This is an optimization exercise on Yosys and OpenROAD, whose aim is small area, a short achievable clock period and few clock cycles, not a production implementation.
RTL that was checked went through simulation tests only; none was proved equivalent to the original.
Not every run is shown, and edits may drop behaviour that the tests do not exercise.
Only the layout flow was run in runs 2, 5, 6 and 11; the RTL was not checked for function there.
Power and IR drop assume default switching activity.

==> flow/design.v <==
module EXT( Imm16, EXTOp, Imm32 );
   input  [15:0] Imm16;
   input         EXTOp;
   output [31:0] Imm32;
   assign Imm32 = (EXTOp) ? {{16{Imm16[15]}}, Imm16} : {16'd0, Imm16};  
endmodule
module NPC(PC, NPCOp, PCJR, IMM, NPC);   
   input  [31:0] PC;         
   input  [1:0]  NPCOp;      
   input  [25:0] IMM;        
   input  [31:0] PCJR;
   output reg [31:0] NPC;    
   wire [31:0] PCPLUS4;
   assign PCPLUS4 = PC + 4;  
   always @(*) begin
      case (NPCOp)
          2'b00:  NPC = PCPLUS4;
          2'b01: NPC = PCPLUS4 + {{14{IMM[15]}}, IMM[15:0], 2'b00};
          2'b10:   NPC = {PCPLUS4[31:28], IMM[25:0], 2'b00};
		  2'b11:    NPC = PCJR;
          default:     NPC = PCPLUS4;
      endcase
   end  
endmodule
module PC( clk, rst, NPC, PC );
  input              clk;
  input              rst;
  input       [31:0] NPC;
  output reg  [31:0] PC;
  always @(posedge clk, posedge rst)
    if (rst) 
      PC <= 32'h0000_0000;
    else
      PC <= NPC;
endmodule
  module RF(   input         clk, 
               input         rst,
               input         RFWr, 
               input  [4:0]  A1, A2, A3, 
               input  [31:0] WD, 
               output [31:0] RD1, RD2);
  reg [31:0] rf[31:0];
  integer i;
  always @(posedge clk, posedge rst)
    if (rst) begin     
      for (i=1; i<32; i=i+1)
        rf[i] <= 0;  
    end
    else 
      if (RFWr) begin
        rf[A3] <= WD;
      end
  assign RD1 = (A1 != 0) ? rf[A1] : 0;
  assign RD2 = (A2 != 0) ? rf[A2] : 0;
endmodule 
module alu(A, B, ALUOp, C, Zero);
   input  signed [31:0] A, B;
   input         [3:0]  ALUOp;
   output signed [31:0] C;
   output Zero;
   reg signed [31:0] C;
   integer    i;
   always @( * ) begin
      case ( ALUOp )
          4'b0000:  C = A;                           
          4'b0001:  C = A + B;                       
          4'b0010:  C = A - B;                       
          4'b0011:  C = A & B;                       
          4'b0100:   C = A | B;                       
          4'b0101:  C = (A < B) ? 32'd1 : 32'd0;     
          4'b0110: C = ({1'b0, A} < {1'b0, B}) ? 32'd1 : 32'd0;
		  4'b0111:  C = ~(A | B);                    
		  4'b1000:  C = B << A; 	 	   			  
		  4'b1001:  C = B >> A;					  
		  4'b1010:  C = B >>> A;           		  
		  4'b1011: C = B << A[4:0];					  
		  4'b1100: C = B >> A[4:0]; 					  
		  4'b1101: C = B << 16; 					  
          default:   C = A;                           
      endcase
   end  
   assign Zero = (C == 32'b0);
endmodule
module ctrl(Op, Funct, Zero, 
            RegWrite, MemWrite,
            EXTOp, ALUOp, NPCOp, 
            ALUSrc, GPRSel, WDSel , ARegSel
            );
   input  [5:0] Op;        
   input  [5:0] Funct;     
   input        Zero;
   output       RegWrite;  
   output       MemWrite;  
   output       EXTOp;     
   output [3:0] ALUOp;     
   output [1:0] NPCOp;     
   output       ALUSrc;    
   output       ARegSel;
   output [1:0] GPRSel;    
   output [1:0] WDSel;     
   wire rtype  = ~|Op;
   wire i_add  = rtype& Funct[5]&~Funct[4]&~Funct[3]&~Funct[2]&~Funct[1]&~Funct[0];  
   wire i_sub  = rtype& Funct[5]&~Funct[4]&~Funct[3]&~Funct[2]& Funct[1]&~Funct[0];  
   wire i_and  = rtype& Funct[5]&~Funct[4]&~Funct[3]& Funct[2]&~Funct[1]&~Funct[0];  
   wire i_or   = rtype& Funct[5]&~Funct[4]&~Funct[3]& Funct[2]&~Funct[1]& Funct[0];  
   wire i_slt  = rtype& Funct[5]&~Funct[4]& Funct[3]&~Funct[2]& Funct[1]&~Funct[0];  
   wire i_sltu = rtype& Funct[5]&~Funct[4]& Funct[3]&~Funct[2]& Funct[1]& Funct[0];  
   wire i_addu = rtype& Funct[5]&~Funct[4]&~Funct[3]&~Funct[2]&~Funct[1]& Funct[0];  
   wire i_subu = rtype& Funct[5]&~Funct[4]&~Funct[3]&~Funct[2]& Funct[1]& Funct[0];  
   wire i_jr   = rtype&~Funct[5]&~Funct[4]& Funct[3]&~Funct[2]&~Funct[1]&~Funct[0];  
   wire i_jalr = rtype&~Funct[5]&~Funct[4]& Funct[3]&~Funct[2]&~Funct[1]& Funct[0];  
   wire i_nor  = rtype& Funct[5]&~Funct[4]&~Funct[3]& Funct[2]& Funct[1]& Funct[0];  
   wire i_sll  = rtype&~Funct[5]&~Funct[4]&~Funct[3]&~Funct[2]&~Funct[1]&~Funct[0];  
   wire i_srl  = rtype&~Funct[5]&~Funct[4]&~Funct[3]&~Funct[2]& Funct[1]&~Funct[0];  
   wire i_sra  = rtype&~Funct[5]&~Funct[4]&~Funct[3]&~Funct[2]& Funct[1]& Funct[0];  
   wire i_sllv = rtype&~Funct[5]&~Funct[4]&~Funct[3]& Funct[2]&~Funct[1]&~Funct[0];  
   wire i_srlv = rtype&~Funct[5]&~Funct[4]&~Funct[3]& Funct[2]& Funct[1]&~Funct[0];  
   wire i_addi = ~Op[5]&~Op[4]& Op[3]&~Op[2]&~Op[1]&~Op[0];  
   wire i_ori  = ~Op[5]&~Op[4]& Op[3]& Op[2]&~Op[1]& Op[0];  
   wire i_lw   =  Op[5]&~Op[4]&~Op[3]&~Op[2]& Op[1]& Op[0];  
   wire i_sw   =  Op[5]&~Op[4]& Op[3]&~Op[2]& Op[1]& Op[0];  
   wire i_beq  = ~Op[5]&~Op[4]&~Op[3]& Op[2]&~Op[1]&~Op[0];  
   wire i_bne  = ~Op[5]&~Op[4]&~Op[3]& Op[2]&~Op[1]& Op[0];  
   wire i_slti = ~Op[5]&~Op[4]& Op[3]&~Op[2]& Op[1]&~Op[0];  
   wire i_lui  = ~Op[5]&~Op[4]& Op[3]& Op[2]& Op[1]& Op[0];  
   wire i_andi = ~Op[5]&~Op[4]& Op[3]& Op[2]&~Op[1]&~Op[0];  
   wire i_j    = ~Op[5]&~Op[4]&~Op[3]&~Op[2]& Op[1]&~Op[0];   
   wire i_jal  = ~Op[5]&~Op[4]&~Op[3]&~Op[2]& Op[1]& Op[0];   
  assign RegWrite   = rtype | i_lw | i_addi | i_ori | i_jal | i_jalr | i_slti | i_lui | i_andi;  
  assign MemWrite   = i_sw;                            
  assign ALUSrc     = i_lw | i_sw | i_addi | i_ori | i_slti | i_lui | i_andi;    
  assign EXTOp      = i_addi | i_lw | i_sw | i_slti |i_lui;            
  assign ARegSel  = i_sll | i_srl | i_sra ;
  assign GPRSel[0] = i_lw | i_addi | i_ori | i_lui | i_andi | i_slti;
  assign GPRSel[1] = i_jal | i_jalr;
  assign WDSel[0] = i_lw;
  assign WDSel[1] = i_jal | i_jalr;
  assign NPCOp[0] = (i_beq & Zero) | (i_bne & ~Zero) | i_jr | i_jalr;
  assign NPCOp[1] = i_j | i_jal | i_jr | i_jalr;
  assign ALUOp[0] = i_add | i_lw | i_sw | i_addi | i_and | i_slt | i_addu | i_nor | i_srl | i_sllv | i_slti | i_lui | i_andi;
  assign ALUOp[1] = i_sub | i_beq | i_and | i_sltu | i_subu | i_bne | i_nor | i_sra | i_sllv | i_andi;
  assign ALUOp[2] = i_or | i_ori | i_slt | i_sltu | i_nor | i_srlv | i_slti | i_lui;
  assign ALUOp[3] = i_sll | i_sra | i_srl | i_sllv | i_srlv | i_lui;
endmodule
module mux2 #(parameter WIDTH = 8)
             (d0, d1,
              s, y);
    input  [WIDTH-1:0] d0, d1;
    input              s;
    output [WIDTH-1:0] y;
    assign y = ( s == 1'b1 ) ? d1:d0;
endmodule
module mux4 #(parameter WIDTH = 8)
             (d0, d1, d2, d3,
              s, y);
    input  [WIDTH-1:0] d0, d1, d2, d3;
    input  [1:0] s;
    output [WIDTH-1:0] y;
    reg [WIDTH-1:0] y_r;
    always @( * ) begin
        case ( s )
            2'b00: y_r = d0;
            2'b01: y_r = d1;
            2'b10: y_r = d2;
            2'b11: y_r = d3;
            default: ;
        endcase
    end  
    assign y = y_r;
endmodule
module mux8 #(parameter WIDTH = 8)
             (d0, d1, d2, d3,
              d4, d5, d6, d7,
              s, y);
    input  [WIDTH-1:0] d0, d1, d2, d3;
    input  [WIDTH-1:0] d4, d5, d6, d7;
    input  [2:0]       s;
    output [WIDTH-1:0] y;
    reg [WIDTH-1:0] y_r;
    always @( * ) begin
        case ( s )
            3'd0: y_r = d0;
            3'd1: y_r = d1;
            3'd2: y_r = d2;
            3'd3: y_r = d3;
            3'd4: y_r = d4;
            3'd5: y_r = d5;
            3'd6: y_r = d6;
            3'd7: y_r = d7;
            default: ;
        endcase
    end  
    assign y = y_r;
endmodule
module mux16 #(parameter WIDTH = 8)
             (d0, d1, d2, d3,
              d4, d5, d6, d7,
              d8, d9, d10, d11,
              d12, d13, d14, d15,
              s, y);
    input [WIDTH-1:0] d0, d1, d2, d3;
    input [WIDTH-1:0] d4, d5, d6, d7;
    input [WIDTH-1:0] d8, d9, d10, d11;
    input [WIDTH-1:0] d12, d13, d14, d15;
    input [3:0] s;
    output [WIDTH-1:0] y;
    reg [WIDTH-1:0] y_r;
    always @( * ) begin
        case ( s )
            4'd0:  y_r = d0;
            4'd1:  y_r = d1;
            4'd2:  y_r = d2;
            4'd3:  y_r = d3;
            4'd4:  y_r = d4;
            4'd5:  y_r = d5;
            4'd6:  y_r = d6;
            4'd7:  y_r = d7;
            4'd8:  y_r = d8;
            4'd9:  y_r = d9;
            4'd10: y_r = d10;
            4'd11: y_r = d11;
            4'd12: y_r = d12;
            4'd13: y_r = d13;
            4'd14: y_r = d14;
            4'd15: y_r = d15;
            default: ;
        endcase
    end  
    assign y = y_r;
endmodule
module sccpu( clk, rst, instr, readdata, PC, MemWrite, aluout, writedata);
   input      clk;           
   input      rst;           
   input [31:0]  instr;      
   input [31:0]  readdata;   
   output [31:0] PC;         
   output        MemWrite;   
   output [31:0] aluout;     
   output [31:0] writedata;  
   wire        RegWrite;     
   wire        EXTOp;        
   wire [3:0]  ALUOp;        
   wire [1:0]  NPCOp;        
   wire [1:0]  WDSel;        
   wire [1:0]  GPRSel;       
   wire        ALUSrc;       
   wire		   ARegSel;
   wire        Zero;         
   wire [31:0] NPC;          
   wire [4:0]  rs;           
   wire [4:0]  rt;           
   wire [4:0]  rd;           
   wire [5:0]  Op;           
   wire [5:0]  Funct;        
   wire [31:0] shamt;   
   wire [15:0] Imm16;        
   wire [31:0] Imm32;        
   wire [25:0] IMM;          
   wire [4:0]  A3;           
   wire [31:0] WD;           
   wire [31:0] RD1;          
   wire [31:0] B;            
   wire [31:0] A;
   assign Op = instr[31:26];   
   assign Funct = instr[5:0];  
   assign rs = instr[25:21];   
   assign rt = instr[20:16];   
   assign rd = instr[15:11];   
   assign shamt = {27'b0,instr[10:6]};
   assign Imm16 = instr[15:0]; 
   assign IMM = instr[25:0];   
   ctrl U_CTRL ( 
      .Op(Op), .Funct(Funct), .Zero(Zero),
      .RegWrite(RegWrite), .MemWrite(MemWrite),
      .EXTOp(EXTOp), .ALUOp(ALUOp), .NPCOp(NPCOp), 
      .ALUSrc(ALUSrc), .GPRSel(GPRSel), .WDSel(WDSel), .ARegSel(ARegSel)
   );
   PC U_PC (
      .clk(clk), .rst(rst), .NPC(NPC), .PC(PC)
   ); 
   NPC U_NPC ( 
      .PC(PC), .NPCOp(NPCOp), .PCJR(RD1), .IMM(IMM), .NPC(NPC) 
   );
   RF U_RF (
      .clk(clk), .rst(rst), .RFWr(RegWrite), 
      .A1(rs), .A2(rt), .A3(A3), 
      .WD(WD), 
      .RD1(RD1), .RD2(writedata)
   );
   mux4 #(5) U_MUX4_GPR_A3 (
      .d0(rd), .d1(rt), .d2(5'b11111), .d3(5'b0), .s(GPRSel), .y(A3)
   );
   mux4 #(32) U_MUX4_GPR_WD (
      .d0(aluout), .d1(readdata), .d2(PC + 4), .d3(32'b0), .s(WDSel), .y(WD)
   );
   EXT U_EXT ( 
      .Imm16(Imm16), .EXTOp(EXTOp), .Imm32(Imm32) 
   );
   mux2 #(32) U_MUX_ALU_B (
      .d0(writedata), .d1(Imm32), .s(ALUSrc), .y(B)
   );   
   mux2 #(32) U_MUX_ALU_A (
	  .d0(RD1), .d1(shamt), .s(ARegSel), .y(A)
   );
   alu U_ALU ( 
      .A(A), .B(B), .ALUOp(ALUOp), .C(aluout), .Zero(Zero)
   );
endmodule
==> flow/constraint.sdc <==
create_clock -name core_clock -period 15.0 [get_ports {clk}]
set_input_delay 3.0000 -clock core_clock [delete_from_list [all_inputs] [get_ports {clk}]]
set_output_delay 3.0000 -clock core_clock [all_outputs]
set_load 0.01 [all_outputs]
==> flow/config.mk <==
export PLATFORM = sky130hd
export DESIGN_NAME = sccpu
export DESIGN_NICKNAME = sccpu
export VERILOG_FILES = /design/flow/design.v
export SDC_FILE = /design/flow/constraint.sdc
export NUM_CORES = 8
export LEC_CHECK = 0
export CAP_MARGIN = 20
export CORE_MARGIN = 2
export CORE_UTILIZATION = 40
export SLEW_MARGIN = 20
==> flow/run.sh <==
#!/bin/bash
# synth_recipe.tcl (not shown) runs the flow's synth.tcl, then flattens the netlist and writes it again
# the make line also repeats each setting of config.mk as NAME=value (left out here)
make -C /OpenROAD-flow-scripts/flow DESIGN_CONFIG=/design/flow/config.mk WORK_HOME=/design/flow/orfs CLKGATE_MAP_FILE= SYNTH_SCRIPT=/design/flow/synth_recipe.tcl finish
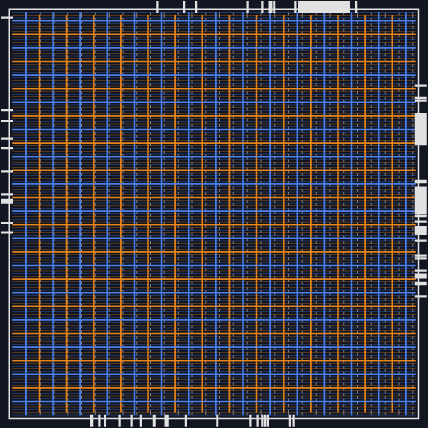
*Power grid, run 1*
(1 px per um) Pins as bars on the die edge. Tap cells in grey.
VDD -> orange
VSS -> blue
met1 rails = 149
met4 straps = 29
tap cells = 2,175

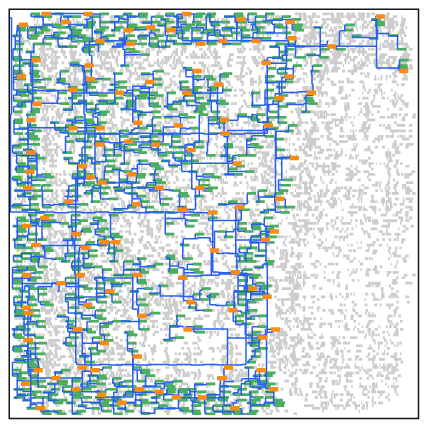
*Clock network drawn from the DEF, run 1*
(1 px per um)
cells driving clock nets -> orange  # count 113
clock wires -> blue  # length 14,500 um
flip-flops -> green  # count 1,024
routed clock nets = 114

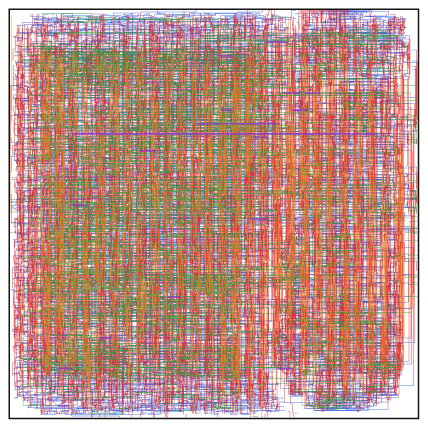
*Routed metal, one colour a layer, run 1*
(1 px per um)
met2 -> red  # wire length 180 mm
met1 -> blue  # wire length 156 mm
met5 -> purple  # wire length 578 um
met3 -> green  # wire length 64.4 mm
met4 -> orange  # wire length 50.4 mm

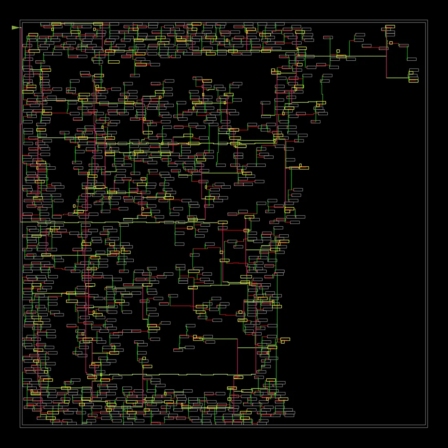
*Clock routing, run 1*
CTS Buf Count: 113
skew final: 0.07406 ns
FFs & Latches: 1,024
clk_buf instances: 153
Clock Sink Count: 1,024

==> metrics.md, run 1 <==
| Metric | Value |
|---|---|
| Status | `no timing/DRC/antenna violations` |
| Distinct cells, synth | `104` |
| Compound-Gate Fraction of Synth Area | `24.49%` |
| CTS tree | `built` |
| Met2 wire length | `180,000 um` |
| Mux contribution to synthesized area | `2.417%` |
| CP required | `12.00 ns` |
| Synthesized flop and latch total | `1,024` |
| Final hold violations | `0` |
| Commonest non-fill, non-tap cell in the layout | `nand2_1` |
| Main combinational cell family by area after synthesis | `simple AND/OR/NAND/NOR gates` |
| Io pins | `163` |
| Area delta synth->final | `15.15%` |
| Post-Synth Simple-Gate Area | `24.80%` |
| Clock latency on the worst-skew pair | `0.83 ns` |
| NetSw | `3646 uW` |
| Peak Freq | `68.65 MHz` |
| Total combinational power | `2900 uW` |
| TNS Setup | `0 ns` |
| Final Non-Filler Cells | `10.28k` |
| Dominant kind of cell | `multi-input gates` |
| Max Used Layer | `met5` |
| First-pass GRT wire length | `605,900 um` |
| Clock Tree Buf Depth | `3` |
| RR Startpoint | `U_RF.rf[19][4]$_DFFE_PP0P_` |
| P_int | `5637 uW` |
| Fill count | `16.13k` |
| Crit-path max cell delay | `0.91 ns` |
| Reg power frac | `35.8%` |
| Count of multi-input gates | `6,096` |
| Count leader, synth | `nand2_1` |
| Routed Antenna Nets | `0` |
| Most frequent cells in the layout | `1,453 x nand2_1, 1,083 x o21ai_0, 1,024 x dfrtp_1` |
| Port-buffer cells | `162` |
| CTS H-Tree Depth | `3` |
| Final wirelength | `451,900 um` |
| Area of the core | `162,400 um2` |
| Die area | `166,300 um2` |
| Top pwr grp | `sequential cells` |
| DRC violations left | `0` |
| Maxcap violations | `0` |
| Adder-Cell Fraction of Synth Area | `2.509%` |
Testbench counts for the RTL of run 1, summed over its fixed seeds: cycles 63,280.
--- run 2 (changed files replaced; the others as in run 1) ---
removed: flow/run.sh
==> flow/design.v <==
module RF(
   input         clk,
   input         rst,
   input         we,         
   input  [4:0]  A1, A2, A3,
   input  [31:0] WD,
   output reg [31:0] RD1, RD2
);
   wire [31:0] q [0:31];
   reg  [31:1] vld;
   assign q[0] = 32'd0;
   genvar g;
   generate
      for (g = 1; g < 32; g = g + 1) begin : r
         reg [31:0] d;
         always @(posedge clk)
            if (we && A3 == g)
               d <= WD;
         always @(posedge clk, posedge rst)
            if (rst)
               vld[g] <= 1'b0;
            else if (we && A3 == g)
               vld[g] <= 1'b1;
         assign q[g] = d;
      end
   endgenerate
   wire [31:0] s1 = (32'd1 << A1) & {vld, 1'b0};
   wire [31:0] s2 = (32'd1 << A2) & {vld, 1'b0};
   integer i;
   always @(*) begin
      RD1 = 32'd0;
      RD2 = 32'd0;
      for (i = 1; i < 32; i = i + 1) begin
         RD1 = RD1 | ({32{s1[i]}} & q[i]);
         RD2 = RD2 | ({32{s2[i]}} & q[i]);
      end
   end
endmodule
module sccpu( clk, rst, instr, readdata, PC, MemWrite, aluout, writedata);
   input         clk;
   input         rst;
   input  [31:0] instr;
   input  [31:0] readdata;
   output [31:0] PC;
   output        MemWrite;
   output [31:0] aluout;
   output [31:0] writedata;
   reg  [31:0] pc_r;
   reg         d_v;           
   reg  [31:0] d_ir;
   reg  [31:0] d_pc4;
   reg         e_we, e_ld, e_st, e_br, e_bne, e_pred, e_jr;
   reg  [4:0]  e_dst;
   reg  [31:0] e_a, e_b, e_sd;
   reg  [4:0]  e_shamt;
   reg         e_shv;         
   reg         e_fa, e_fb, e_fsd;    
   reg         r_add, r_sub, r_and, r_or, r_nor, r_slt, r_sltu,
               r_sll, r_sh, r_sra, r_pb, r_pa;
   reg         m_we, m_ld, m_st;
   reg  [4:0]  m_dst;
   reg  [31:0] m_res, m_wd;
   assign PC = pc_r;
   wire [31:0] pc4 = pc_r + 32'd4;
   wire        f_j = (instr[31:27] == 5'b00001);           
   wire [31:0] f_jt = {pc4[31:28], instr[25:0], 2'b00};
   wire [5:0]  op = d_ir[31:26];
   wire [5:0]  fn = d_ir[5:0];
   wire [4:0]  rs = d_ir[25:21];
   wire [4:0]  rt = d_ir[20:16];
   wire [4:0]  rd = d_ir[15:11];
   wire [15:0] imm = d_ir[15:0];
   wire rtype  = (op == 6'h00);
   wire f_add  = rtype & (fn == 6'h20 | fn == 6'h21);
   wire f_sub  = rtype & (fn == 6'h22 | fn == 6'h23);
   wire f_and  = rtype & (fn == 6'h24);
   wire f_or   = rtype & (fn == 6'h25);
   wire f_nor  = rtype & (fn == 6'h27);
   wire f_slt  = rtype & (fn == 6'h2a);
   wire f_sltu = rtype & (fn == 6'h2b);
   wire f_sll  = rtype & (fn == 6'h00);
   wire f_srl  = rtype & (fn == 6'h02);
   wire f_sra  = rtype & (fn == 6'h03);
   wire f_sllv = rtype & (fn == 6'h04);
   wire f_srlv = rtype & (fn == 6'h06);
   wire f_jr   = rtype & (fn == 6'h08);
   wire f_jalr = rtype & (fn == 6'h09);
   wire f_pa   = rtype & ~(f_add | f_sub | f_and | f_or | f_nor | f_slt | f_sltu |
                           f_sll | f_srl | f_sra | f_sllv | f_srlv | f_jalr);
   wire i_addi = (op == 6'h08);
   wire i_andi = (op == 6'h0c);
   wire i_ori  = (op == 6'h0d);
   wire i_slti = (op == 6'h0a);
   wire i_lui  = (op == 6'h0f);
   wire i_lw   = (op == 6'h23);
   wire i_sw   = (op == 6'h2b);
   wire i_beq  = (op == 6'h04);
   wire i_bne  = (op == 6'h05);
   wire i_jal  = (op == 6'h03);
   wire use_imm  = i_addi | i_andi | i_ori | i_slti | i_lui | i_lw | i_sw;
   wire use_link = i_jal | f_jalr;
   wire sext     = i_addi | i_slti | i_lw | i_sw;
   wire wr_rt    = i_addi | i_andi | i_ori | i_slti | i_lui | i_lw;
   wire wr_31    = i_jal | f_jalr;
   wire regwr    = rtype | wr_rt | i_jal;
   wire [4:0] dst = wr_31 ? 5'd31 : (wr_rt ? rt : rd);
   wire rd_rs = ~(i_lui | i_jal | f_sll | f_srl | f_sra) &
                (rtype | use_imm | i_beq | i_bne);
   wire rd_rt = (rtype & ~(f_pa | f_jalr)) | i_sw | i_beq | i_bne;
   wire [31:0] rf1, rf2;
   wire [31:0] wval = m_ld ? readdata : m_res;
   RF U_RF (.clk(clk), .rst(rst), .we(m_we), .A1(rs), .A2(rt), .A3(m_dst),
            .WD(wval), .RD1(rf1), .RD2(rf2));
   wire [31:0] rsv = (m_we && m_dst == rs) ? wval : rf1;
   wire [31:0] rtv = (m_we && m_dst == rt) ? wval : rf2;
   wire [31:0] immx = i_lui ? {imm, 16'd0} :
                      sext  ? {{16{imm[15]}}, imm} : {16'd0, imm};
   wire        d_isbr = i_beq | i_bne;
   wire [31:0] d_bt   = d_pc4 + {{14{imm[15]}}, imm, 2'b00};
   wire [31:0] d_alt  = imm[15] ? d_pc4 : d_bt;
   wire        use_rt = ~(use_imm | use_link | d_isbr);
   wire [31:0] bsel = d_isbr ? d_alt : (use_link ? d_pc4 : immx);
   wire [31:0] bval = use_rt ? rtv : bsel;
   wire stall = d_v & e_ld & ((rd_rs & e_dst == rs) | (rd_rt & e_dst == rt));
   wire [31:0] a  = e_fa  ? m_res : e_a;
   wire [31:0] b  = e_fb  ? m_res : e_b;
   wire [31:0] sd = e_fsd ? m_res : e_sd;
   wire [31:0] sum  = a + b;
   wire [32:0] dif  = {1'b0, a} - {1'b0, b};
   wire        ltu  = dif[32];
   wire        lts  = (a[31] ^ b[31]) ? a[31] : dif[31];
   wire [4:0]  sh   = e_shv ? a[4:0] : e_shamt;
   wire [31:0] brev, srev, shr;
   wire [31:0] shin = r_sll ? brev : b;
   wire [63:0] shx  = {{32{r_sra & b[31]}}, shin} >> sh;
   assign shr = shx[31:0];
   genvar k;
   generate
      for (k = 0; k < 32; k = k + 1) begin : rv
         assign brev[k] = b[31-k];
         assign srev[k] = shr[31-k];
      end
   endgenerate
   wire [31:0] shres = r_sll ? srev : shr;
   wire [31:0] res = ({32{r_add}}  & sum)
                   | ({32{r_sub}}  & dif[31:0])
                   | ({32{r_and}}  & (a & b))
                   | ({32{r_or}}   & (a | b))
                   | ({32{r_nor}}  & ~(a | b))
                   | {31'd0, (r_slt & lts) | (r_sltu & ltu)}
                   | ({32{r_sh}}   & shres)
                   | ({32{r_pb}}   & b)
                   | ({32{r_pa}}   & a);
   wire        taken    = (a == sd) ^ e_bne;
   wire        mispred  = e_br & (taken ^ e_pred);
   wire        e_redir  = mispred | e_jr;
   wire [31:0] e_target = e_jr ? a : e_b;
   wire        d_redir  = d_v & d_isbr & imm[15] & ~stall & ~e_redir;
   assign aluout    = m_res;
   assign writedata = m_wd;
   assign MemWrite  = m_st;
   always @(posedge clk, posedge rst)
      if (rst)
         pc_r <= 32'd0;
      else if (e_redir)
         pc_r <= e_target;
      else if (stall)
         pc_r <= pc_r;
      else if (d_redir)
         pc_r <= d_bt;
      else if (f_j)
         pc_r <= f_jt;
      else
         pc_r <= pc4;
   always @(posedge clk, posedge rst)
      if (rst)
         d_v <= 1'b0;
      else if (!stall)
         d_v <= ~(e_redir | d_redir);
   always @(posedge clk)
      if (!stall) begin
         d_ir  <= instr;
         d_pc4 <= pc4;
      end
   wire go = d_v & ~stall & ~e_redir;      
   always @(posedge clk, posedge rst)
      if (rst) begin
         e_we <= 1'b0; e_ld <= 1'b0; e_st <= 1'b0; e_br <= 1'b0; e_jr <= 1'b0;
      end else begin
         e_we <= go & regwr & (dst != 5'd0);
         e_ld <= go & i_lw;
         e_st <= go & i_sw;
         e_br <= go & d_isbr;
         e_jr <= go & (f_jr | f_jalr);
      end
   always @(posedge clk) begin
      e_dst   <= dst;
      e_bne   <= i_bne;
      e_pred  <= imm[15];
      e_a     <= rsv;
      e_b     <= bval;
      e_sd    <= rtv;
      e_shamt <= d_ir[10:6];
      e_shv   <= f_sllv | f_srlv;
      e_fa    <= e_we & (e_dst == rs);
      e_fb    <= e_we & (e_dst == rt) & use_rt;
      e_fsd   <= e_we & (e_dst == rt);
      r_add   <= f_add | i_addi | i_lw | i_sw;
      r_sub   <= f_sub;
      r_and   <= f_and | i_andi;
      r_or    <= f_or | i_ori;
      r_nor   <= f_nor;
      r_slt   <= f_slt | i_slti;
      r_sltu  <= f_sltu;
      r_sll   <= f_sll | f_sllv;
      r_sh    <= f_sll | f_sllv | f_srl | f_srlv | f_sra;
      r_sra   <= f_sra;
      r_pb    <= i_lui | use_link;
      r_pa    <= f_pa;
   end
   always @(posedge clk, posedge rst)
      if (rst) begin
         m_we <= 1'b0; m_ld <= 1'b0; m_st <= 1'b0;
      end else begin
         m_we <= e_we;
         m_ld <= e_ld;
         m_st <= e_st;
      end
   always @(posedge clk) begin
      m_dst <= e_dst;
      m_res <= res;
      m_wd  <= sd;
   end
endmodule
==> flow/flow/run.sh <==
#!/bin/bash
# Own layout flow: the standard flow (standard.sh) unchanged, except that
# timing repair aims for a setup slack of MARGIN ns at the design's clock
# period, so the layout is optimised for a shorter period than 15 ns. The
# synthesis is the standard one, run first and on its own.
set -euo pipefail
MARGIN=10.5
bash standard.sh synth > synth.log 2>&1
bash standard.sh SETUP_SLACK_MARGIN=$MARGIN finish > layout.log 2>&1
==> flow/standard.sh <==
#!/bin/bash
# synth_recipe.tcl (not shown) runs the flow's synth.tcl, then flattens the netlist and writes it again
# the make line also repeats each setting of config.mk as NAME=value (left out here)
make -C /OpenROAD-flow-scripts/flow DESIGN_CONFIG=/design/flow/config.mk WORK_HOME=/design/flow/orfs CLKGATE_MAP_FILE= SYNTH_SCRIPT=/design/flow/synth_recipe.tcl "${@:-finish}"
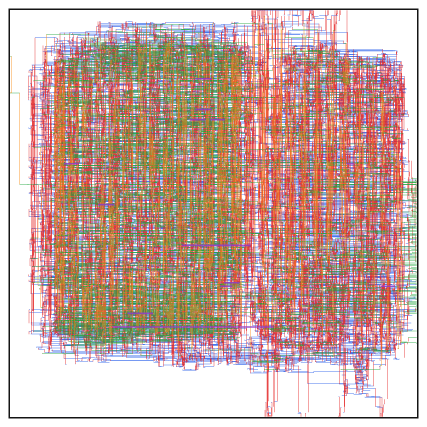
*Routed metal, one colour a layer, run 2*
(1 px per um)
met5 -> purple  # wire length 377 um
met3 -> green  # wire length 55.1 mm
met4 -> orange  # wire length 32.4 mm
met2 -> red  # wire length 137 mm
met1 -> blue  # wire length 111 mm

==> metrics.md, run 2 <==
| Metric | Value |
|---|---|
| Status | `no timing/DRC/antenna violations (unchanged)` |
| Skew final | `0.06503 ns (was 0.07406 ns)` |
| Fill count | `14.37k (was 16.13k)` |
| Worst hold-check path type | `flop to flop (unchanged)` |
| CTS H-Tree Depth | `4 (was 3)` |
| Hold_buf cts | `0 (unchanged)` |
| Layout non-clock buf frac | `4.664% (was 6.522%)` |
| Port-buffer cells | `162 (unchanged)` |
| Number of well taps | `2,160 (was 2,175)` |
| Adder-Cell Fraction of Synth Area | `2.549% (was 2.509%)` |
| GRT overflow | `0 (unchanged)` |
| Total combinational power | `2480 uW (was 2900 uW)` |
| Io pins | `163 (unchanged)` |
| Maxcap violations | `0 (unchanged)` |
| Max-slew violations | `0 (unchanged)` |
| P_int | `7289 uW (was 5637 uW)` |
| CP required | `15.59 ns (was 12.00 ns)` |
| Area delta synth->final | `16.27% (was 15.15%)` |
| FF-to-FF path depth | `21 (was 28)` |
| Layout cells sized above 1 | `17.20% (was 10.80%)` |
| Global routing met2 resource utilization | `56.43% (was 73.18%)` |
| Distinct cells, synth | `96 (was 104)` |
| Clock latency on the worst-skew pair | `0.82 ns (was 0.83 ns)` |
| Final wirelength | `335,800 um (was 451,900 um)` |
| Final hold violations | `0 (unchanged)` |
| Inst Count DP | `7,392 (was 9,998)` |
| Met2 wire length | `136,800 um (was 180,000 um)` |
| Commonest non-fill, non-tap cell in the layout | `edfxtp_1 (was nand2_1)` |
| Clock Pin Slew Worst Setup and Hold Paths | `0.06 ns (about the same)` |
| Worst-Margin Slew | `1.321 ns (was 1.411 ns)` |
| Area of the core | `160,900 um2 (was 162,400 um2)` |
| Routed length on met3 | `55,080 um (was 64,450 um)` |
| Synthesized area per cell | `12.18 um2 (was 8.139 um2)` |
| Crit-path max cell delay | `0.43 ns (was 0.91 ns)` |
| Main combinational cell family by area after synthesis | `compound AO/OA/AOI/OAI gates (was simple AND/OR/NAND/NOR gates)` |
| Design Power | `10,730 uW (was 9283 uW)` |
| Clk_buf instances | `171 (was 153)` |
| FFs & Latches | `1,321 (was 1,024)` |
| Most used DFF post-synth | `edfxtp_1 (was dfrtp_1)` |
| Die Y | `407.1 um (was 407.8 um)` |
| PwrDens | `141.9 nW/um2 (was 123.6 nW/um2)` |
| CTS Buf Count | `142 (was 113)` |
| Mux contribution to synthesized area | `4.805% (was 2.417%)` |
| Most frequent cells in the layout | `1,056 x edfxtp_1, 321 x a22oi_1, 315 x a221oi_1 (was 1,453 x nand2_1, 1,083 x o21ai_0, 1,024 x dfrtp_1)` |
| Routed Antenna Nets | `0 (unchanged)` |
| Die area | `165,700 um2 (was 166,300 um2)` |
| Top cells by area, synth | `edfxtp_1 49%, dfxtp_1 5.9%, a221oi_1 4.3% (was dfrtp_1 39%, nand2_1 8.4%, o21ai_0 8.4%)` |
| Post-Synth Simple-Gate Area | `8.836% (was 24.80%)` |
| Placement Setup Slack | `8.786 ns (was 0.8289 ns)` |
| Count of multi-input gates | `3,440 (was 6,096)` |
| Max Used Layer | `met5 (unchanged)` |
| RR Startpoint | `e_fa$_DFF_P_ (was U_RF.rf[19][4]$_DFFE_PP0P_)` |
| Post-detail-place hpwl | `199,200 um (was 312,300 um)` |
| First-pass GRT wire length | `447,500 um (was 605,900 um)` |
| Count leader, synth | `edfxtp_1 (was nand2_1)` |
| Clock Tree Buf Depth | `3 (unchanged)` |
| Compound-Gate Fraction of Synth Area | `20.29% (was 24.49%)` |
| TNS Setup | `0 ns (unchanged)` |
| Dominant kind of cell | `flip-flops and latches (was multi-input gates)` |
| Reg power frac | `42.4% (was 35.8%)` |
| Peak Freq | `204.3 MHz (was 68.65 MHz)` |
| CTS root buf | `clkbuf_16 (unchanged)` |
| Cell area after layout | `75,570 um2 (was 75,110 um2)` |
| Leakage power | `0.02673 uW (was 0.03477 uW)` |
| Vias/cell | `7.487 (was 7.349)` |
| Top cell type's share of synthesized area | `48.79% (was 39.28%)` |
| Endpoint, Worst Hold | `m_st$_DFF_PP0_ (was U_RF.rf[8][28]$_DFFE_PP0P_)` |
| Synthesized flop and latch total | `1,321 (was 1,024)` |
| Worst reg2reg endpoint | `m_res[31]$_DFF_P_ (was U_PC.PC[23]$_DFF_PP0_)` |
| Top pwr grp | `sequential cells (unchanged)` |
| Gate power share | `23.1% (was 31.2%)` |
| CTS tree | `built (unchanged)` |
| DRC violations left | `0 (unchanged)` |
| Antenna Cells | `15 (was 65)` |
| NetSw | `3436 uW (was 3646 uW)` |
| Final Non-Filler Cells | `7,755 (was 10.28k)` |
| Clock Sink Count | `1,321 (was 1,024)` |
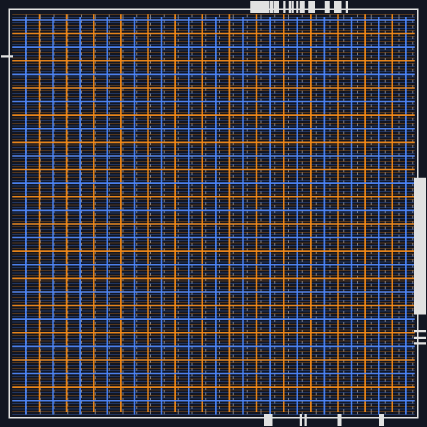
*Power grid, run 2*
(1 px per um) Pins as bars on the die edge. Tap cells in grey.
VDD -> orange
VSS -> blue
signal pins = 163
met4 straps = 29

==> run 3, diff against run 2 <==
--- a/flow/design.v
+++ b/flow/design.v
@@ -52,10 +52,10 @@
    reg         e_we, e_ld, e_st, e_br, e_bne, e_pred, e_jr;
    reg  [4:0]  e_dst;
-   reg  [31:0] e_a, e_b, e_sd;
+   reg  [31:0] e_a, e_b, e_sd, e_alt;
    reg  [4:0]  e_shamt;
    reg         e_shv;         
    reg         e_fa, e_fb, e_fsd;    
    reg         r_add, r_sub, r_and, r_or, r_nor, r_slt, r_sltu,
-               r_sll, r_sh, r_sra, r_pb, r_pa;
+               r_sll, r_srl, r_sra, r_pb, r_pa;
    reg         m_we, m_ld, m_st;
    reg  [4:0]  m_dst;
@@ -116,10 +116,8 @@
    wire [31:0] immx = i_lui ? {imm, 16'd0} :
                       sext  ? {{16{imm[15]}}, imm} : {16'd0, imm};
+   wire [31:0] bsel = use_link ? d_pc4 : immx;
+   wire [31:0] bval = (use_imm | use_link) ? bsel : rtv;
    wire        d_isbr = i_beq | i_bne;
    wire [31:0] d_bt   = d_pc4 + {{14{imm[15]}}, imm, 2'b00};
-   wire [31:0] d_alt  = imm[15] ? d_pc4 : d_bt;
-   wire        use_rt = ~(use_imm | use_link | d_isbr);
-   wire [31:0] bsel = d_isbr ? d_alt : (use_link ? d_pc4 : immx);
-   wire [31:0] bval = use_rt ? rtv : bsel;
    wire stall = d_v & e_ld & ((rd_rs & e_dst == rs) | (rd_rt & e_dst == rt));
    wire [31:0] a  = e_fa  ? m_res : e_a;
@@ -131,16 +129,8 @@
    wire        lts  = (a[31] ^ b[31]) ? a[31] : dif[31];
    wire [4:0]  sh   = e_shv ? a[4:0] : e_shamt;
-   wire [31:0] brev, srev, shr;
-   wire [31:0] shin = r_sll ? brev : b;
-   wire [63:0] shx  = {{32{r_sra & b[31]}}, shin} >> sh;
-   assign shr = shx[31:0];
-   genvar k;
-   generate
-      for (k = 0; k < 32; k = k + 1) begin : rv
-         assign brev[k] = b[31-k];
-         assign srev[k] = shr[31-k];
-      end
-   endgenerate
-   wire [31:0] shres = r_sll ? srev : shr;
+   wire [31:0] shl  = b << sh;
+   wire [31:0] shr  = b >> sh;
+   wire signed [31:0] bs = b;
+   wire [31:0] sra_ = bs >>> sh;
    wire [31:0] res = ({32{r_add}}  & sum)
                    | ({32{r_sub}}  & dif[31:0])
@@ -149,11 +139,13 @@
                    | ({32{r_nor}}  & ~(a | b))
                    | {31'd0, (r_slt & lts) | (r_sltu & ltu)}
-                   | ({32{r_sh}}   & shres)
+                   | ({32{r_sll}}  & shl)
+                   | ({32{r_srl}}  & shr)
+                   | ({32{r_sra}}  & sra_)
                    | ({32{r_pb}}   & b)
                    | ({32{r_pa}}   & a);
-   wire        taken    = (a == sd) ^ e_bne;
+   wire        taken    = (a == b) ^ e_bne;
    wire        mispred  = e_br & (taken ^ e_pred);
    wire        e_redir  = mispred | e_jr;
-   wire [31:0] e_target = e_jr ? a : e_b;
+   wire [31:0] e_target = e_jr ? a : e_alt;
    wire        d_redir  = d_v & d_isbr & imm[15] & ~stall & ~e_redir;
    assign aluout    = m_res;
@@ -198,4 +190,5 @@
       e_bne   <= i_bne;
       e_pred  <= imm[15];
+      e_alt   <= imm[15] ? d_pc4 : d_bt;
       e_a     <= rsv;
       e_b     <= bval;
@@ -204,5 +197,5 @@
       e_shv   <= f_sllv | f_srlv;
       e_fa    <= e_we & (e_dst == rs);
-      e_fb    <= e_we & (e_dst == rt) & use_rt;
+      e_fb    <= e_we & (e_dst == rt) & ~(use_imm | use_link);
       e_fsd   <= e_we & (e_dst == rt);
       r_add   <= f_add | i_addi | i_lw | i_sw;
@@ -214,5 +207,5 @@
       r_sltu  <= f_sltu;
       r_sll   <= f_sll | f_sllv;
-      r_sh    <= f_sll | f_sllv | f_srl | f_srlv | f_sra;
+      r_srl   <= f_srl | f_srlv;
       r_sra   <= f_sra;
       r_pb    <= i_lui | use_link;
==> flow/run.sh (new file) <==
#!/bin/bash
# synth_recipe.tcl (not shown) runs the flow's synth.tcl, then flattens the netlist and writes it again
# the make line also repeats each setting of config.mk as NAME=value (left out here)
make -C /OpenROAD-flow-scripts/flow DESIGN_CONFIG=/design/flow/config.mk WORK_HOME=/design/flow/orfs CLKGATE_MAP_FILE= SYNTH_SCRIPT=/design/flow/synth_recipe.tcl finish
removed: flow/flow/run.sh
removed: flow/standard.sh
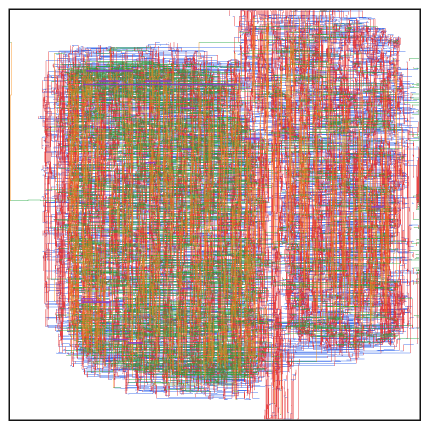
*Routed metal, one colour a layer, run 3*
(1 px per um)
met3 -> green  # wire length 50.8 mm
met1 -> blue  # wire length 111 mm
met4 -> orange  # wire length 32.6 mm
met5 -> purple  # wire length 374 um
met2 -> red  # wire length 135 mm

==> metrics.md, run 3 <==
| Metric | Value |
|---|---|
| Status | `no timing/DRC/antenna violations (unchanged)` |
| Commonest cells post-synth | `1,056 x edfxtp_1, 505 x a221oi_1, 455 x a22o_1 (was 1,056 x edfxtp_1, 352 x clkbuf_1, 323 x a22oi_1)` |
| CTS root buf | `clkbuf_16 (unchanged)` |
| Min Tclk post-route | `6.527 ns (was 4.894 ns)` |
| Dominant kind of cell | `flip-flops and latches (unchanged)` |
| Leakage power | `0.02656 uW (was 0.02673 uW)` |
| Cell chain of the critical path | `buf_4, mux2i_1, ha_1, nor2_1, a221oi_1, o21ai_0, a31oi_1, a31o_2, o21a_1, o21ai_0, or2_2, a21oi_1, o21bai_1, fa_1, a22oi_1, nand3_1, a221oi_1, o21ai_0, a21oi_1, o31ai_1 (was buf_12, buf_12, mux2i_4, buf_6, ha_4, nor2_2, o311a_4, nor4b_4, o21a_2, nor4_4, o41ai_2, buf_4, o41ai_4, a21oi_2, nor2_2, o41a_1, fa_2, a221oi_2, o221ai_1, a221oi_1, o221ai_1)` |
| CTS tree | `built (unchanged)` |
| First-pass GRT wire length | `444,900 um (was 447,500 um)` |
| Skew final | `0.04031 ns (was 0.06503 ns)` |
| Count of multi-input gates | `3,415 (was 3,440)` |
| Most frequent cells in the layout | `1,056 x edfxtp_1, 505 x a221oi_1, 455 x a22o_1 (was 1,056 x edfxtp_1, 321 x a22oi_1, 315 x a221oi_1)` |
| Design Power | `10,520 uW (was 10,730 uW)` |
| Mux contribution to synthesized area | `4.535% (was 4.805%)` |
| Io pins | `163 (unchanged)` |
| Clock latency on the worst-skew pair | `0.83 ns (was 0.82 ns)` |
| DRC violations left | `0 (unchanged)` |
| Cell area after layout | `75,050 um2 (was 75,570 um2)` |
| Commonest non-fill, non-tap cell in the layout | `edfxtp_1 (unchanged)` |
| Post-detail-place hpwl | `197,500 um (was 199,200 um)` |
| Synth Instances | `5,389 (was 5,337)` |
| Startpoint types | `flop (unchanged)` |
| Max Used Layer | `met5 (unchanged)` |
| Top cells by area, synth | `edfxtp_1 48%, dfxtp_1 6.9%, a221oi_1 6.7% (was edfxtp_1 49%, dfxtp_1 5.9%, a221oi_1 4.3%)` |
| CP required | `15.67 ns (was 15.59 ns)` |
| Top pwr grp | `sequential cells (unchanged)` |
| Peak Freq | `153.2 MHz (was 204.3 MHz)` |
| Global routing met2 resource utilization | `54.66% (was 56.43%)` |
| Vias/cell | `7.461 (was 7.487)` |
| Number of well taps | `2,175 (was 2,160)` |
| Most used DFF post-synth | `edfxtp_1 (unchanged)` |
| Met2 wire length | `134,900 um (was 136,800 um)` |
| Synthesized flop and latch total | `1,353 (was 1,321)` |
| Final Non-Filler Cells | `7,721 (was 7,755)` |
| Worst hold-check path type | `flop to flop (unchanged)` |
| PwrDens | `140.1 nW/um2 (was 141.9 nW/um2)` |
| CTS Buf Count | `149 (was 142)` |
| Total combinational power | `1910 uW (was 2480 uW)` |
| Top cell type's share of synthesized area | `48.23% (was 48.79%)` |
| Antenna Cells | `18 (was 15)` |
| Crit Path Max Fanout | `23 (was 6)` |
| Clk. pwr | `3900 uW (was 3700 uW)` |
| Hold path cells | `0 (unchanged)` |
| Final hold violations | `0 (unchanged)` |
| TritonRoute pass-1 iters | `15 (was 11)` |
| Layout non-clock buf frac | `3.841% (was 4.664%)` |
| Sw frac | `30.18% (was 32.03%)` |
| Synthesized area per cell | `12.20 um2 (was 12.18 um2)` |
| Die area | `167,600 um2 (was 165,700 um2)` |
| Die Y | `409.4 um (was 407.1 um)` |
| Layout cells sized above 1 | `12.41% (was 17.20%)` |
| Post-Synth Simple-Gate Area | `8.486% (was 8.836%)` |
| Routed Antenna Nets | `0 (unchanged)` |
| Distinct cells, synth | `102 (was 96)` |
| Main combinational cell family by area after synthesis | `compound AO/OA/AOI/OAI gates (unchanged)` |
| FFs & Latches | `1,353 (was 1,321)` |
| Clock Sink Count | `1,353 (was 1,321)` |
| Final wirelength | `329,200 um (was 335,800 um)` |
| M1 GR Usage | `45.15% (was 47.88%)` |
| Non-clock inverter count | `154 (was 147)` |
| Compound-Gate Fraction of Synth Area | `21.80% (was 20.29%)` |
| Adder-Cell Fraction of Synth Area | `2.535% (was 2.549%)` |
| FF-to-FF path depth | `20 (was 21)` |
| Area delta synth->final | `14.16% (was 16.27%)` |
| Endpoint, Worst Hold | `m_st$_DFF_PP0_ (unchanged)` |
| Placement Setup Slack | `8.709 ns (was 8.786 ns)` |
| Maxcap violations | `0 (unchanged)` |
| P_int | `7342 uW (was 7289 uW)` |
| Clock Pin Slew Worst Setup and Hold Paths | `0.06 ns (about the same)` |
| Clock Tree Buf Depth | `3 (unchanged)` |
| CTS H-Tree Depth | `4 (unchanged)` |
| Routed length on met3 | `50,770 um (was 55,080 um)` |
| Worst-Margin Slew | `1.284 ns (was 1.321 ns)` |
| Count leader, synth | `edfxtp_1 (unchanged)` |
| Inst Count DP | `7,426 (was 7,392)` |
| Port-buffer cells | `162 (unchanged)` |
| Max-slew violations | `0 (unchanged)` |
| RR Startpoint | `e_fb$_DFF_P_ (was e_fa$_DFF_P_)` |
| GRT overflow | `0 (unchanged)` |
| Worst reg2reg endpoint | `m_res[31]$_DFF_P_ (unchanged)` |
| Crit-path most repeated cell | `o21ai_0` |
| NetSw | `3173 uW (was 3436 uW)` |
| Clk_buf instances | `175 (was 171)` |
| TNS Setup | `0 ns (unchanged)` |
| Hold_buf cts | `0 (unchanged)` |
| Crit-path max cell delay | `0.74 ns (was 0.43 ns)` |
| Area of the core | `163,000 um2 (was 160,900 um2)` |
| Fill count | `14.57k (was 14.37k)` |
| Reg power frac | `44.8% (was 42.4%)` |
| Gate power share | `18.2% (was 23.1%)` |
| Pin count of the biggest net entering global routing | `72 (was 73)` |
Testbench counts for the RTL of run 3, summed over its fixed seeds: cycles 79,578.
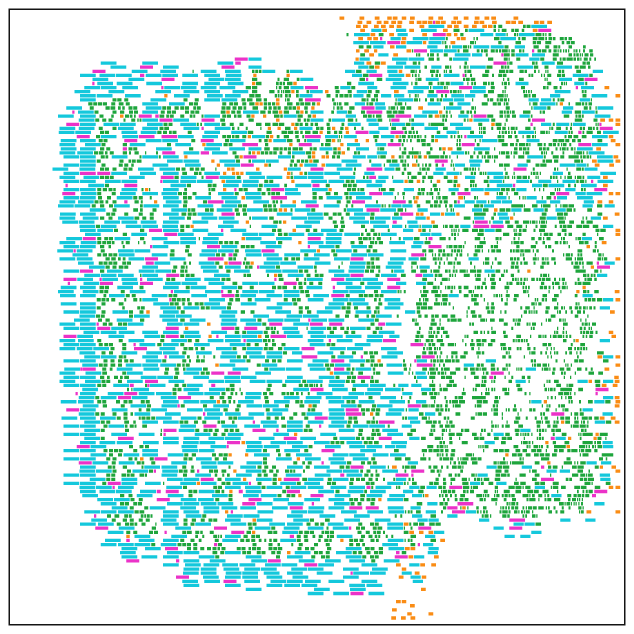
*Cells coloured by class, run 3*
(1.5 px per um)
other buffers and delay cells -> orange  # cells 330
clock drivers and dummy loads -> magenta  # cells 276
flip-flops -> cyan  # cells 1,353
all other logic -> green  # cells 3,569

--- run 4 (changed files replaced; the others as in run 3) ---
removed: flow/run.sh
==> flow/design.v <==
module RF(
   input         clk,
   input         rst,
   input         we,         
   input  [4:0]  A1, A2, A3,
   input  [31:0] WD,
   output reg [31:0] RD1, RD2
);
   wire [31:0] q [0:31];
   reg  [31:1] vld;
   assign q[0] = 32'd0;
   genvar g;
   generate
      for (g = 1; g < 32; g = g + 1) begin : r
         reg [31:0] d;
         always @(posedge clk)
            if (we && A3 == g)
               d <= WD;
         always @(posedge clk, posedge rst)
            if (rst)
               vld[g] <= 1'b0;
            else if (we && A3 == g)
               vld[g] <= 1'b1;
         assign q[g] = d;
      end
   endgenerate
   wire [31:0] s1 = (32'd1 << A1) & {vld, 1'b0};
   wire [31:0] s2 = (32'd1 << A2) & {vld, 1'b0};
   integer i;
   always @(*) begin
      RD1 = 32'd0;
      RD2 = 32'd0;
      for (i = 1; i < 32; i = i + 1) begin
         RD1 = RD1 | ({32{s1[i]}} & q[i]);
         RD2 = RD2 | ({32{s2[i]}} & q[i]);
      end
   end
endmodule
module sccpu( clk, rst, instr, readdata, PC, MemWrite, aluout, writedata);
   input         clk;
   input         rst;
   input  [31:0] instr;
   input  [31:0] readdata;
   output [31:0] PC;
   output        MemWrite;
   output [31:0] aluout;
   output [31:0] writedata;
   reg  [31:0] pc_r;
   reg         d_v;           
   reg  [31:0] d_ir;
   reg  [31:0] d_pc4;
   reg         e_we, e_ld, e_st, e_br, e_bne, e_pred, e_jr;
   reg  [4:0]  e_dst;
   reg  [31:0] e_a, e_b, e_sd;
   reg  [4:0]  e_shamt;
   reg         e_shv;         
   reg         e_fa, e_fb, e_fsd;    
   reg         r_add, r_sub, r_and, r_or, r_nor, r_slt, r_sltu,
               r_sll, r_sh, r_sra, r_pb, r_pa;
   reg         m_we, m_ld, m_st;
   reg  [4:0]  m_dst;
   reg  [31:0] m_res, m_wd;
   assign PC = pc_r;
   wire [31:0] pc4 = pc_r + 32'd4;
   wire        f_j = (instr[31:27] == 5'b00001);           
   wire [31:0] f_jt = {pc4[31:28], instr[25:0], 2'b00};
   wire [5:0]  op = d_ir[31:26];
   wire [5:0]  fn = d_ir[5:0];
   wire [4:0]  rs = d_ir[25:21];
   wire [4:0]  rt = d_ir[20:16];
   wire [4:0]  rd = d_ir[15:11];
   wire [15:0] imm = d_ir[15:0];
   wire rtype  = (op == 6'h00);
   wire f_add  = rtype & (fn == 6'h20 | fn == 6'h21);
   wire f_sub  = rtype & (fn == 6'h22 | fn == 6'h23);
   wire f_and  = rtype & (fn == 6'h24);
   wire f_or   = rtype & (fn == 6'h25);
   wire f_nor  = rtype & (fn == 6'h27);
   wire f_slt  = rtype & (fn == 6'h2a);
   wire f_sltu = rtype & (fn == 6'h2b);
   wire f_sll  = rtype & (fn == 6'h00);
   wire f_srl  = rtype & (fn == 6'h02);
   wire f_sra  = rtype & (fn == 6'h03);
   wire f_sllv = rtype & (fn == 6'h04);
   wire f_srlv = rtype & (fn == 6'h06);
   wire f_jr   = rtype & (fn == 6'h08);
   wire f_jalr = rtype & (fn == 6'h09);
   wire f_pa   = rtype & ~(f_add | f_sub | f_and | f_or | f_nor | f_slt | f_sltu |
                           f_sll | f_srl | f_sra | f_sllv | f_srlv | f_jalr);
   wire i_addi = (op == 6'h08);
   wire i_andi = (op == 6'h0c);
   wire i_ori  = (op == 6'h0d);
   wire i_slti = (op == 6'h0a);
   wire i_lui  = (op == 6'h0f);
   wire i_lw   = (op == 6'h23);
   wire i_sw   = (op == 6'h2b);
   wire i_beq  = (op == 6'h04);
   wire i_bne  = (op == 6'h05);
   wire i_jal  = (op == 6'h03);
   wire use_imm  = i_addi | i_andi | i_ori | i_slti | i_lui | i_lw | i_sw;
   wire use_link = i_jal | f_jalr;
   wire sext     = i_addi | i_slti | i_lw | i_sw;
   wire wr_rt    = i_addi | i_andi | i_ori | i_slti | i_lui | i_lw;
   wire wr_31    = i_jal | f_jalr;
   wire regwr    = rtype | wr_rt | i_jal;
   wire [4:0] dst = wr_31 ? 5'd31 : (wr_rt ? rt : rd);
   wire rd_rs = ~(i_lui | i_jal | f_sll | f_srl | f_sra) &
                (rtype | use_imm | i_beq | i_bne);
   wire rd_rt = (rtype & ~(f_pa | f_jalr)) | i_sw | i_beq | i_bne;
   wire [31:0] rf1, rf2;
   wire [31:0] wval = m_ld ? readdata : m_res;
   RF U_RF (.clk(clk), .rst(rst), .we(m_we), .A1(rs), .A2(rt), .A3(m_dst),
            .WD(wval), .RD1(rf1), .RD2(rf2));
   wire        m_rs = m_we && m_dst == rs;
   wire        m_rt = m_we && m_dst == rt;
   wire [31:0] rsv_r = (m_rs & ~m_ld) ? m_res : rf1;
   wire [31:0] rtv_r = (m_rt & ~m_ld) ? m_res : rf2;
   wire [31:0] rsv = (m_rs & m_ld) ? readdata : rsv_r;
   wire [31:0] rtv = (m_rt & m_ld) ? readdata : rtv_r;
   wire [31:0] immx = i_lui ? {imm, 16'd0} :
                      sext  ? {{16{imm[15]}}, imm} : {16'd0, imm};
   wire        d_isbr = i_beq | i_bne;
   wire [31:0] d_bt   = d_pc4 + {{14{imm[15]}}, imm, 2'b00};
   wire [31:0] d_alt  = imm[15] ? d_pc4 : d_bt;
   wire        use_rt = ~(use_imm | use_link | d_isbr);
   wire [31:0] bsel = d_isbr ? d_alt : (use_link ? d_pc4 : immx);
   wire [31:0] bval = (use_rt & m_rt & m_ld) ? readdata : (use_rt ? rtv_r : bsel);
   wire stall = d_v & e_ld & ((rd_rs & e_dst == rs) | (rd_rt & e_dst == rt));
   wire [31:0] a  = e_fa  ? m_res : e_a;
   wire [31:0] b  = e_fb  ? m_res : e_b;
   wire [31:0] sd = e_fsd ? m_res : e_sd;
   wire [31:0] sum  = a + b;
   wire [32:0] dif  = {1'b0, a} - {1'b0, b};
   wire        ltu  = dif[32];
   wire        lts  = (a[31] ^ b[31]) ? a[31] : dif[31];
   wire [4:0]  sh   = e_shv ? a[4:0] : e_shamt;
   wire [31:0] brev, srev, shr;
   wire [31:0] shin = r_sll ? brev : b;
   wire [63:0] shx  = {{32{r_sra & b[31]}}, shin} >> sh;
   assign shr = shx[31:0];
   genvar k;
   generate
      for (k = 0; k < 32; k = k + 1) begin : rv
         assign brev[k] = b[31-k];
         assign srev[k] = shr[31-k];
      end
   endgenerate
   wire [31:0] shres = r_sll ? srev : shr;
   wire [31:0] res_o = ({32{r_and}}  & (a & b))
                     | ({32{r_or}}   & (a | b))
                     | ({32{r_nor}}  & ~(a | b))
                     | ({32{r_sh}}   & shres)
                     | ({32{r_pb}}   & b)
                     | ({32{r_pa}}   & a);
   wire [31:0] res = ({32{r_add}} & sum)
                   | ({32{r_sub}} & dif[31:0])
                   | {31'd0, (r_slt & lts) | (r_sltu & ltu)}
                   | res_o;
   wire        taken    = (a == sd) ^ e_bne;
   wire        mispred  = e_br & (taken ^ e_pred);
   wire        e_redir  = mispred | e_jr;
   wire [31:0] e_target = e_jr ? a : e_b;
   wire        d_redir  = d_v & d_isbr & imm[15] & ~stall & ~e_redir;
   assign aluout    = m_res;
   assign writedata = m_wd;
   assign MemWrite  = m_st;
   wire [31:0] pc_nj = e_redir ? e_target :
                       stall   ? pc_r :
                       d_redir ? d_bt : pc4;
   wire        take_j = f_j & ~(e_redir | stall | d_redir);
   always @(posedge clk, posedge rst)
      if (rst)
         pc_r <= 32'd0;
      else
         pc_r <= take_j ? f_jt : pc_nj;
   always @(posedge clk, posedge rst)
      if (rst)
         d_v <= 1'b0;
      else if (!stall)
         d_v <= ~(e_redir | d_redir);
   always @(posedge clk)
      if (!stall) begin
         d_ir  <= instr;
         d_pc4 <= pc4;
      end
   wire go = d_v & ~stall & ~e_redir;      
   always @(posedge clk, posedge rst)
      if (rst) begin
         e_we <= 1'b0; e_ld <= 1'b0; e_st <= 1'b0; e_br <= 1'b0; e_jr <= 1'b0;
      end else begin
         e_we <= go & regwr & (dst != 5'd0);
         e_ld <= go & i_lw;
         e_st <= go & i_sw;
         e_br <= go & d_isbr;
         e_jr <= go & (f_jr | f_jalr);
      end
   always @(posedge clk) begin
      e_dst   <= dst;
      e_bne   <= i_bne;
      e_pred  <= imm[15];
      e_a     <= rsv;
      e_b     <= bval;
      e_sd    <= rtv;
      e_shamt <= d_ir[10:6];
      e_shv   <= f_sllv | f_srlv;
      e_fa    <= e_we & (e_dst == rs);
      e_fb    <= e_we & (e_dst == rt) & use_rt;
      e_fsd   <= e_we & (e_dst == rt);
      r_add   <= f_add | i_addi | i_lw | i_sw;
      r_sub   <= f_sub;
      r_and   <= f_and | i_andi;
      r_or    <= f_or | i_ori;
      r_nor   <= f_nor;
      r_slt   <= f_slt | i_slti;
      r_sltu  <= f_sltu;
      r_sll   <= f_sll | f_sllv;
      r_sh    <= f_sll | f_sllv | f_srl | f_srlv | f_sra;
      r_sra   <= f_sra;
      r_pb    <= i_lui | use_link;
      r_pa    <= f_pa;
   end
   always @(posedge clk, posedge rst)
      if (rst) begin
         m_we <= 1'b0; m_ld <= 1'b0; m_st <= 1'b0;
      end else begin
         m_we <= e_we;
         m_ld <= e_ld;
         m_st <= e_st;
      end
   always @(posedge clk) begin
      m_dst <= e_dst;
      m_res <= res;
      m_wd  <= sd;
   end
endmodule
==> flow/flow/run.sh <==
#!/bin/bash
# Own layout flow: the standard flow (standard.sh), with the standard
# synthesis run first and on its own. For the layout steps it changes only
# how timing is repaired:
#  - timing repair aims for a setup slack of MARGIN ns at the design's clock
#    period, so the layout is optimised for a shorter period than 15 ns;
#  - every port still gets a buffer, but a plain buffer rather than the delay
#    cell buffer_ports picks by default;
#  - gate sizing may use any cell of the same function, not only cells of the
#    same footprint.
set -euo pipefail
MARGIN=10.7
bash standard.sh synth > synth.log 2>&1
bash standard.sh SETUP_SLACK_MARGIN=$MARGIN MATCH_CELL_FOOTPRINT=0 \
   "BUFFER_PORTS_ARGS=-buffer_cell sky130_fd_sc_hd__buf_4" finish > layout.log 2>&1
==> flow/standard.sh <==
#!/bin/bash
# synth_recipe.tcl (not shown) runs the flow's synth.tcl, then flattens the netlist and writes it again
# the make line also repeats each setting of config.mk as NAME=value (left out here)
make -C /OpenROAD-flow-scripts/flow DESIGN_CONFIG=/design/flow/config.mk WORK_HOME=/design/flow/orfs CLKGATE_MAP_FILE= SYNTH_SCRIPT=/design/flow/synth_recipe.tcl "${@:-finish}"
==> flow/config.mk <==
export PLATFORM = sky130hd
export DESIGN_NAME = sccpu
export DESIGN_NICKNAME = sccpu
export VERILOG_FILES = /design/flow/design.v
export SDC_FILE = /design/flow/constraint.sdc
export NUM_CORES = 8
export LEC_CHECK = 0
export CAP_MARGIN = 20
export CORE_MARGIN = 2
export CORE_UTILIZATION = 55
export SLEW_MARGIN = 20
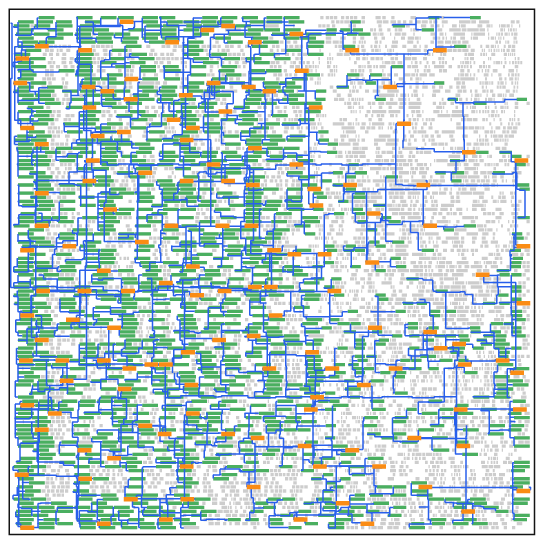
*Clock network drawn from the DEF, run 4*
(1.5 px per um)
flip-flops -> green  # count 1,321
clock wires -> blue  # length 16,400 um
cells driving clock nets -> orange  # count 141
flops lie = all over the die

==> metrics.md, run 4 <==
| Metric | Value |
|---|---|
| Clk. pwr | `3690 uW (was 3900 uW)` |
| Synth Instances | `5,454 (was 5,389)` |
| CTS H-Tree Depth | `4 (unchanged)` |
| Compound-Gate Fraction of Synth Area | `21.38% (was 21.80%)` |
| Max Used Layer | `met5 (unchanged)` |
| Count of multi-input gates | `3,555 (was 3,415)` |
| Gate power share | `21.5% (was 18.2%)` |
| Placement Setup Slack | `8.398 ns (was 8.709 ns)` |
| Cell area after layout | `76,350 um2 (was 75,050 um2)` |
| Non-clock inverter count | `137 (was 154)` |
| Die area | `122,000 um2 (was 167,600 um2)` |
| Post-Synth Simple-Gate Area | `9.221% (was 8.486%)` |
| Endpoint, Worst Hold | `m_st$_DFF_PP0_ (unchanged)` |
| Sw frac | `30.54% (was 30.18%)` |
| Top pwr grp | `sequential cells (unchanged)` |
| Layout cells sized above 1 | `20.01% (was 12.41%)` |
| DRC violations left | `0 (unchanged)` |
| Layout non-clock buf frac | `5.575% (was 3.841%)` |
| Routed Antenna Nets | `0 (unchanged)` |
| Worst-Margin Slew | `1.302 ns (was 1.284 ns)` |
| Hold path cells | `0 (unchanged)` |
| Dominant kind of cell | `flip-flops and latches (unchanged)` |
| Most used DFF post-synth | `edfxtp_1 (unchanged)` |
| Status | `no timing/DRC/antenna violations (unchanged)` |
| Clock Tree Buf Depth | `3 (unchanged)` |
| RR Startpoint | `e_fa$_DFF_P_ (was e_fb$_DFF_P_)` |
| Vias/cell | `8.356 (was 7.461)` |
| Reg power frac | `42.7% (was 44.8%)` |
| Mux contribution to synthesized area | `4.091% (was 4.535%)` |
| FF-to-FF path depth | `18 (was 20)` |
| Adder-Cell Fraction of Synth Area | `2.527% (was 2.535%)` |
| Synthesized area per cell | `12.02 um2 (was 12.20 um2)` |
| Design Power | `10,320 uW (was 10,520 uW)` |
| Final wirelength | `340,300 um (was 329,200 um)` |
| Peak Freq | `216.5 MHz (was 153.2 MHz)` |
| Post-detail-place hpwl | `204,500 um (was 197,500 um)` |
| Pin count of the biggest net entering global routing | `72 (unchanged)` |
| Min Tclk post-route | `4.619 ns (was 6.527 ns)` |
| Routed length on met3 | `59,550 um (was 50,770 um)` |
| Hold_buf cts | `0 (unchanged)` |
| Top cells by area, synth | `edfxtp_1 48%, dfxtp_1 5.9%, a221oi_1 4.5% (was edfxtp_1 48%, dfxtp_1 6.9%, a221oi_1 6.7%)` |
| Maxcap violations | `0 (unchanged)` |
| Total combinational power | `2220 uW (was 1910 uW)` |
| Leakage power | `0.02767 uW (was 0.02656 uW)` |
| CTS root buf | `clkbuf_16 (unchanged)` |
| NetSw | `3153 uW (was 3173 uW)` |
| FFs & Latches | `1,321 (was 1,353)` |
| Die Y | `349.2 um (was 409.4 um)` |
| CTS Buf Count | `141 (was 149)` |
| Clock Pin Slew Worst Setup and Hold Paths | `0.06 ns (about the same)` |
| Fill count | `9,049 (was 14.57k)` |
| Final hold violations | `0 (unchanged)` |
| Worst hold-check path type | `flop to flop (unchanged)` |
| Startpoint types | `flop (unchanged)` |
| Main combinational cell family by area after synthesis | `compound AO/OA/AOI/OAI gates (unchanged)` |
| Commonest non-fill, non-tap cell in the layout | `edfxtp_1 (unchanged)` |
| Worst reg2reg endpoint | `m_res[31]$_DFF_P_ (unchanged)` |
| Met2 wire length | `134,000 um (was 134,900 um)` |
| CTS tree | `built (unchanged)` |
| GRT overflow | `0 (unchanged)` |
| PwrDens | `135.2 nW/um2 (was 140.1 nW/um2)` |
| Cell chain of the critical path | `clkbuf_16, mux2i_4, ha_4, o21bai_4, a21oi_2, o311ai_4, a21oi_4, a2111oi_4, o21ai_2, o41ai_4, buf_4, a21oi_2, o221ai_2, fa_2, a221oi_2, o21ai_1, a221oi_2, o221ai_1 (was buf_4, mux2i_1, ha_1, nor2_1, a221oi_1, o21ai_0, a31oi_1, a31o_2, o21a_1, o21ai_0, or2_2, a21oi_1, o21bai_1, fa_1, a22oi_1, nand3_1, a221oi_1, o21ai_0, a21oi_1, o31ai_1)` |
| Io pins | `163 (unchanged)` |
| Max-slew violations | `0 (unchanged)` |
| Crit Path Max Fanout | `5 (was 23)` |
| Clock Sink Count | `1,321 (was 1,353)` |
| Clk_buf instances | `173 (was 175)` |
| Area delta synth->final | `16.47% (was 14.16%)` |
Testbench counts for the RTL of run 4, summed over its fixed seeds: cycles 79,578.
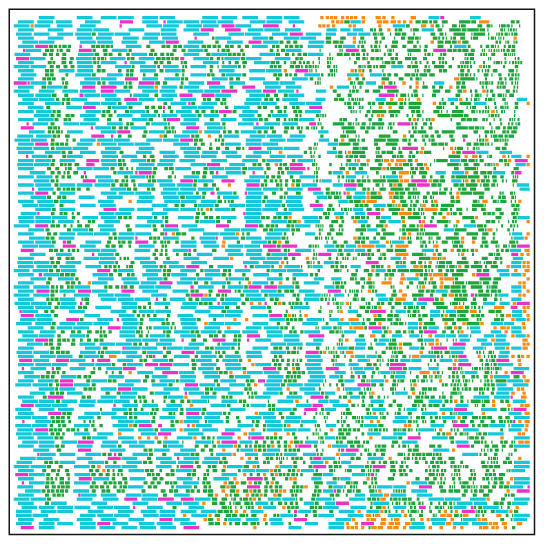
*Cells coloured by class, run 4*
(1.5 px per um)
flip-flops -> cyan  # cells 1,321
other buffers and delay cells -> orange  # cells 500
clock drivers and dummy loads -> magenta  # cells 260
all other logic -> green  # cells 3,692

==> run 5, diff against run 4 <==
--- a/flow/design.v
+++ b/flow/design.v
@@ -50,4 +50,5 @@
    reg  [31:0] d_ir;
    reg  [31:0] d_pc4;
+   reg         d_btb;         
    reg         e_we, e_ld, e_st, e_br, e_bne, e_pred, e_jr;
    reg  [4:0]  e_dst;
@@ -55,14 +56,21 @@
    reg  [4:0]  e_shamt;
    reg         e_shv;         
-   reg         e_fa, e_fb, e_fsd;    
+   reg         e_fas, e_fbs, e_fsds;    
+   reg         e_fao, e_fbo, e_fsdo;    
    reg         r_add, r_sub, r_and, r_or, r_nor, r_slt, r_sltu,
                r_sll, r_sh, r_sra, r_pb, r_pa;
    reg         m_we, m_ld, m_st;
    reg  [4:0]  m_dst;
-   reg  [31:0] m_res, m_wd;
+   reg         m_add;         
+   reg  [31:0] m_sum, m_oth, m_wd;
    assign PC = pc_r;
    wire [31:0] pc4 = pc_r + 32'd4;
    wire        f_j = (instr[31:27] == 5'b00001);           
    wire [31:0] f_jt = {pc4[31:28], instr[25:0], 2'b00};
+   reg         btb_v;
+   reg  [9:0]  btb_tag;
+   reg  [13:0] btb_tl;
+   wire        f_hit = btb_v & (pc4[11:2] == btb_tag);
+   wire [31:0] f_bt  = {pc_r[31:14], btb_tl};
    wire [5:0]  op = d_ir[31:26];
    wire [5:0]  fn = d_ir[5:0];
@@ -105,8 +113,6 @@
    wire regwr    = rtype | wr_rt | i_jal;
    wire [4:0] dst = wr_31 ? 5'd31 : (wr_rt ? rt : rd);
-   wire rd_rs = ~(i_lui | i_jal | f_sll | f_srl | f_sra) &
-                (rtype | use_imm | i_beq | i_bne);
-   wire rd_rt = (rtype & ~(f_pa | f_jalr)) | i_sw | i_beq | i_bne;
    wire [31:0] rf1, rf2;
+   wire [31:0] m_res = m_add ? m_sum : m_oth;
    wire [31:0] wval = m_ld ? readdata : m_res;
    RF U_RF (.clk(clk), .rst(rst), .we(m_we), .A1(rs), .A2(rt), .A3(m_dst),
@@ -122,12 +128,25 @@
    wire        d_isbr = i_beq | i_bne;
    wire [31:0] d_bt   = d_pc4 + {{14{imm[15]}}, imm, 2'b00};
+   wire        d_bb   = d_isbr & imm[15];         
+   wire [31:0] d_nx   = d_bb ? d_bt : d_pc4;      
    wire [31:0] d_alt  = imm[15] ? d_pc4 : d_bt;
    wire        use_rt = ~(use_imm | use_link | d_isbr);
    wire [31:0] bsel = d_isbr ? d_alt : (use_link ? d_pc4 : immx);
    wire [31:0] bval = (use_rt & m_rt & m_ld) ? readdata : (use_rt ? rtv_r : bsel);
-   wire stall = d_v & e_ld & ((rd_rs & e_dst == rs) | (rd_rt & e_dst == rt));
-   wire [31:0] a  = e_fa  ? m_res : e_a;
-   wire [31:0] b  = e_fb  ? m_res : e_b;
-   wire [31:0] sd = e_fsd ? m_res : e_sd;
+   wire [5:0] fop = instr[31:26];
+   wire [5:0] ffn = instr[5:0];
+   wire f_rtype = (fop == 6'h00);
+   wire f_shimm = f_rtype & (ffn == 6'h00 | ffn == 6'h02 | ffn == 6'h03);
+   wire f_rdrt  = f_rtype & (ffn == 6'h20 | ffn == 6'h21 | ffn == 6'h22 | ffn == 6'h23 |
+                             ffn == 6'h24 | ffn == 6'h25 | ffn == 6'h27 | ffn == 6'h2a |
+                             ffn == 6'h2b | ffn == 6'h00 | ffn == 6'h02 | ffn == 6'h03 |
+                             ffn == 6'h04 | ffn == 6'h06);
+   wire f_uses_rs = (f_rtype & ~f_shimm) | fop == 6'h08 | fop == 6'h0c | fop == 6'h0d |
+                    fop == 6'h0a | fop == 6'h23 | fop == 6'h2b | fop == 6'h04 | fop == 6'h05;
+   wire f_uses_rt = f_rdrt | fop == 6'h2b | fop == 6'h04 | fop == 6'h05;
+   reg  stall;
+   wire [31:0] a  = e_fas  ? m_sum : e_fao  ? m_oth : e_a;
+   wire [31:0] b  = e_fbs  ? m_sum : e_fbo  ? m_oth : e_b;
+   wire [31:0] sd = e_fsds ? m_sum : e_fsdo ? m_oth : e_sd;
    wire [31:0] sum  = a + b;
    wire [32:0] dif  = {1'b0, a} - {1'b0, b};
@@ -153,6 +172,5 @@
                      | ({32{r_pb}}   & b)
                      | ({32{r_pa}}   & a);
-   wire [31:0] res = ({32{r_add}} & sum)
-                   | ({32{r_sub}} & dif[31:0])
+   wire [31:0] oth = ({32{r_sub}} & dif[31:0])
                    | {31'd0, (r_slt & lts) | (r_sltu & ltu)}
                    | res_o;
@@ -161,11 +179,13 @@
    wire        e_redir  = mispred | e_jr;
    wire [31:0] e_target = e_jr ? a : e_b;
-   wire        d_redir  = d_v & d_isbr & imm[15] & ~stall & ~e_redir;
-   assign aluout    = m_res;
+   assign aluout    = m_sum;
    assign writedata = m_wd;
    assign MemWrite  = m_st;
+   wire        d_btbok = d_bb & (pc_r == d_bt);
+   wire        d_redir = d_v & ~stall & ~e_redir & (d_btb ? ~d_btbok : d_bb);
    wire [31:0] pc_nj = e_redir ? e_target :
                        stall   ? pc_r :
-                       d_redir ? d_bt : pc4;
+                       d_redir ? d_nx :
+                       f_hit   ? f_bt : pc4;
    wire        take_j = f_j & ~(e_redir | stall | d_redir);
    always @(posedge clk, posedge rst)
@@ -183,6 +203,13 @@
          d_ir  <= instr;
          d_pc4 <= pc4;
+         d_btb <= f_hit & ~f_j;
       end
    wire go = d_v & ~stall & ~e_redir;      
+   always @(posedge clk, posedge rst)
+      if (rst)
+         stall <= 1'b0;
+      else
+         stall <= go & i_lw & (rt != 5'd0) &
+                  ((f_uses_rs & instr[25:21] == rt) | (f_uses_rt & instr[20:16] == rt));
    always @(posedge clk, posedge rst)
       if (rst) begin
@@ -204,7 +231,10 @@
       e_shamt <= d_ir[10:6];
       e_shv   <= f_sllv | f_srlv;
-      e_fa    <= e_we & (e_dst == rs);
-      e_fb    <= e_we & (e_dst == rt) & use_rt;
-      e_fsd   <= e_we & (e_dst == rt);
+      e_fas   <= e_we & (e_dst == rs) & r_add;
+      e_fbs   <= e_we & (e_dst == rt) & use_rt & r_add;
+      e_fsds  <= e_we & (e_dst == rt) & r_add;
+      e_fao   <= e_we & (e_dst == rs) & ~r_add;
+      e_fbo   <= e_we & (e_dst == rt) & use_rt & ~r_add;
+      e_fsdo  <= e_we & (e_dst == rt) & ~r_add;
       r_add   <= f_add | i_addi | i_lw | i_sw;
       r_sub   <= f_sub;
@@ -230,6 +260,18 @@
    always @(posedge clk) begin
       m_dst <= e_dst;
-      m_res <= res;
+      m_add <= r_add;
+      m_sum <= sum;
+      m_oth <= oth;
       m_wd  <= sd;
    end
+   always @(posedge clk, posedge rst)
+      if (rst)
+         btb_v <= 1'b0;
+      else if (go & d_bb)
+         btb_v <= 1'b1;
+   always @(posedge clk)
+      if (go & d_bb) begin
+         btb_tag <= d_pc4[11:2];
+         btb_tl  <= d_bt[13:0];
+      end
 endmodule
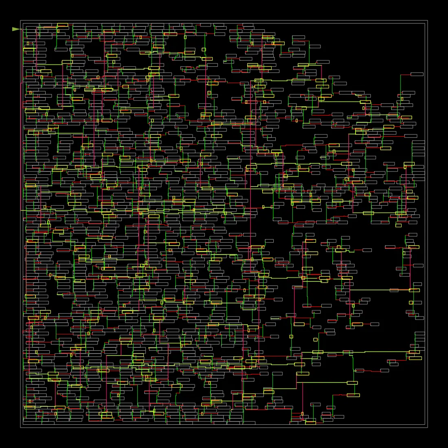
*Clock routing, run 5*
skew final: 0.04025 ns
CTS Buf Count: 149

==> metrics.md, run 5 <==
| Metric | Value |
|---|---|
| Status | `no timing/DRC/antenna violations (unchanged)` |
| Top cell type's share of synthesized area | `46.85% (was 48.38%)` |
| Synthesized flop and latch total | `1,384 (was 1,321)` |
| Endpoint, Worst Hold | `m_st$_DFF_PP0_ (unchanged)` |
| Final Non-Filler Cells | `7,846 (was 7,337)` |
| Most used DFF post-synth | `edfxtp_1 (unchanged)` |
| Area delta synth->final | `16.50% (was 16.47%)` |
| Worst reg2reg endpoint | `m_oth[31]$_DFF_P_ (was m_res[31]$_DFF_P_)` |
| Io pins | `163 (unchanged)` |
| Crit-path most repeated cell | `a21oi_2` |
| M1 GR Usage | `63.04% (was 63.46%)` |
| Maxcap violations | `0 (unchanged)` |
| Total combinational power | `2880 uW (was 2220 uW)` |
| Leakage power | `0.02871 uW (was 0.02767 uW)` |
| Adder-Cell Fraction of Synth Area | `2.391% (was 2.527%)` |
| Clock Pin Slew Worst Setup and Hold Paths | `0.06 ns (about the same)` |
| Clock Sink Count | `1,384 (was 1,321)` |
| Commonest non-fill, non-tap cell in the layout | `edfxtp_1 (unchanged)` |
| Clk_buf instances | `185 (was 173)` |
| Fill count | `9,711 (was 9,049)` |
| Final wirelength | `347,300 um (was 340,300 um)` |
| Crit Path Max Fanout | `6 (was 5)` |
| CTS H-Tree Depth | `4 (unchanged)` |
| Synthesized area per cell | `11.77 um2 (was 12.02 um2)` |
| Hold path cells | `0 (unchanged)` |
| NetSw | `3657 uW (was 3153 uW)` |
| Number of well taps | `1,650 (was 1,536)` |
| Top cells by area, synth | `edfxtp_1 47%, dfxtp_1 6.6%, a221oi_1 4.1% (was edfxtp_1 48%, dfxtp_1 5.9%, a221oi_1 4.5%)` |
| Max-slew violations | `0 (unchanged)` |
| Port-buffer cells | `162 (unchanged)` |
| Most frequent cells in the layout | `1,081 x edfxtp_1, 384 x buf_4, 373 x nand2_1 (was 1,056 x edfxtp_1, 416 x buf_4, 365 x a22oi_1)` |
| Met2 wire length | `140,000 um (was 134,000 um)` |
| Layout non-clock buf frac | `5.659% (was 5.575%)` |
| CTS tree | `built (unchanged)` |
| Clock latency on the worst-skew pair | `0.84 ns (was 0.83 ns)` |
| Peak Freq | `210.1 MHz (was 216.5 MHz)` |
| CTS root buf | `clkbuf_16 (unchanged)` |
| Post-detail-place hpwl | `209,800 um (was 204,500 um)` |
| Post-Synth Simple-Gate Area | `9.935% (was 9.221%)` |
| First-pass GRT wire length | `466,400 um (was 456,600 um)` |
| DRC violations left | `0 (unchanged)` |
| Area of the core | `125,200 um2 (was 118,100 um2)` |
| RR Startpoint | `e_fao$_DFF_P_ (was e_fa$_DFF_P_)` |
| Global routing met2 resource utilization | `73.31% (was 75.38%)` |
| FF-to-FF path depth | `22 (was 18)` |
| TritonRoute pass-1 iters | `12 (was 14)` |
| TNS Setup | `0 ns (unchanged)` |
| Main combinational cell family by area after synthesis | `compound AO/OA/AOI/OAI gates (unchanged)` |
| Reg power frac | `40.9% (was 42.7%)` |
| Clock Tree Buf Depth | `3 (unchanged)` |
| FFs & Latches | `1,384 (was 1,321)` |
| Die area | `128,800 um2 (was 122,000 um2)` |
| Top pwr grp | `sequential cells (unchanged)` |
| Cell chain of the critical path | `buf_12, mux2i_4, o21ai_2, inv_2, ha_4, o21bai_4, a21oi_2, o211ai_1, a21oi_2, buf_6, a2111oi_4, a21oi_2, o21ai_2, a21o_1, a311oi_2, o21bai_2, a21boi_1, o21bai_1, fa_2, a22oi_2, nand3_1, a221o_1 (was clkbuf_16, mux2i_4, ha_4, o21bai_4, a21oi_2, o311ai_4, a21oi_4, a2111oi_4, o21ai_2, o41ai_4, buf_4, a21oi_2, o221ai_2, fa_2, a221oi_2, o21ai_1, a221oi_2, o221ai_1)` |
| Worst-Margin Slew | `1.253 ns (was 1.302 ns)` |
| Gate power share | `25.4% (was 21.5%)` |
| Synth Instances | `5,888 (was 5,454)` |
| Sw frac | `32.28% (was 30.54%)` |
| Hold_buf cts | `0 (unchanged)` |
| Routed Antenna Nets | `0 (unchanged)` |
| CP required | `15.71 ns (was 15.65 ns)` |
| Mux contribution to synthesized area | `5.345% (was 4.091%)` |
| Inst Count DP | `7,396 (was 6,897)` |
| Non-clock inverter count | `131 (was 137)` |
| Count of multi-input gates | `3,884 (was 3,555)` |
| Final hold violations | `0 (unchanged)` |
| Max Used Layer | `met5 (unchanged)` |
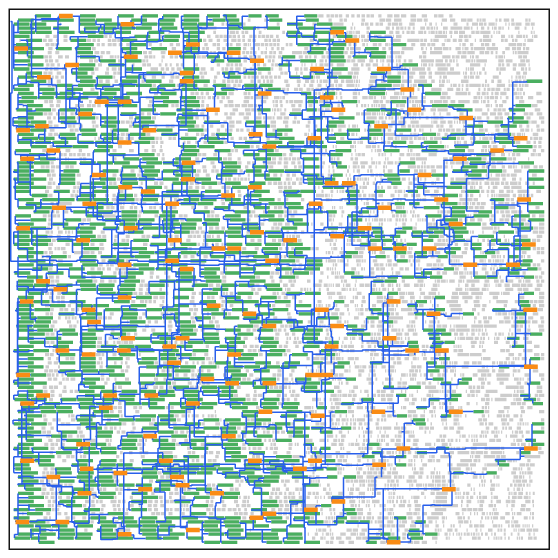
*Clock network drawn from the DEF, run 5*
(1.5 px per um)
clock wires -> blue  # length 17,200 um
cells driving clock nets -> orange  # count 149
flip-flops -> green  # count 1,384
routed clock nets = 150
flops lie = all over the die

==> run 6: a larger rewrite; changed files in full <==
==> flow/design.v <==
module RF(
   input         clk,
   input         rst,
   input         we,         
   input  [4:0]  A1, A2, A3,
   input  [31:0] WD,
   input         BP1, BP2,     
   input  [31:0] BV,
   output [31:0] RD1, RD2
);
   wire [31:0] q [0:31];
   reg  [31:1] vld;
   assign q[0] = 32'd0;
   genvar g;
   generate
      for (g = 1; g < 32; g = g + 1) begin : r
         reg [31:0] d;
         always @(posedge clk)
            if (we && A3 == g)
               d <= WD;
         always @(posedge clk, posedge rst)
            if (rst)
               vld[g] <= 1'b0;
            else if (we && A3 == g)
               vld[g] <= 1'b1;
         assign q[g] = d;
      end
   endgenerate
   wire [31:0] s1 = BP1 ? 32'd1 : ((32'd1 << A1) & {vld, 1'b0});
   wire [31:0] s2 = BP2 ? 32'd1 : ((32'd1 << A2) & {vld, 1'b0});
   genvar j;
   generate
      for (j = 0; j < 32; j = j + 1) begin : rdb
         wire [31:0] col;
         assign col[0] = BV[j];
         for (g = 1; g < 32; g = g + 1) begin : c
            assign col[g] = q[g][j];
         end
         RF_bit U1 (.s(s1), .d(col), .o(RD1[j]));
         RF_bit U2 (.s(s2), .d(col), .o(RD2[j]));
      end
   endgenerate
endmodule
module RF_bit(input [31:0] s, input [31:0] d, output o);
   assign o = |(s & d);
endmodule
module sccpu( clk, rst, instr, readdata, PC, MemWrite, aluout, writedata);
   input         clk;
   input         rst;
   input  [31:0] instr;
   input  [31:0] readdata;
   output [31:0] PC;
   output        MemWrite;
   output [31:0] aluout;
   output [31:0] writedata;
   reg  [31:0] pc_r;
   reg         btb_v;
   reg  [9:0]  btb_tag;       
   reg  [13:0] btb_tl;        
   reg         stall;         
   reg         d_v;           
   reg  [31:0] d_ir;
   reg  [31:0] d_pc4;
   reg         d_btb;         
   reg         e_we, e_ld, e_st, e_br, e_jr;
   reg         e_bne, e_pred;
   reg  [4:0]  e_dst;
   reg  [31:0] e_a, e_b, e_sd;
   reg         e_eq;          
   reg  [4:0]  e_shamt;
   reg         e_shv;         
   reg         e_fa, e_fb, e_fsd;    
   reg         r_as, r_inv, r_and, r_or, r_nor, r_slt, r_sltu,
               r_sll, r_sh, r_sra, r_pb, r_pa;
   reg         m_we, m_ld, m_st;
   reg  [4:0]  m_dst;
   reg  [31:0] m_res, m_wd;
   reg  [31:0] m_addr;        
   assign PC = pc_r;
   wire [31:0] pc4  = pc_r + 32'd4;
   wire        f_j  = (instr[31:27] == 5'b00001);           
   wire [31:0] f_jt = {pc4[31:28], instr[25:0], 2'b00};
   wire        f_hit = btb_v & (pc4[11:2] == btb_tag);
   wire [31:0] f_bt  = {pc_r[31:14], btb_tl};
   wire [5:0] fop = instr[31:26];
   wire [5:0] ffn = instr[5:0];
   wire f_rtype = (fop == 6'h00);
   wire f_shimm = f_rtype & (ffn == 6'h00 | ffn == 6'h02 | ffn == 6'h03);
   wire f_rdrt  = f_rtype & (ffn == 6'h20 | ffn == 6'h21 | ffn == 6'h22 | ffn == 6'h23 |
                             ffn == 6'h24 | ffn == 6'h25 | ffn == 6'h27 | ffn == 6'h2a |
                             ffn == 6'h2b | ffn == 6'h00 | ffn == 6'h02 | ffn == 6'h03 |
                             ffn == 6'h04 | ffn == 6'h06);
   wire f_br    = (fop == 6'h04) | (fop == 6'h05);
   wire f_uses_rs = (f_rtype & ~f_shimm) | fop == 6'h08 | fop == 6'h0c | fop == 6'h0d |
                    fop == 6'h0a | fop == 6'h23 | fop == 6'h2b | f_br;
   wire f_uses_rt = f_rdrt | fop == 6'h2b | f_br;
   wire [5:0]  op  = d_ir[31:26];
   wire [5:0]  fn  = d_ir[5:0];
   wire [4:0]  rs  = d_ir[25:21];
   wire [4:0]  rt  = d_ir[20:16];
   wire [4:0]  rd  = d_ir[15:11];
   wire [15:0] imm = d_ir[15:0];
   wire rtype  = (op == 6'h00);
   wire f_add  = rtype & (fn == 6'h20 | fn == 6'h21);
   wire f_sub  = rtype & (fn == 6'h22 | fn == 6'h23);
   wire f_and  = rtype & (fn == 6'h24);
   wire f_or   = rtype & (fn == 6'h25);
   wire f_nor  = rtype & (fn == 6'h27);
   wire f_slt  = rtype & (fn == 6'h2a);
   wire f_sltu = rtype & (fn == 6'h2b);
   wire f_sll  = rtype & (fn == 6'h00);
   wire f_srl  = rtype & (fn == 6'h02);
   wire f_sra  = rtype & (fn == 6'h03);
   wire f_sllv = rtype & (fn == 6'h04);
   wire f_srlv = rtype & (fn == 6'h06);
   wire f_jr   = rtype & (fn == 6'h08);
   wire f_jalr = rtype & (fn == 6'h09);
   wire f_pa   = rtype & ~(f_add | f_sub | f_and | f_or | f_nor | f_slt | f_sltu |
                           f_sll | f_srl | f_sra | f_sllv | f_srlv | f_jalr);
   wire i_addi = (op == 6'h08);
   wire i_andi = (op == 6'h0c);
   wire i_ori  = (op == 6'h0d);
   wire i_slti = (op == 6'h0a);
   wire i_lui  = (op == 6'h0f);
   wire i_lw   = (op == 6'h23);
   wire i_sw   = (op == 6'h2b);
   wire i_beq  = (op == 6'h04);
   wire i_bne  = (op == 6'h05);
   wire i_jal  = (op == 6'h03);
   wire use_imm  = i_addi | i_andi | i_ori | i_slti | i_lui | i_lw | i_sw;
   wire use_link = i_jal | f_jalr;
   wire sext     = i_addi | i_slti | i_lw | i_sw;
   wire wr_rt    = i_addi | i_andi | i_ori | i_slti | i_lui | i_lw;
   wire wr_31    = i_jal | f_jalr;
   wire regwr    = rtype | wr_rt | i_jal;
   wire [4:0] dst = wr_31 ? 5'd31 : (wr_rt ? rt : rd);
   wire [31:0] rf1, rf2;
   wire [31:0] wval = m_ld ? readdata : m_res;
   wire        m_rs  = m_we && m_dst == rs;
   wire        m_rt  = m_we && m_dst == rt;
   RF U_RF (.clk(clk), .rst(rst), .we(m_we), .A1(rs), .A2(rt), .A3(m_dst),
            .WD(wval), .BP1(m_rs & ~m_ld), .BP2(m_rt & ~m_ld), .BV(m_res),
            .RD1(rf1), .RD2(rf2));
   wire [31:0] rsv_r = rf1;
   wire [31:0] rtv_r = rf2;
   wire [31:0] rsv   = (m_rs & m_ld) ? readdata : rsv_r;
   wire [31:0] rtv   = (m_rt & m_ld) ? readdata : rtv_r;
   wire [31:0] immx = i_lui ? {imm, 16'd0} :
                      sext  ? {{16{imm[15]}}, imm} : {16'd0, imm};
   wire        d_isbr = i_beq | i_bne;
   wire [31:0] d_bt   = d_pc4 + {{14{imm[15]}}, imm, 2'b00};
   wire        d_bb   = d_isbr & imm[15];         
   wire [31:0] d_nx   = d_bb ? d_bt : d_pc4;      
   wire [31:0] d_alt  = imm[15] ? d_pc4 : d_bt;
   wire        use_rt = ~(use_imm | use_link | d_isbr);
   wire [31:0] bsel   = d_isbr ? d_alt : (use_link ? d_pc4 : immx);
   wire [31:0] bval   = (use_rt & m_rt & m_ld) ? readdata : (use_rt ? rtv_r : bsel);
   wire        d_eq;
   EQ32 U_DEQ (.a(rsv_r), .b(rtv_r), .y(d_eq));
   wire [31:0] a  = e_fa  ? m_res : e_a;
   wire [31:0] b  = e_fb  ? m_res : e_b;
   wire [31:0] sd = e_fsd ? m_res : e_sd;
   wire [32:0] s33;
   ADD33 U_ADD (.a(a), .b(b ^ {32{r_inv}}), .ci(r_inv), .s(s33));
   wire        ltu = ~s33[32];
   wire        lts = (a[31] ^ b[31]) ? a[31] : s33[31];
   wire [4:0]  sh  = e_shv ? a[4:0] : e_shamt;
   wire [31:0] brev, srev, shr;
   wire [31:0] shin = r_sll ? brev : b;
   wire [63:0] shx  = {{32{r_sra & b[31]}}, shin} >> sh;
   assign shr = shx[31:0];
   genvar k;
   generate
      for (k = 0; k < 32; k = k + 1) begin : rv
         assign brev[k] = b[31-k];
         assign srev[k] = shr[31-k];
      end
   endgenerate
   wire [31:0] shres = r_sll ? srev : shr;
   wire [31:0] res_o = {31'd0, (r_slt & lts) | (r_sltu & ltu)}
                   | ({32{r_and}} & (a & b))
                   | ({32{r_or}}  & (a | b))
                   | ({32{r_nor}} & ~(a | b))
                   | ({32{r_sh}}  & shres)
                   | ({32{r_pb}}  & b)
                   | ({32{r_pa}}  & a);
   wire [31:0] res;
   MUX32 U_RMUX (.s(r_as), .a(s33[31:0]), .b(res_o), .y(res));
   wire        eq = e_fa  ? (e_fsd ? 1'b1 : (m_res == e_sd)) :
                    e_fsd ? (e_a == m_res) : e_eq;
   wire        taken    = eq ^ e_bne;
   wire        mispred  = e_br & (taken ^ e_pred);
   wire        e_redir  = mispred | e_jr;
   wire [31:0] e_target = e_jr ? a : e_b;
   assign aluout    = m_addr;
   assign writedata = m_wd;
   assign MemWrite  = m_st;
   wire [31:0] ck_b = {{14{imm[15]}}, imm, 2'b00};
   wire [31:0] ck_k = d_pc4 ^ ck_b ^ pc_r;
   wire [31:0] ck_z = {(d_pc4[30:0] & ck_b[30:0]) | ((d_pc4[30:0] ^ ck_b[30:0]) & ~pc_r[30:0]), 1'b0};
   wire        d_btbok = d_bb & (ck_k == ck_z);
   wire        d_redir = d_v & ~stall & ~e_redir & (d_btb ? ~d_btbok : d_bb);
   wire [31:0] pc_nj = e_redir ? e_target :
                       stall   ? pc_r :
                       d_redir ? d_nx :
                       f_hit   ? f_bt : pc4;
   wire        take_j = f_j & ~(e_redir | stall | d_redir);
   wire [31:0] pc_next;
   MUX32 U_PMUX (.s(take_j), .a(f_jt), .b(pc_nj), .y(pc_next));
   always @(posedge clk, posedge rst)
      if (rst)
         pc_r <= 32'd0;
      else
         pc_r <= pc_next;
   always @(posedge clk, posedge rst)
      if (rst)
         d_v <= 1'b0;
      else if (!stall)
         d_v <= ~(e_redir | d_redir);
   always @(posedge clk)
      if (!stall) begin
         d_ir  <= instr;
         d_pc4 <= pc4;
         d_btb <= f_hit & ~f_j;
      end
   wire go = d_v & ~stall & ~e_redir;      
   wire next_br_ld = stall ? (d_isbr & (rs == e_dst | rt == e_dst)) :
                     (~e_redir & ~d_redir & f_br &
                      (instr[25:21] == e_dst | instr[20:16] == e_dst));
   always @(posedge clk, posedge rst)
      if (rst)
         stall <= 1'b0;
      else
         stall <= (go & i_lw & (rt != 5'd0) &
                   ((f_uses_rs & instr[25:21] == rt) | (f_uses_rt & instr[20:16] == rt))) |
                  (e_ld & next_br_ld);
   always @(posedge clk, posedge rst)
      if (rst) begin
         e_we <= 1'b0; e_ld <= 1'b0; e_st <= 1'b0; e_br <= 1'b0; e_jr <= 1'b0;
      end else begin
         e_we <= go & regwr & (dst != 5'd0);
         e_ld <= go & i_lw & (rt != 5'd0);
         e_st <= go & i_sw;
         e_br <= go & d_isbr;
         e_jr <= go & (f_jr | f_jalr);
      end
   always @(posedge clk) begin
      e_dst   <= dst;
      e_bne   <= i_bne;
      e_pred  <= imm[15];
      e_a     <= rsv;
      e_b     <= bval;
      e_sd    <= rtv;
      e_eq    <= d_eq;
      e_shamt <= d_ir[10:6];
      e_shv   <= f_sllv | f_srlv;
      e_fa    <= e_we & (e_dst == rs);
      e_fb    <= e_we & (e_dst == rt) & use_rt;
      e_fsd   <= e_we & (e_dst == rt);
      r_as    <= f_add | i_addi | i_lw | i_sw | f_sub;
      r_inv   <= f_sub | f_slt | i_slti | f_sltu;
      r_and   <= f_and | i_andi;
      r_or    <= f_or | i_ori;
      r_nor   <= f_nor;
      r_slt   <= f_slt | i_slti;
      r_sltu  <= f_sltu;
      r_sll   <= f_sll | f_sllv;
      r_sh    <= f_sll | f_sllv | f_srl | f_srlv | f_sra;
      r_sra   <= f_sra;
      r_pb    <= i_lui | use_link;
      r_pa    <= f_pa;
   end
   always @(posedge clk, posedge rst)
      if (rst) begin
         m_we <= 1'b0; m_ld <= 1'b0; m_st <= 1'b0;
      end else begin
         m_we <= e_we;
         m_ld <= e_ld;
         m_st <= e_st;
      end
   always @(posedge clk) begin
      m_dst <= e_dst;
      m_res <= res;
      m_addr <= s33[31:0];
      m_wd  <= sd;
   end
   wire btb_we = d_v & ~stall & d_bb;
   always @(posedge clk, posedge rst)
      if (rst)
         btb_v <= 1'b0;
      else if (btb_we)
         btb_v <= 1'b1;
   always @(posedge clk)
      if (btb_we) begin
         btb_tag <= d_pc4[11:2];
         btb_tl  <= d_bt[13:0];
      end
endmodule
module MUX32(input s, input [31:0] a, input [31:0] b, output [31:0] y);
   assign y = s ? a : b;
endmodule
module ADD33(input [31:0] a, input [31:0] b, input ci, output [32:0] s);
   assign s = {1'b0, a} + {1'b0, b} + {32'd0, ci};
endmodule
module EQ32(input [31:0] a, input [31:0] b, output y);
   assign y = (a == b);
endmodule
==> flow/config.mk <==
export PLATFORM = sky130hd
export DESIGN_NAME = sccpu
export DESIGN_NICKNAME = sccpu
export VERILOG_FILES = /design/flow/design.v
export SDC_FILE = /design/flow/constraint.sdc
export NUM_CORES = 8
export LEC_CHECK = 0
export CAP_MARGIN = 20
export CORE_MARGIN = 2
export CORE_UTILIZATION = 55
export CTS_CLUSTER_DIAMETER = 80
export CTS_CLUSTER_SIZE = 24
export SLEW_MARGIN = 20
export SYNTH_HIERARCHICAL = 1
export TNS_END_PERCENT = 0
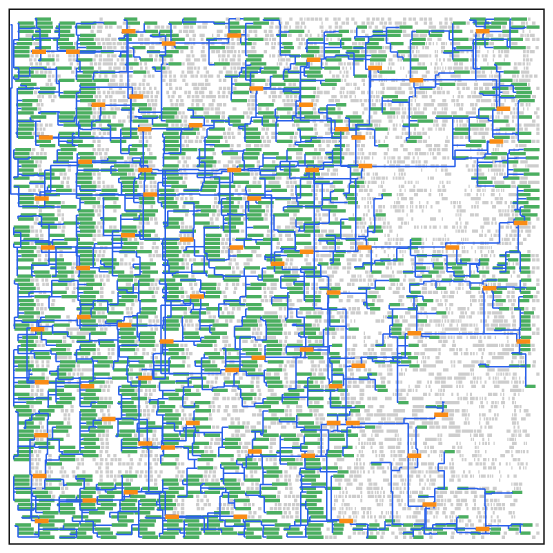
*Clock network drawn from the DEF, run 6*
(1.5 px per um)
cells driving clock nets -> orange  # count 75
flip-flops -> green  # count 1,381
clock wires -> blue  # length 14,800 um
routed clock nets = 76
flops lie = all over the die

==> metrics.md, run 6 <==
| Metric | Value |
|---|---|
| Status | `no timing/DRC/antenna violations (unchanged)` |
| Leakage power | `0.02612 uW (was 0.02871 uW)` |
| Min Tclk post-route | `4.631 ns (was 4.759 ns)` |
| Startpoint types | `flop (unchanged)` |
| Synth Instances | `5,332 (was 5,888)` |
| Max Used Layer | `met5 (unchanged)` |
| DRC violations left | `0 (unchanged)` |
| Layout cells sized above 1 | `17.08% (was 20.99%)` |
| RR Startpoint | `d_ir[16]$_DFFE_PN_ (was e_fao$_DFF_P_)` |
| Endpoint, Worst Hold | `m_st$_DFF_PP0_ (unchanged)` |
| Hold_buf cts | `0 (unchanged)` |
| Die area | `126,400 um2 (was 128,800 um2)` |
| Peak Freq | `215.9 MHz (was 210.1 MHz)` |
| Synthesized area per cell | `12.75 um2 (was 11.77 um2)` |
| Cell area after layout | `75,180 um2 (was 80,720 um2)` |
| GRT overflow | `0 (unchanged)` |
| Clock Pin Slew Worst Setup and Hold Paths | `0.10 ns (was 0.06 ns)` |
| NetSw | `3189 uW (was 3657 uW)` |
| Placement Setup Slack | `9.122 ns (was 9.238 ns)` |
| Routed length on met3 | `35,090 um (was 59,040 um)` |
| Final hold violations | `0 (unchanged)` |
| Gate power share | `24.8% (was 25.4%)` |
| Io pins | `163 (unchanged)` |
| TritonRoute pass-1 iters | `7 (was 12)` |
| CTS H-Tree Depth | `3 (was 4)` |
| Top pwr grp | `sequential cells (unchanged)` |
| Post-Synth Simple-Gate Area | `9.414% (was 9.935%)` |
| Worst-Margin Slew | `1.170 ns (was 1.253 ns)` |
| Maxcap violations | `0 (unchanged)` |
| PwrDens | `128.5 nW/um2 (was 140.3 nW/um2)` |
| CP required | `15.64 ns (was 15.71 ns)` |
| Most frequent cells in the layout | `1,081 x edfxtp_1, 968 x a22oi_1, 318 x buf_4 (was 1,081 x edfxtp_1, 384 x buf_4, 373 x nand2_1)` |
| TNS Setup | `0 ns (unchanged)` |
| Fill count | `9,494 (was 9,711)` |
| Final Non-Filler Cells | `7,249 (was 7,846)` |
| Synthesized flop and latch total | `1,381 (was 1,384)` |
| CTS tree | `built (unchanged)` |
| Main combinational cell family by area after synthesis | `compound AO/OA/AOI/OAI gates (unchanged)` |
| Cell chain of the critical path | `xor2_1, nor4_2, and3_1, nor2b_4, buf_12, and4bb_2, and3_1, buf_6, a22oi_1, nand4_1, or4_1, xor2_1, nor4_1, nand4_1, nor2_1 (was buf_12, mux2i_4, o21ai_2, inv_2, ha_4, o21bai_4, a21oi_2, o211ai_1, a21oi_2, buf_6, a2111oi_4, a21oi_2, o21ai_2, a21o_1, a311oi_2, o21bai_2, a21boi_1, o21bai_1, fa_2, a22oi_2, nand3_1, a221o_1)` |
| Met2 wire length | `121,800 um (was 140,000 um)` |
| Area of the core | `122,200 um2 (was 125,200 um2)` |
| FFs & Latches | `1,381 (was 1,384)` |
| Total combinational power | `2400 uW (was 2880 uW)` |
| Inst Count DP | `7,081 (was 7,396)` |
| Number of well taps | `1,625 (was 1,650)` |
| Die Y | `355.6 um (was 358.9 um)` |
| Reg power frac | `50.7% (was 40.9%)` |
| Most used DFF post-synth | `edfxtp_1 (unchanged)` |
| Skew final | `0.05789 ns (was 0.04025 ns)` |
| Clk_buf instances | `98 (was 185)` |
| Clock Tree Buf Depth | `3 (unchanged)` |
| P_int | `6470 uW (was 7672 uW)` |
| Post-detail-place hpwl | `184,300 um (was 209,800 um)` |
| Crit Path Max Fanout | `32 (was 6)` |
| Clk. pwr | `2370 uW (was 3820 uW)` |
| Worst hold-check path type | `flop to flop (unchanged)` |
| Antenna Cells | `9 (was 11)` |
| Worst reg2reg endpoint | `e_eq$_DFF_P_ (was m_oth[31]$_DFF_P_)` |
| Commonest non-fill, non-tap cell in the layout | `edfxtp_1 (unchanged)` |
| Clock Sink Count | `1,381 (was 1,384)` |
| Dominant kind of cell | `flip-flops and latches (unchanged)` |
| M1 GR Usage | `56.34% (was 63.04%)` |
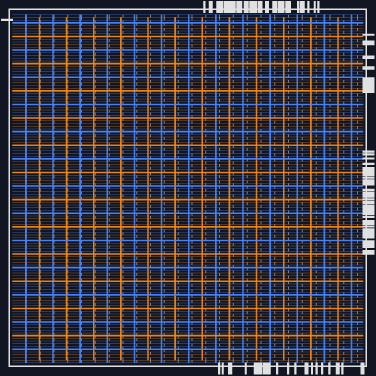
*Power grid, run 6*
(1 px per um) Pins as bars on the die edge. Tap cells in grey.
VSS -> blue
VDD -> orange
met5 straps = 25
met1 rails = 129

==> run 7, diff against run 6 <==
--- a/flow/design.v
+++ b/flow/design.v
@@ -76,5 +76,4 @@
    reg  [4:0]  m_dst;
    reg  [31:0] m_res, m_wd;
-   reg  [31:0] m_addr;        
    assign PC = pc_r;
    wire [31:0] pc4  = pc_r + 32'd4;
@@ -156,11 +155,8 @@
    wire [31:0] bsel   = d_isbr ? d_alt : (use_link ? d_pc4 : immx);
    wire [31:0] bval   = (use_rt & m_rt & m_ld) ? readdata : (use_rt ? rtv_r : bsel);
-   wire        d_eq;
-   EQ32 U_DEQ (.a(rsv_r), .b(rtv_r), .y(d_eq));
    wire [31:0] a  = e_fa  ? m_res : e_a;
    wire [31:0] b  = e_fb  ? m_res : e_b;
    wire [31:0] sd = e_fsd ? m_res : e_sd;
-   wire [32:0] s33;
-   ADD33 U_ADD (.a(a), .b(b ^ {32{r_inv}}), .ci(r_inv), .s(s33));
+   wire [32:0] s33 = {1'b0, a} + {1'b0, b ^ {32{r_inv}}} + {32'd0, r_inv};
    wire        ltu = ~s33[32];
    wire        lts = (a[31] ^ b[31]) ? a[31] : s33[31];
@@ -178,5 +174,6 @@
    endgenerate
    wire [31:0] shres = r_sll ? srev : shr;
-   wire [31:0] res_o = {31'd0, (r_slt & lts) | (r_sltu & ltu)}
+   wire [31:0] res = ({32{r_as}}  & s33[31:0])
+                   | {31'd0, (r_slt & lts) | (r_sltu & ltu)}
                    | ({32{r_and}} & (a & b))
                    | ({32{r_or}}  & (a | b))
@@ -185,6 +182,4 @@
                    | ({32{r_pb}}  & b)
                    | ({32{r_pa}}  & a);
-   wire [31:0] res;
-   MUX32 U_RMUX (.s(r_as), .a(s33[31:0]), .b(res_o), .y(res));
    wire        eq = e_fa  ? (e_fsd ? 1'b1 : (m_res == e_sd)) :
                     e_fsd ? (e_a == m_res) : e_eq;
@@ -193,5 +188,5 @@
    wire        e_redir  = mispred | e_jr;
    wire [31:0] e_target = e_jr ? a : e_b;
-   assign aluout    = m_addr;
+   assign aluout    = m_res;
    assign writedata = m_wd;
    assign MemWrite  = m_st;
@@ -206,11 +201,9 @@
                        f_hit   ? f_bt : pc4;
    wire        take_j = f_j & ~(e_redir | stall | d_redir);
-   wire [31:0] pc_next;
-   MUX32 U_PMUX (.s(take_j), .a(f_jt), .b(pc_nj), .y(pc_next));
    always @(posedge clk, posedge rst)
       if (rst)
          pc_r <= 32'd0;
       else
-         pc_r <= pc_next;
+         pc_r <= take_j ? f_jt : pc_nj;
    always @(posedge clk, posedge rst)
       if (rst)
@@ -252,5 +245,5 @@
       e_b     <= bval;
       e_sd    <= rtv;
-      e_eq    <= d_eq;
+      e_eq    <= (rsv_r == rtv_r);
       e_shamt <= d_ir[10:6];
       e_shv   <= f_sllv | f_srlv;
@@ -282,26 +275,15 @@
       m_dst <= e_dst;
       m_res <= res;
-      m_addr <= s33[31:0];
       m_wd  <= sd;
    end
-   wire btb_we = d_v & ~stall & d_bb;
    always @(posedge clk, posedge rst)
       if (rst)
          btb_v <= 1'b0;
-      else if (btb_we)
+      else if (go & d_bb)
          btb_v <= 1'b1;
    always @(posedge clk)
-      if (btb_we) begin
+      if (go & d_bb) begin
          btb_tag <= d_pc4[11:2];
          btb_tl  <= d_bt[13:0];
       end
 endmodule
-module MUX32(input s, input [31:0] a, input [31:0] b, output [31:0] y);
-   assign y = s ? a : b;
-endmodule
-module ADD33(input [31:0] a, input [31:0] b, input ci, output [32:0] s);
-   assign s = {1'b0, a} + {1'b0, b} + {32'd0, ci};
-endmodule
-module EQ32(input [31:0] a, input [31:0] b, output y);
-   assign y = (a == b);
-endmodule
--- a/flow/config.mk
+++ b/flow/config.mk
@@ -8,5 +8,5 @@
 export CAP_MARGIN = 20
 export CORE_MARGIN = 2
-export CORE_UTILIZATION = 55
+export CORE_UTILIZATION = 62
 export CTS_CLUSTER_DIAMETER = 80
 export CTS_CLUSTER_SIZE = 24
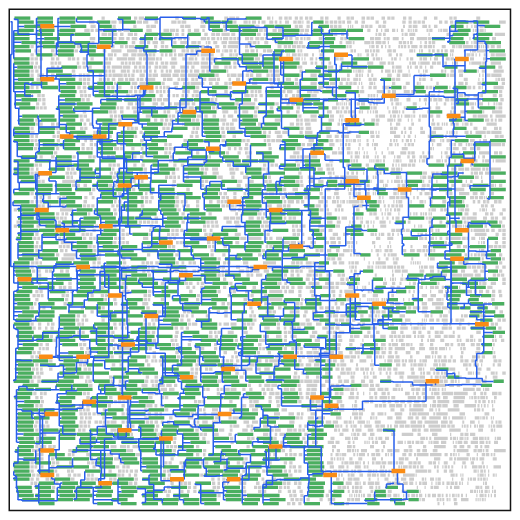
*Clock network drawn from the DEF, run 7*
(1.5 px per um)
flip-flops -> green  # count 1,349
cells driving clock nets -> orange  # count 70
clock wires -> blue  # length 14,000 um
flops lie = all over the die
routed clock nets = 71

==> metrics.md, run 7 <==
| Metric | Value |
|---|---|
| Status | `no timing/DRC/antenna violations (unchanged)` |
| Crit-path most repeated cell | `nand4_1` |
| Min Tclk post-route | `4.622 ns (was 4.631 ns)` |
| Met2 wire length | `115,800 um (was 121,800 um)` |
| Final hold violations | `0 (unchanged)` |
| Area of the core | `107,200 um2 (was 122,200 um2)` |
| Total combinational power | `2340 uW (was 2400 uW)` |
| Synthesized area per cell | `12.58 um2 (was 12.75 um2)` |
| Endpoint, Worst Hold | `m_st$_DFF_PP0_ (unchanged)` |
| Clk_buf instances | `93 (was 98)` |
| Most frequent cells in the layout | `1,081 x edfxtp_1, 948 x a22oi_1, 296 x buf_4 (was 1,081 x edfxtp_1, 968 x a22oi_1, 318 x buf_4)` |
| Dominant kind of cell | `flip-flops and latches (unchanged)` |
| P_int | `6193 uW (was 6470 uW)` |
| Layout cells sized above 1 | `17.08% (about the same)` |
| Startpoint types | `flop (unchanged)` |
| Adder-Cell Fraction of Synth Area | `2.134% (was 2.153%)` |
| Commonest non-fill, non-tap cell in the layout | `edfxtp_1 (unchanged)` |
| Worst hold-check path type | `flop to flop (unchanged)` |
| Post-Synth Simple-Gate Area | `9.660% (was 9.414%)` |
| CTS Buf Count | `70 (was 75)` |
| PwrDens | `125.7 nW/um2 (was 128.5 nW/um2)` |
| Antenna Cells | `25 (was 9)` |
| TNS Setup | `0 ns (unchanged)` |
| Synthesized flop and latch total | `1,349 (was 1,381)` |
| Io pins | `163 (unchanged)` |
| Hold_buf cts | `0 (unchanged)` |
| Pin count of the biggest net entering global routing | `52 (was 50)` |
| Top pwr grp | `sequential cells (unchanged)` |
| Clock latency on the worst-skew pair | `0.70 ns (was 0.73 ns)` |
| Max-slew violations | `0 (unchanged)` |
| Layout non-clock buf frac | `4.277% (was 3.994%)` |
| DRC violations left | `0 (unchanged)` |
| Worst reg2reg endpoint | `e_eq$_DFF_P_ (unchanged)` |
| Crit Path Max Fanout | `32 (unchanged)` |
| Clock Tree Buf Depth | `3 (unchanged)` |
| Cell chain of the critical path | `xor2_2, nor4_2, nand3_1, nor2_4, buf_12, and4bb_2, and3_1, buf_8, a22oi_1, nand4_1, or4_4, xor2_1, nor4_4, nand4_1, nor2_1 (was xor2_1, nor4_2, and3_1, nor2b_4, buf_12, and4bb_2, and3_1, buf_6, a22oi_1, nand4_1, or4_1, xor2_1, nor4_1, nand4_1, nor2_1)` |
| Clock Sink Count | `1,349 (was 1,381)` |
| Crit-path max cell delay | `0.65 ns (was 0.83 ns)` |
| M1 GR Usage | `62.41% (was 56.34%)` |
| Distinct cells, synth | `106 (was 116)` |
| Port-buffer cells | `162 (unchanged)` |
| NetSw | `3146 uW (was 3189 uW)` |
| Compound-Gate Fraction of Synth Area | `20.22% (was 18.55%)` |
| First-pass GRT wire length | `376,600 um (was 381,100 um)` |
| Placement Setup Slack | `9.264 ns (was 9.122 ns)` |
| Worst-Margin Slew | `1.235 ns (was 1.170 ns)` |
| Hold path cells | `0 (unchanged)` |
| RR Startpoint | `d_ir[17]$_DFFE_PN_ (was d_ir[16]$_DFFE_PN_)` |
| Maxcap violations | `0 (unchanged)` |
| Main combinational cell family by area after synthesis | `compound AO/OA/AOI/OAI gates (unchanged)` |
| Non-clock inverter count | `78 (was 92)` |
| Die Y | `333.2 um (was 355.6 um)` |
| Clock Pin Slew Worst Setup and Hold Paths | `0.10 ns (about the same)` |
| Skew final | `0.03784 ns (was 0.05789 ns)` |
| Synth Instances | `5,341 (was 5,332)` |
| Peak Freq | `216.4 MHz (was 215.9 MHz)` |
| FF-to-FF path depth | `15 (unchanged)` |
| FFs & Latches | `1,349 (was 1,381)` |
Testbench counts for the RTL of run 7, summed over its fixed seeds: cycles 75,828.
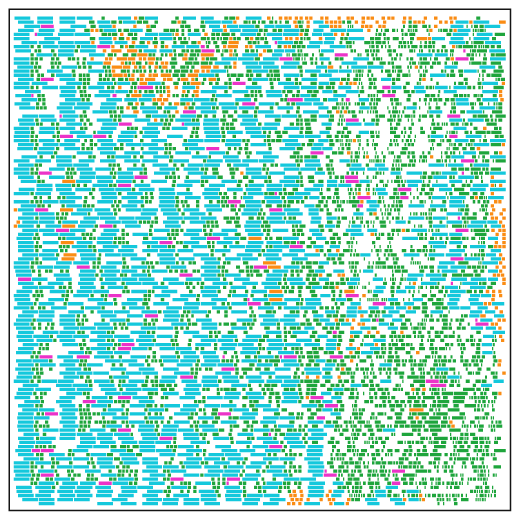
*Cells coloured by class, run 7*
(1.5 px per um)
clock drivers and dummy loads -> magenta  # cells 107
flip-flops -> cyan  # cells 1,349
other buffers and delay cells -> orange  # cells 350
all other logic -> green  # cells 3,796

==> run 8, diff against run 7 <==
--- a/flow/flow/run.sh
+++ b/flow/flow/run.sh
@@ -10,5 +10,5 @@
 #    same footprint.
 set -euo pipefail
-MARGIN=10.7
+MARGIN=11.0
 bash standard.sh synth > synth.log 2>&1
 bash standard.sh SETUP_SLACK_MARGIN=$MARGIN MATCH_CELL_FOOTPRINT=0 \
--- a/flow/config.mk
+++ b/flow/config.mk
@@ -8,5 +8,5 @@
 export CAP_MARGIN = 20
 export CORE_MARGIN = 2
-export CORE_UTILIZATION = 62
+export CORE_UTILIZATION = 55
 export CTS_CLUSTER_DIAMETER = 80
 export CTS_CLUSTER_SIZE = 24
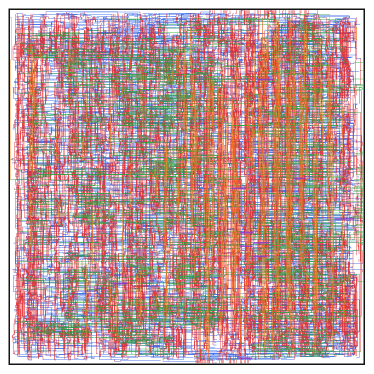
*Routed metal, one colour a layer, run 8*
(1 px per um)
met4 -> orange  # wire length 19,400 um
met1 -> blue  # wire length 101 mm
met2 -> red  # wire length 121 mm
met3 -> green  # wire length 41.5 mm
met5 -> purple  # wire length 147 um

==> metrics.md, run 8 <==
| Metric | Value |
|---|---|
| Worst hold-check path type | `flop to flop (unchanged)` |
| Final Non-Filler Cells | `7,315 (was 7,030)` |
| Status | `no timing/DRC/antenna violations (unchanged)` |
| TNS Setup | `0 ns (unchanged)` |
| DRC violations left | `0 (unchanged)` |
| Clk. pwr | `2330 uW (was 2170 uW)` |
| Endpoint, Worst Hold | `m_st$_DFF_PP0_ (unchanged)` |
| Top pwr grp | `sequential cells (unchanged)` |
| PwrDens | `128.2 nW/um2 (was 125.7 nW/um2)` |
| Distinct cells, synth | `106 (unchanged)` |
| Commonest cells post-synth | `1,081 x edfxtp_1, 965 x a22oi_1, 290 x nand4_1 (unchanged)` |
| GRT overflow | `0 (unchanged)` |
| NetSw | `3328 uW (was 3146 uW)` |
| Fill count | `9,463 (was 7,751)` |
| Post-detail-place hpwl | `185,700 um (was 178,400 um)` |
| Inst Count DP | `7,089 (was 6,855)` |
| Layout non-clock buf frac | `4.817% (was 4.277%)` |
| Worst-Margin Slew | `1.342 ns (was 1.235 ns)` |
| Final wirelength | `283,000 um (was 273,300 um)` |
| Area of the core | `121,600 um2 (was 107,200 um2)` |
| Synthesized area per cell | `12.58 um2 (unchanged)` |
| Count leader, synth | `edfxtp_1 (unchanged)` |
| Die area | `125,000 um2 (was 111,000 um2)` |
| Number of well taps | `1,625 (was 1,403)` |
| Clk_buf instances | `101 (was 93)` |
| Top cells by area, synth | `edfxtp_1 48%, a22oi_1 11%, dfxtp_1 5.8% (unchanged)` |
| Synthesized flop and latch total | `1,349 (unchanged)` |
| M1 GR Usage | `58.79% (was 62.41%)` |
| Top cell type's share of synthesized area | `48.32% (unchanged)` |
| Clock latency on the worst-skew pair | `0.72 ns (was 0.70 ns)` |
| Count of multi-input gates | `3,719 (was 3,718)` |
| Commonest non-fill, non-tap cell in the layout | `edfxtp_1 (unchanged)` |
| Startpoint types | `flop (unchanged)` |
| Clock Tree Buf Depth | `3 (unchanged)` |
| Crit-path max cell delay | `1.12 ns (was 0.65 ns)` |
| Hold path cells | `0 (unchanged)` |
| Min Tclk post-route | `4.586 ns (was 4.622 ns)` |
| First-pass GRT wire length | `388,900 um (was 376,600 um)` |
| Design Power | `9684 uW (was 9339 uW)` |
| CTS tree | `built (unchanged)` |
| Leakage power | `0.02609 uW (was 0.02565 uW)` |
| Sw frac | `34.36% (was 33.69%)` |
| Cell area after layout | `75,570 um2 (was 74,270 um2)` |
| Dominant kind of cell | `flip-flops and latches (unchanged)` |
| Clock Pin Slew Worst Setup and Hold Paths | `0.09 ns (was 0.10 ns)` |
| Peak Freq | `218.0 MHz (was 216.4 MHz)` |
| Crit Path Max Fanout | `28 (was 32)` |
| Most frequent cells in the layout | `1,081 x edfxtp_1, 931 x a22oi_1, 351 x buf_4 (was 1,081 x edfxtp_1, 948 x a22oi_1, 296 x buf_4)` |
| Total combinational power | `2620 uW (was 2340 uW)` |
| P_int | `6356 uW (was 6193 uW)` |
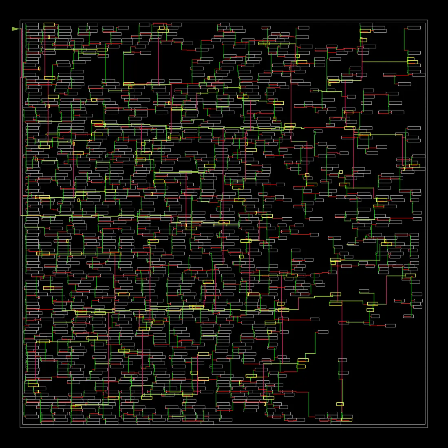
*Clock routing, run 8*
CTS Buf Count: 75
FFs & Latches: 1,349
Clock Sink Count: 1,349

==> run 9, diff against run 8 <==
--- a/flow/flow/run.sh
+++ b/flow/flow/run.sh
@@ -10,5 +10,5 @@
 #    same footprint.
 set -euo pipefail
-MARGIN=11.0
+MARGIN=10.7
 bash standard.sh synth > synth.log 2>&1
 bash standard.sh SETUP_SLACK_MARGIN=$MARGIN MATCH_CELL_FOOTPRINT=0 \
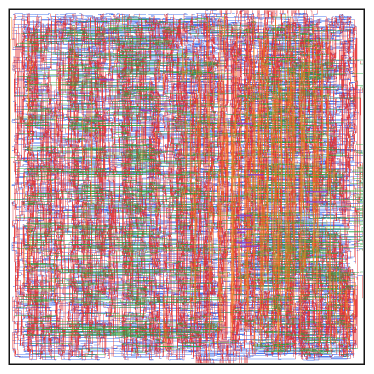
*Routed metal, one colour a layer, run 9*
(1 px per um)
met4 -> orange  # wire length 17,000 um
met5 -> purple  # wire length 160 um
met3 -> green  # wire length 35.2 mm
met2 -> red  # wire length 119 mm
met1 -> blue  # wire length 97.3 mm

==> metrics.md, run 9 <==
| Metric | Value |
|---|---|
| Distinct cells, synth | `106 (unchanged)` |
| Area of the core | `121,600 um2 (unchanged)` |
| Top cell type's share of synthesized area | `48.32% (unchanged)` |
| M1 GR Usage | `56.09% (was 58.79%)` |
| Met2 wire length | `118,900 um (was 120,800 um)` |
| Gate power share | `25.2% (was 27.0%)` |
| Compound-Gate Fraction of Synth Area | `20.22% (unchanged)` |
| Reg power frac | `50.7% (was 48.9%)` |
| Die area | `125,000 um2 (unchanged)` |
| Clock Pin Slew Worst Setup and Hold Paths | `0.10 ns (was 0.09 ns)` |
| Cell area after layout | `74,110 um2 (was 75,570 um2)` |
| Mux contribution to synthesized area | `5.667% (unchanged)` |
| Area delta synth->final | `10.31% (was 12.47%)` |
| CP required | `15.58 ns (was 15.56 ns)` |
| Adder-Cell Fraction of Synth Area | `2.134% (unchanged)` |
| Clk. pwr | `2290 uW (was 2330 uW)` |
| Cell chain of the critical path | `xor2_1, nor4_1, nand4_1, o211a_1, or2_1, o31ai_4, buf_4, or2_2, o21ai_0, o32ai_1 (was buf_6, buf_12, xor2_1, nor4_1, nand3_1, nor3_1, o211ai_1, nand3_1, buf_4, nand3_1, o311ai_0, o22ai_1)` |
| FFs & Latches | `1,349 (unchanged)` |
| Hold_buf cts | `0 (unchanged)` |
| Clock Tree Buf Depth | `3 (unchanged)` |
| Non-clock inverter count | `78 (unchanged)` |
| Synthesized area per cell | `12.58 um2 (unchanged)` |
| Max Used Layer | `met5 (unchanged)` |
| Final Non-Filler Cells | `7,230 (was 7,315)` |
| DRC violations left | `0 (unchanged)` |
| Clock Sink Count | `1,349 (unchanged)` |
| TritonRoute pass-1 iters | `9 (was 6)` |
| Max-slew violations | `0 (unchanged)` |
| Design Power | `9511 uW (was 9684 uW)` |
| Die Y | `353.5 um (unchanged)` |
| TNS Setup | `0 ns (unchanged)` |
| Number of well taps | `1,625 (unchanged)` |
| Skew final | `0.04203 ns (was 0.04276 ns)` |
| Antenna Cells | `5 (was 8)` |
| Top pwr grp | `sequential cells (unchanged)` |
| Global routing met2 resource utilization | `63.62% (was 64.18%)` |
| Status | `no timing/DRC/antenna violations (unchanged)` |
| Layout non-clock buf frac | `3.657% (was 4.817%)` |
| FF-to-FF path depth | `10 (was 12)` |
| Worst-Margin Slew | `1.119 ns (was 1.342 ns)` |
| Pin count of the biggest net entering global routing | `52 (unchanged)` |
| Most used DFF post-synth | `edfxtp_1 (unchanged)` |
| Worst hold-check path type | `flop to flop (unchanged)` |
| Routed Antenna Nets | `0 (unchanged)` |
| Startpoint types | `flop (unchanged)` |
| CTS tree | `built (unchanged)` |
| P_int | `6265 uW (was 6356 uW)` |
| Clk_buf instances | `87 (was 101)` |
| RR Startpoint | `m_res[18]$_DFF_P_ (unchanged)` |
| GRT overflow | `0 (unchanged)` |
| Dominant kind of cell | `flip-flops and latches (unchanged)` |
| CTS Buf Count | `74 (was 75)` |
| Total combinational power | `2400 uW (was 2620 uW)` |
| Final wirelength | `268,500 um (was 283,000 um)` |
| Count leader, synth | `edfxtp_1 (unchanged)` |
| Inst Count DP | `7,084 (was 7,089)` |
| Synth Instances | `5,341 (unchanged)` |
| Top cells by area, synth | `edfxtp_1 48%, a22oi_1 11%, dfxtp_1 5.8% (unchanged)` |
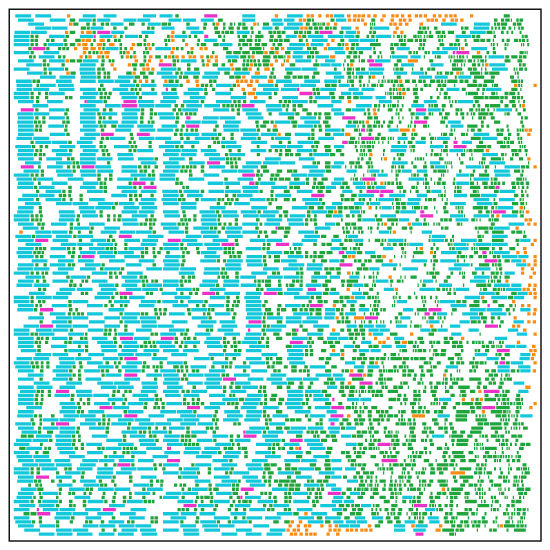
*Cells coloured by class, run 9*
(1.5 px per um)
flip-flops -> cyan  # cells 1,349
clock drivers and dummy loads -> magenta  # cells 113
other buffers and delay cells -> orange  # cells 341
all other logic -> green  # cells 3,797

==> run 10, diff against run 9 <==
--- a/flow/config.mk
+++ b/flow/config.mk
@@ -13,3 +13,2 @@
 export SLEW_MARGIN = 20
 export SYNTH_HIERARCHICAL = 1
-export TNS_END_PERCENT = 0
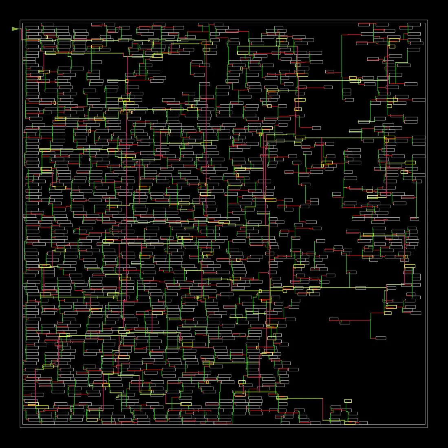
*Clock routing, run 10*
CTS Buf Count: 74
clock latency on the worst-skew pair: 0.71 ns

==> metrics.md, run 10 <==
| Metric | Value |
|---|---|
| Design Power | `9625 uW (was 9511 uW)` |
| Endpoint, Worst Hold | `m_st$_DFF_PP0_ (unchanged)` |
| Compound-Gate Fraction of Synth Area | `20.22% (unchanged)` |
| Final Non-Filler Cells | `7,310 (was 7,230)` |
| Area delta synth->final | `12.25% (was 10.31%)` |
| Clock Pin Slew Worst Setup and Hold Paths | `0.10 ns (about the same)` |
| Total combinational power | `2600 uW (was 2400 uW)` |
| Gate power share | `27.0% (was 25.2%)` |
| TritonRoute pass-1 iters | `8 (was 9)` |
| Routed Antenna Nets | `0 (unchanged)` |
| FF-to-FF path depth | `11 (was 10)` |
| Max-slew violations | `0 (unchanged)` |
| P_int | `6358 uW (was 6265 uW)` |
| Clk. pwr | `2300 uW (was 2290 uW)` |
| Hold path cells | `0 (unchanged)` |
| Distinct cells, synth | `106 (unchanged)` |
| Worst-Margin Slew | `1.147 ns (was 1.119 ns)` |
| CTS H-Tree Depth | `3 (unchanged)` |
| PwrDens | `127.6 nW/um2 (was 128.3 nW/um2)` |
| Count leader, synth | `edfxtp_1 (unchanged)` |
| Synthesized area per cell | `12.58 um2 (unchanged)` |
| Count of multi-input gates | `3,720 (was 3,719)` |
| CTS root buf | `clkbuf_16 (unchanged)` |
| M1 GR Usage | `58.29% (was 56.09%)` |
| Routed length on met3 | `36,350 um (was 35,150 um)` |
| CP required | `15.59 ns (was 15.58 ns)` |
| Number of well taps | `1,625 (unchanged)` |
| Top cells by area, synth | `edfxtp_1 48%, a22oi_1 11%, dfxtp_1 5.8% (unchanged)` |
| Worst hold-check path type | `flop to flop (unchanged)` |
| Most used DFF post-synth | `edfxtp_1 (unchanged)` |
| Clock Sink Count | `1,349 (unchanged)` |
| Crit Path Max Fanout | `17 (was 22)` |
| CTS tree | `built (unchanged)` |
| Most frequent cells in the layout | `1,081 x edfxtp_1, 946 x a22oi_1, 331 x buf_4 (was 1,081 x edfxtp_1, 957 x a22oi_1, 316 x buf_4)` |
| Dominant kind of cell | `flip-flops and latches (unchanged)` |
| Status | `no timing/DRC/antenna violations (unchanged)` |
| Reg power frac | `49.1% (was 50.7%)` |
| Vias/cell | `7.551 (was 7.497)` |
| Crit-path most repeated cell | `buf_4` |
| Post-detail-place hpwl | `185,800 um (was 183,800 um)` |
| Hold_buf cts | `0 (unchanged)` |
| Non-clock inverter count | `78 (unchanged)` |
| Post-Synth Simple-Gate Area | `9.660% (unchanged)` |
| Inst Count DP | `7,084 (unchanged)` |
| Top pwr grp | `sequential cells (unchanged)` |
| First-pass GRT wire length | `385,000 um (was 376,000 um)` |
| Area of the core | `121,600 um2 (unchanged)` |
| Antenna Cells | `16 (was 5)` |
| Placement Setup Slack | `9.572 ns (was 9.355 ns)` |
| GRT overflow | `0 (unchanged)` |
| Layout cells sized above 1 | `18.79% (was 16.68%)` |
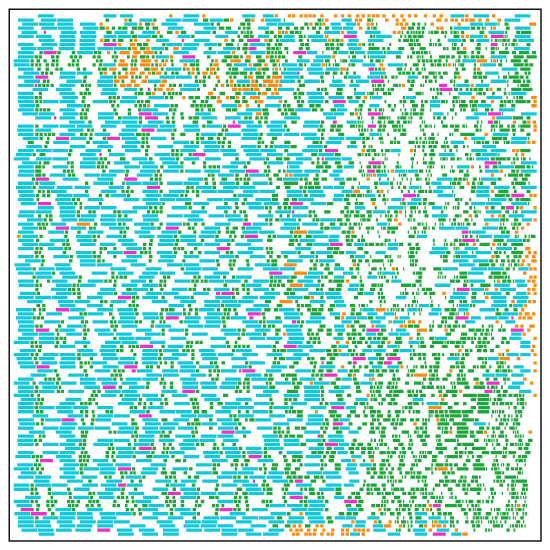
*Cells coloured by class, run 10*
(1.5 px per um)
all other logic -> green  # cells 3,798
flip-flops -> cyan  # cells 1,349
clock drivers and dummy loads -> magenta  # cells 116
other buffers and delay cells -> orange  # cells 406

--- run 11: outline of the changes from run 10 ---
flow/design.v: 289 -> 327 lines; modules unchanged: 1
  RF: edited, 43 -> 47 lines
  sccpu: edited, 243 -> 268 lines
  MUX32: new, 3 lines
  ADD33: new, 3 lines
  EQ32: new, 3 lines
==> module ADD33 as of run 11 <==
module ADD33(input [31:0] a, input [31:0] b, input ci, output [32:0] s);
   assign s = {1'b0, a} + {1'b0, b} + {32'd0, ci};
endmodule
==> module RF as of run 11 <==
module RF(
   input         clk,
   input         rst,
   input         we,         
   input  [31:1] S1, S2,       
   output [31:1] VN,           
   input  [4:0]  A3,
   input  [31:0] WD,
   input         BP1, BP2,     
   input  [31:0] BV,
   output [31:0] RD1, RD2
);
   wire [31:0] q [0:31];
   reg  [31:1] vld;
   assign q[0] = 32'd0;
   genvar g;
   generate
      for (g = 1; g < 32; g = g + 1) begin : r
         reg [31:0] d;
         always @(posedge clk)
            if (we && A3 == g)
               d <= WD;
         always @(posedge clk, posedge rst)
            if (rst)
               vld[g] <= 1'b0;
            else if (we && A3 == g)
               vld[g] <= 1'b1;
         assign q[g] = d;
      end
   endgenerate
   wire [31:0] wdec = 32'd1 << A3;
   assign VN = vld | (wdec[31:1] & {31{we}});
   wire [31:0] sel1 = {S1, BP1};
   wire [31:0] sel2 = {S2, BP2};
   genvar j;
   generate
      for (j = 0; j < 32; j = j + 1) begin : rdb
         wire [31:0] col;
         assign col[0] = BV[j];
         for (g = 1; g < 32; g = g + 1) begin : c
            assign col[g] = q[g][j];
         end
         RF_bit U1 (.s(sel1), .d(col), .o(RD1[j]));
         RF_bit U2 (.s(sel2), .d(col), .o(RD2[j]));
      end
   endgenerate
endmodule
==> module EQ32 as of run 11 <==
module EQ32(input [31:0] a, input [31:0] b, output y);
   assign y = (a == b);
endmodule
==> module MUX32 as of run 11 <==
module MUX32(input s, input [31:0] a, input [31:0] b, output [31:0] y);
   assign y = s ? a : b;
endmodule
--- a/flow/config.mk
+++ b/flow/config.mk
@@ -13,2 +13,3 @@
 export SLEW_MARGIN = 20
 export SYNTH_HIERARCHICAL = 1
+export TNS_END_PERCENT = 0
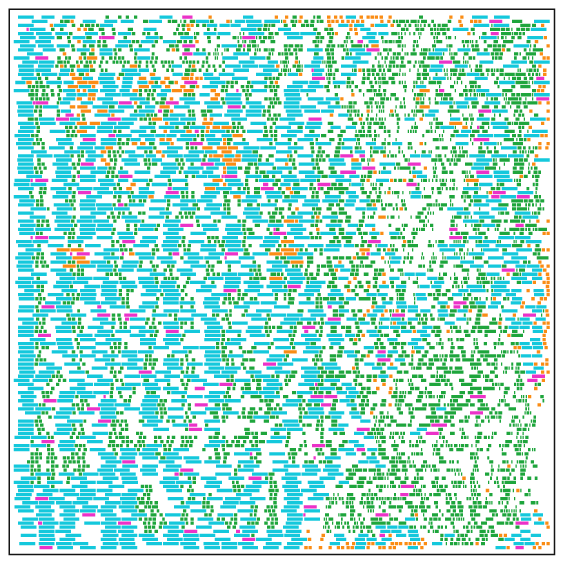
*Cells coloured by class, run 11*
(1.5 px per um)
other buffers and delay cells -> orange  # cells 391
all other logic -> green  # cells 3,985
flip-flops -> cyan  # cells 1,446
clock drivers and dummy loads -> magenta  # cells 148

==> metrics.md, run 11 <==
| Metric | Value |
|---|---|
| Layout non-clock buf frac | `4.775% (was 4.788%)` |
| Non-clock inverter count | `108 (was 78)` |
| Count leader, synth | `edfxtp_1 (unchanged)` |
| Clock latency on the worst-skew pair | `0.77 ns (was 0.71 ns)` |
| Synthesized flop and latch total | `1,446 (was 1,349)` |
| Synthesized area per cell | `12.52 um2 (was 12.58 um2)` |
| M1 GR Usage | `56.81% (was 58.29%)` |
| Count of multi-input gates | `3,877 (was 3,720)` |
| Number of well taps | `1,662 (was 1,625)` |
| NetSw | `3478 uW (was 3267 uW)` |
| Port-buffer cells | `162 (unchanged)` |
| FFs & Latches | `1,446 (was 1,349)` |
| Status | `no timing/DRC/antenna violations (unchanged)` |
| Die area | `131,400 um2 (was 125,000 um2)` |
| Final hold violations | `0 (unchanged)` |
| Adder-Cell Fraction of Synth Area | `2.057% (was 2.134%)` |
| Skew final | `0.05078 ns (was 0.04618 ns)` |
| Top cells by area, synth | `edfxtp_1 46%, a22oi_1 10%, dfxtp_1 8.2% (was edfxtp_1 48%, a22oi_1 11%, dfxtp_1 5.8%)` |
| Pin count of the biggest net entering global routing | `60 (was 52)` |
| Cell area after layout | `79,180 um2 (was 75,410 um2)` |
| Fill count | `10.02k (was 9,408)` |
| PwrDens | `129.3 nW/um2 (was 127.6 nW/um2)` |
| Worst hold-check path type | `flop to flop (unchanged)` |
| Max-slew violations | `0 (unchanged)` |
| CTS H-Tree Depth | `3 (unchanged)` |
| CTS root buf | `clkbuf_16 (unchanged)` |
| Leakage power | `0.02790 uW (was 0.02608 uW)` |
| Top pwr grp | `sequential cells (unchanged)` |
| Antenna Cells | `9 (was 16)` |
| Top cell type's share of synthesized area | `45.92% (was 48.32%)` |
| Placement Setup Slack | `9.112 ns (was 9.572 ns)` |
| GRT overflow | `0 (unchanged)` |
| TNS Setup | `0 ns (unchanged)` |
| CP required | `15.64 ns (was 15.59 ns)` |
| Die Y | `362.5 um (was 353.5 um)` |
| Post-detail-place hpwl | `199,800 um (was 185,800 um)` |
| Clock Pin Slew Worst Setup and Hold Paths | `0.10 ns (about the same)` |
| Routed Antenna Nets | `0 (unchanged)` |
| Endpoint, Worst Hold | `m_st$_DFF_PP0_ (unchanged)` |
| TritonRoute pass-1 iters | `10 (was 8)` |
| Max Used Layer | `met5 (unchanged)` |
| Clock Sink Count | `1,446 (was 1,349)` |
| Reg power frac | `49.5% (was 49.1%)` |
| Startpoint types | `flop (unchanged)` |
| Post-Synth Simple-Gate Area | `9.564% (was 9.660%)` |
| Area delta synth->final | `12.02% (was 12.25%)` |
| RR Startpoint | `p_s2[17]$_DFF_P_ (was m_res[21]$_DFF_P_)` |
| Crit-path max cell delay | `0.67 ns (was 0.90 ns)` |
| Mux contribution to synthesized area | `6.569% (was 5.667%)` |
| Io pins | `163 (unchanged)` |
| Routed length on met3 | `38,800 um (was 36,350 um)` |
| Vias/cell | `7.505 (was 7.551)` |
| Min Tclk post-route | `4.620 ns (was 4.370 ns)` |
| Clk_buf instances | `107 (was 89)` |
| Global routing met2 resource utilization | `65.00% (was 64.81%)` |
| CTS Buf Count | `85 (was 74)` |
| Layout cells sized above 1 | `17.47% (was 18.79%)` |
| Clk. pwr | `2650 uW (was 2300 uW)` |
| Commonest cells post-synth | `1,081 x edfxtp_1, 969 x a22oi_1, 302 x nand2_1 (was 1,081 x edfxtp_1, 965 x a22oi_1, 290 x nand4_1)` |
| Total combinational power | `2520 uW (was 2600 uW)` |
| Clock Tree Buf Depth | `3 (unchanged)` |
| Dominant kind of cell | `flip-flops and latches (unchanged)` |
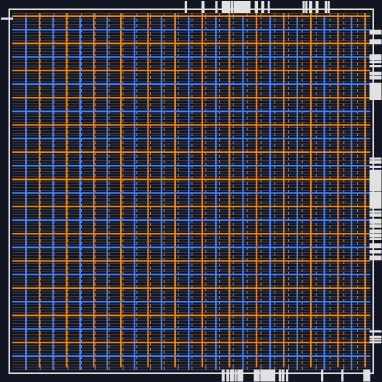
*Power grid, run 11*
(1 px per um) Pins as bars on the die edge. Tap cells in grey.
VSS -> blue
VDD -> orange
met1 rails = 132
met5 straps = 26
rows = 131

port drivers added, routing unchanged:
In the flow no input, the clock included, has a driving cell. The finished layouts below were timed again as built, in two steps. Step 1 (the two cells are an assumption about what drives the block):
set clk [get_ports {clk}]
set_driving_cell -lib_cell sky130_fd_sc_hd__clkbuf_16 $clk
set_driving_cell -lib_cell sky130_fd_sc_hd__buf_2 [delete_from_list [all_inputs] $clk]
Step 2, shift: input delay + t, output delay - t, t = (earliest + latest rising clock arrival at the registers) / 2. This alone moves slack from input paths to output paths. a / b / c = ideal / step 1 / step 2; a / b = the first two.
run	shift t [ns]	slack for setup (ns)	worst hold slack (ns)	cell pins on the clock port's net
run 1	0.880	0.433 / 0.408 / 0.408	0.501 / 0.501 / 0.501	1
run 2	0.873	10.106 / 10.106 / 9.591	0.348 / 0.348 / 0.348	1
run 3	0.892	8.473 / 8.473 / 8.473	0.399 / 0.399 / 0.399	1
run 4	0.883	10.381 / 10.381 / 9.811	0.356 / 0.356 / 0.356	1
run 5	0.895	10.241 / 10.241 / 9.883	0.357 / 0.357 / 0.357	1
run 6	0.778	10.369 / 10.369 / 9.926	0.356 / 0.356 / 0.356	1
run 7	0.757	10.378 / 10.378 / 9.841	0.366 / 0.366 / 0.366	1
run 8	0.772	10.414 / 10.414 / 9.929	0.404 / 0.404 / 0.404	1
run 9	0.746	10.524 / 10.501 / 9.994	0.359 / 0.359 / 0.359	1
run 10	0.770	10.630 / 10.629 / 10.033	0.354 / 0.354 / 0.354	1
run 11	0.826	10.380 / 10.380 / 9.712	0.361 / 0.361 / 0.361	1
After both steps setup and hold are still met in every run listed. For run 11, which loses most, drivers alone change the setup slack by 0.000 ns; drivers and shift together by -0.668 ns.
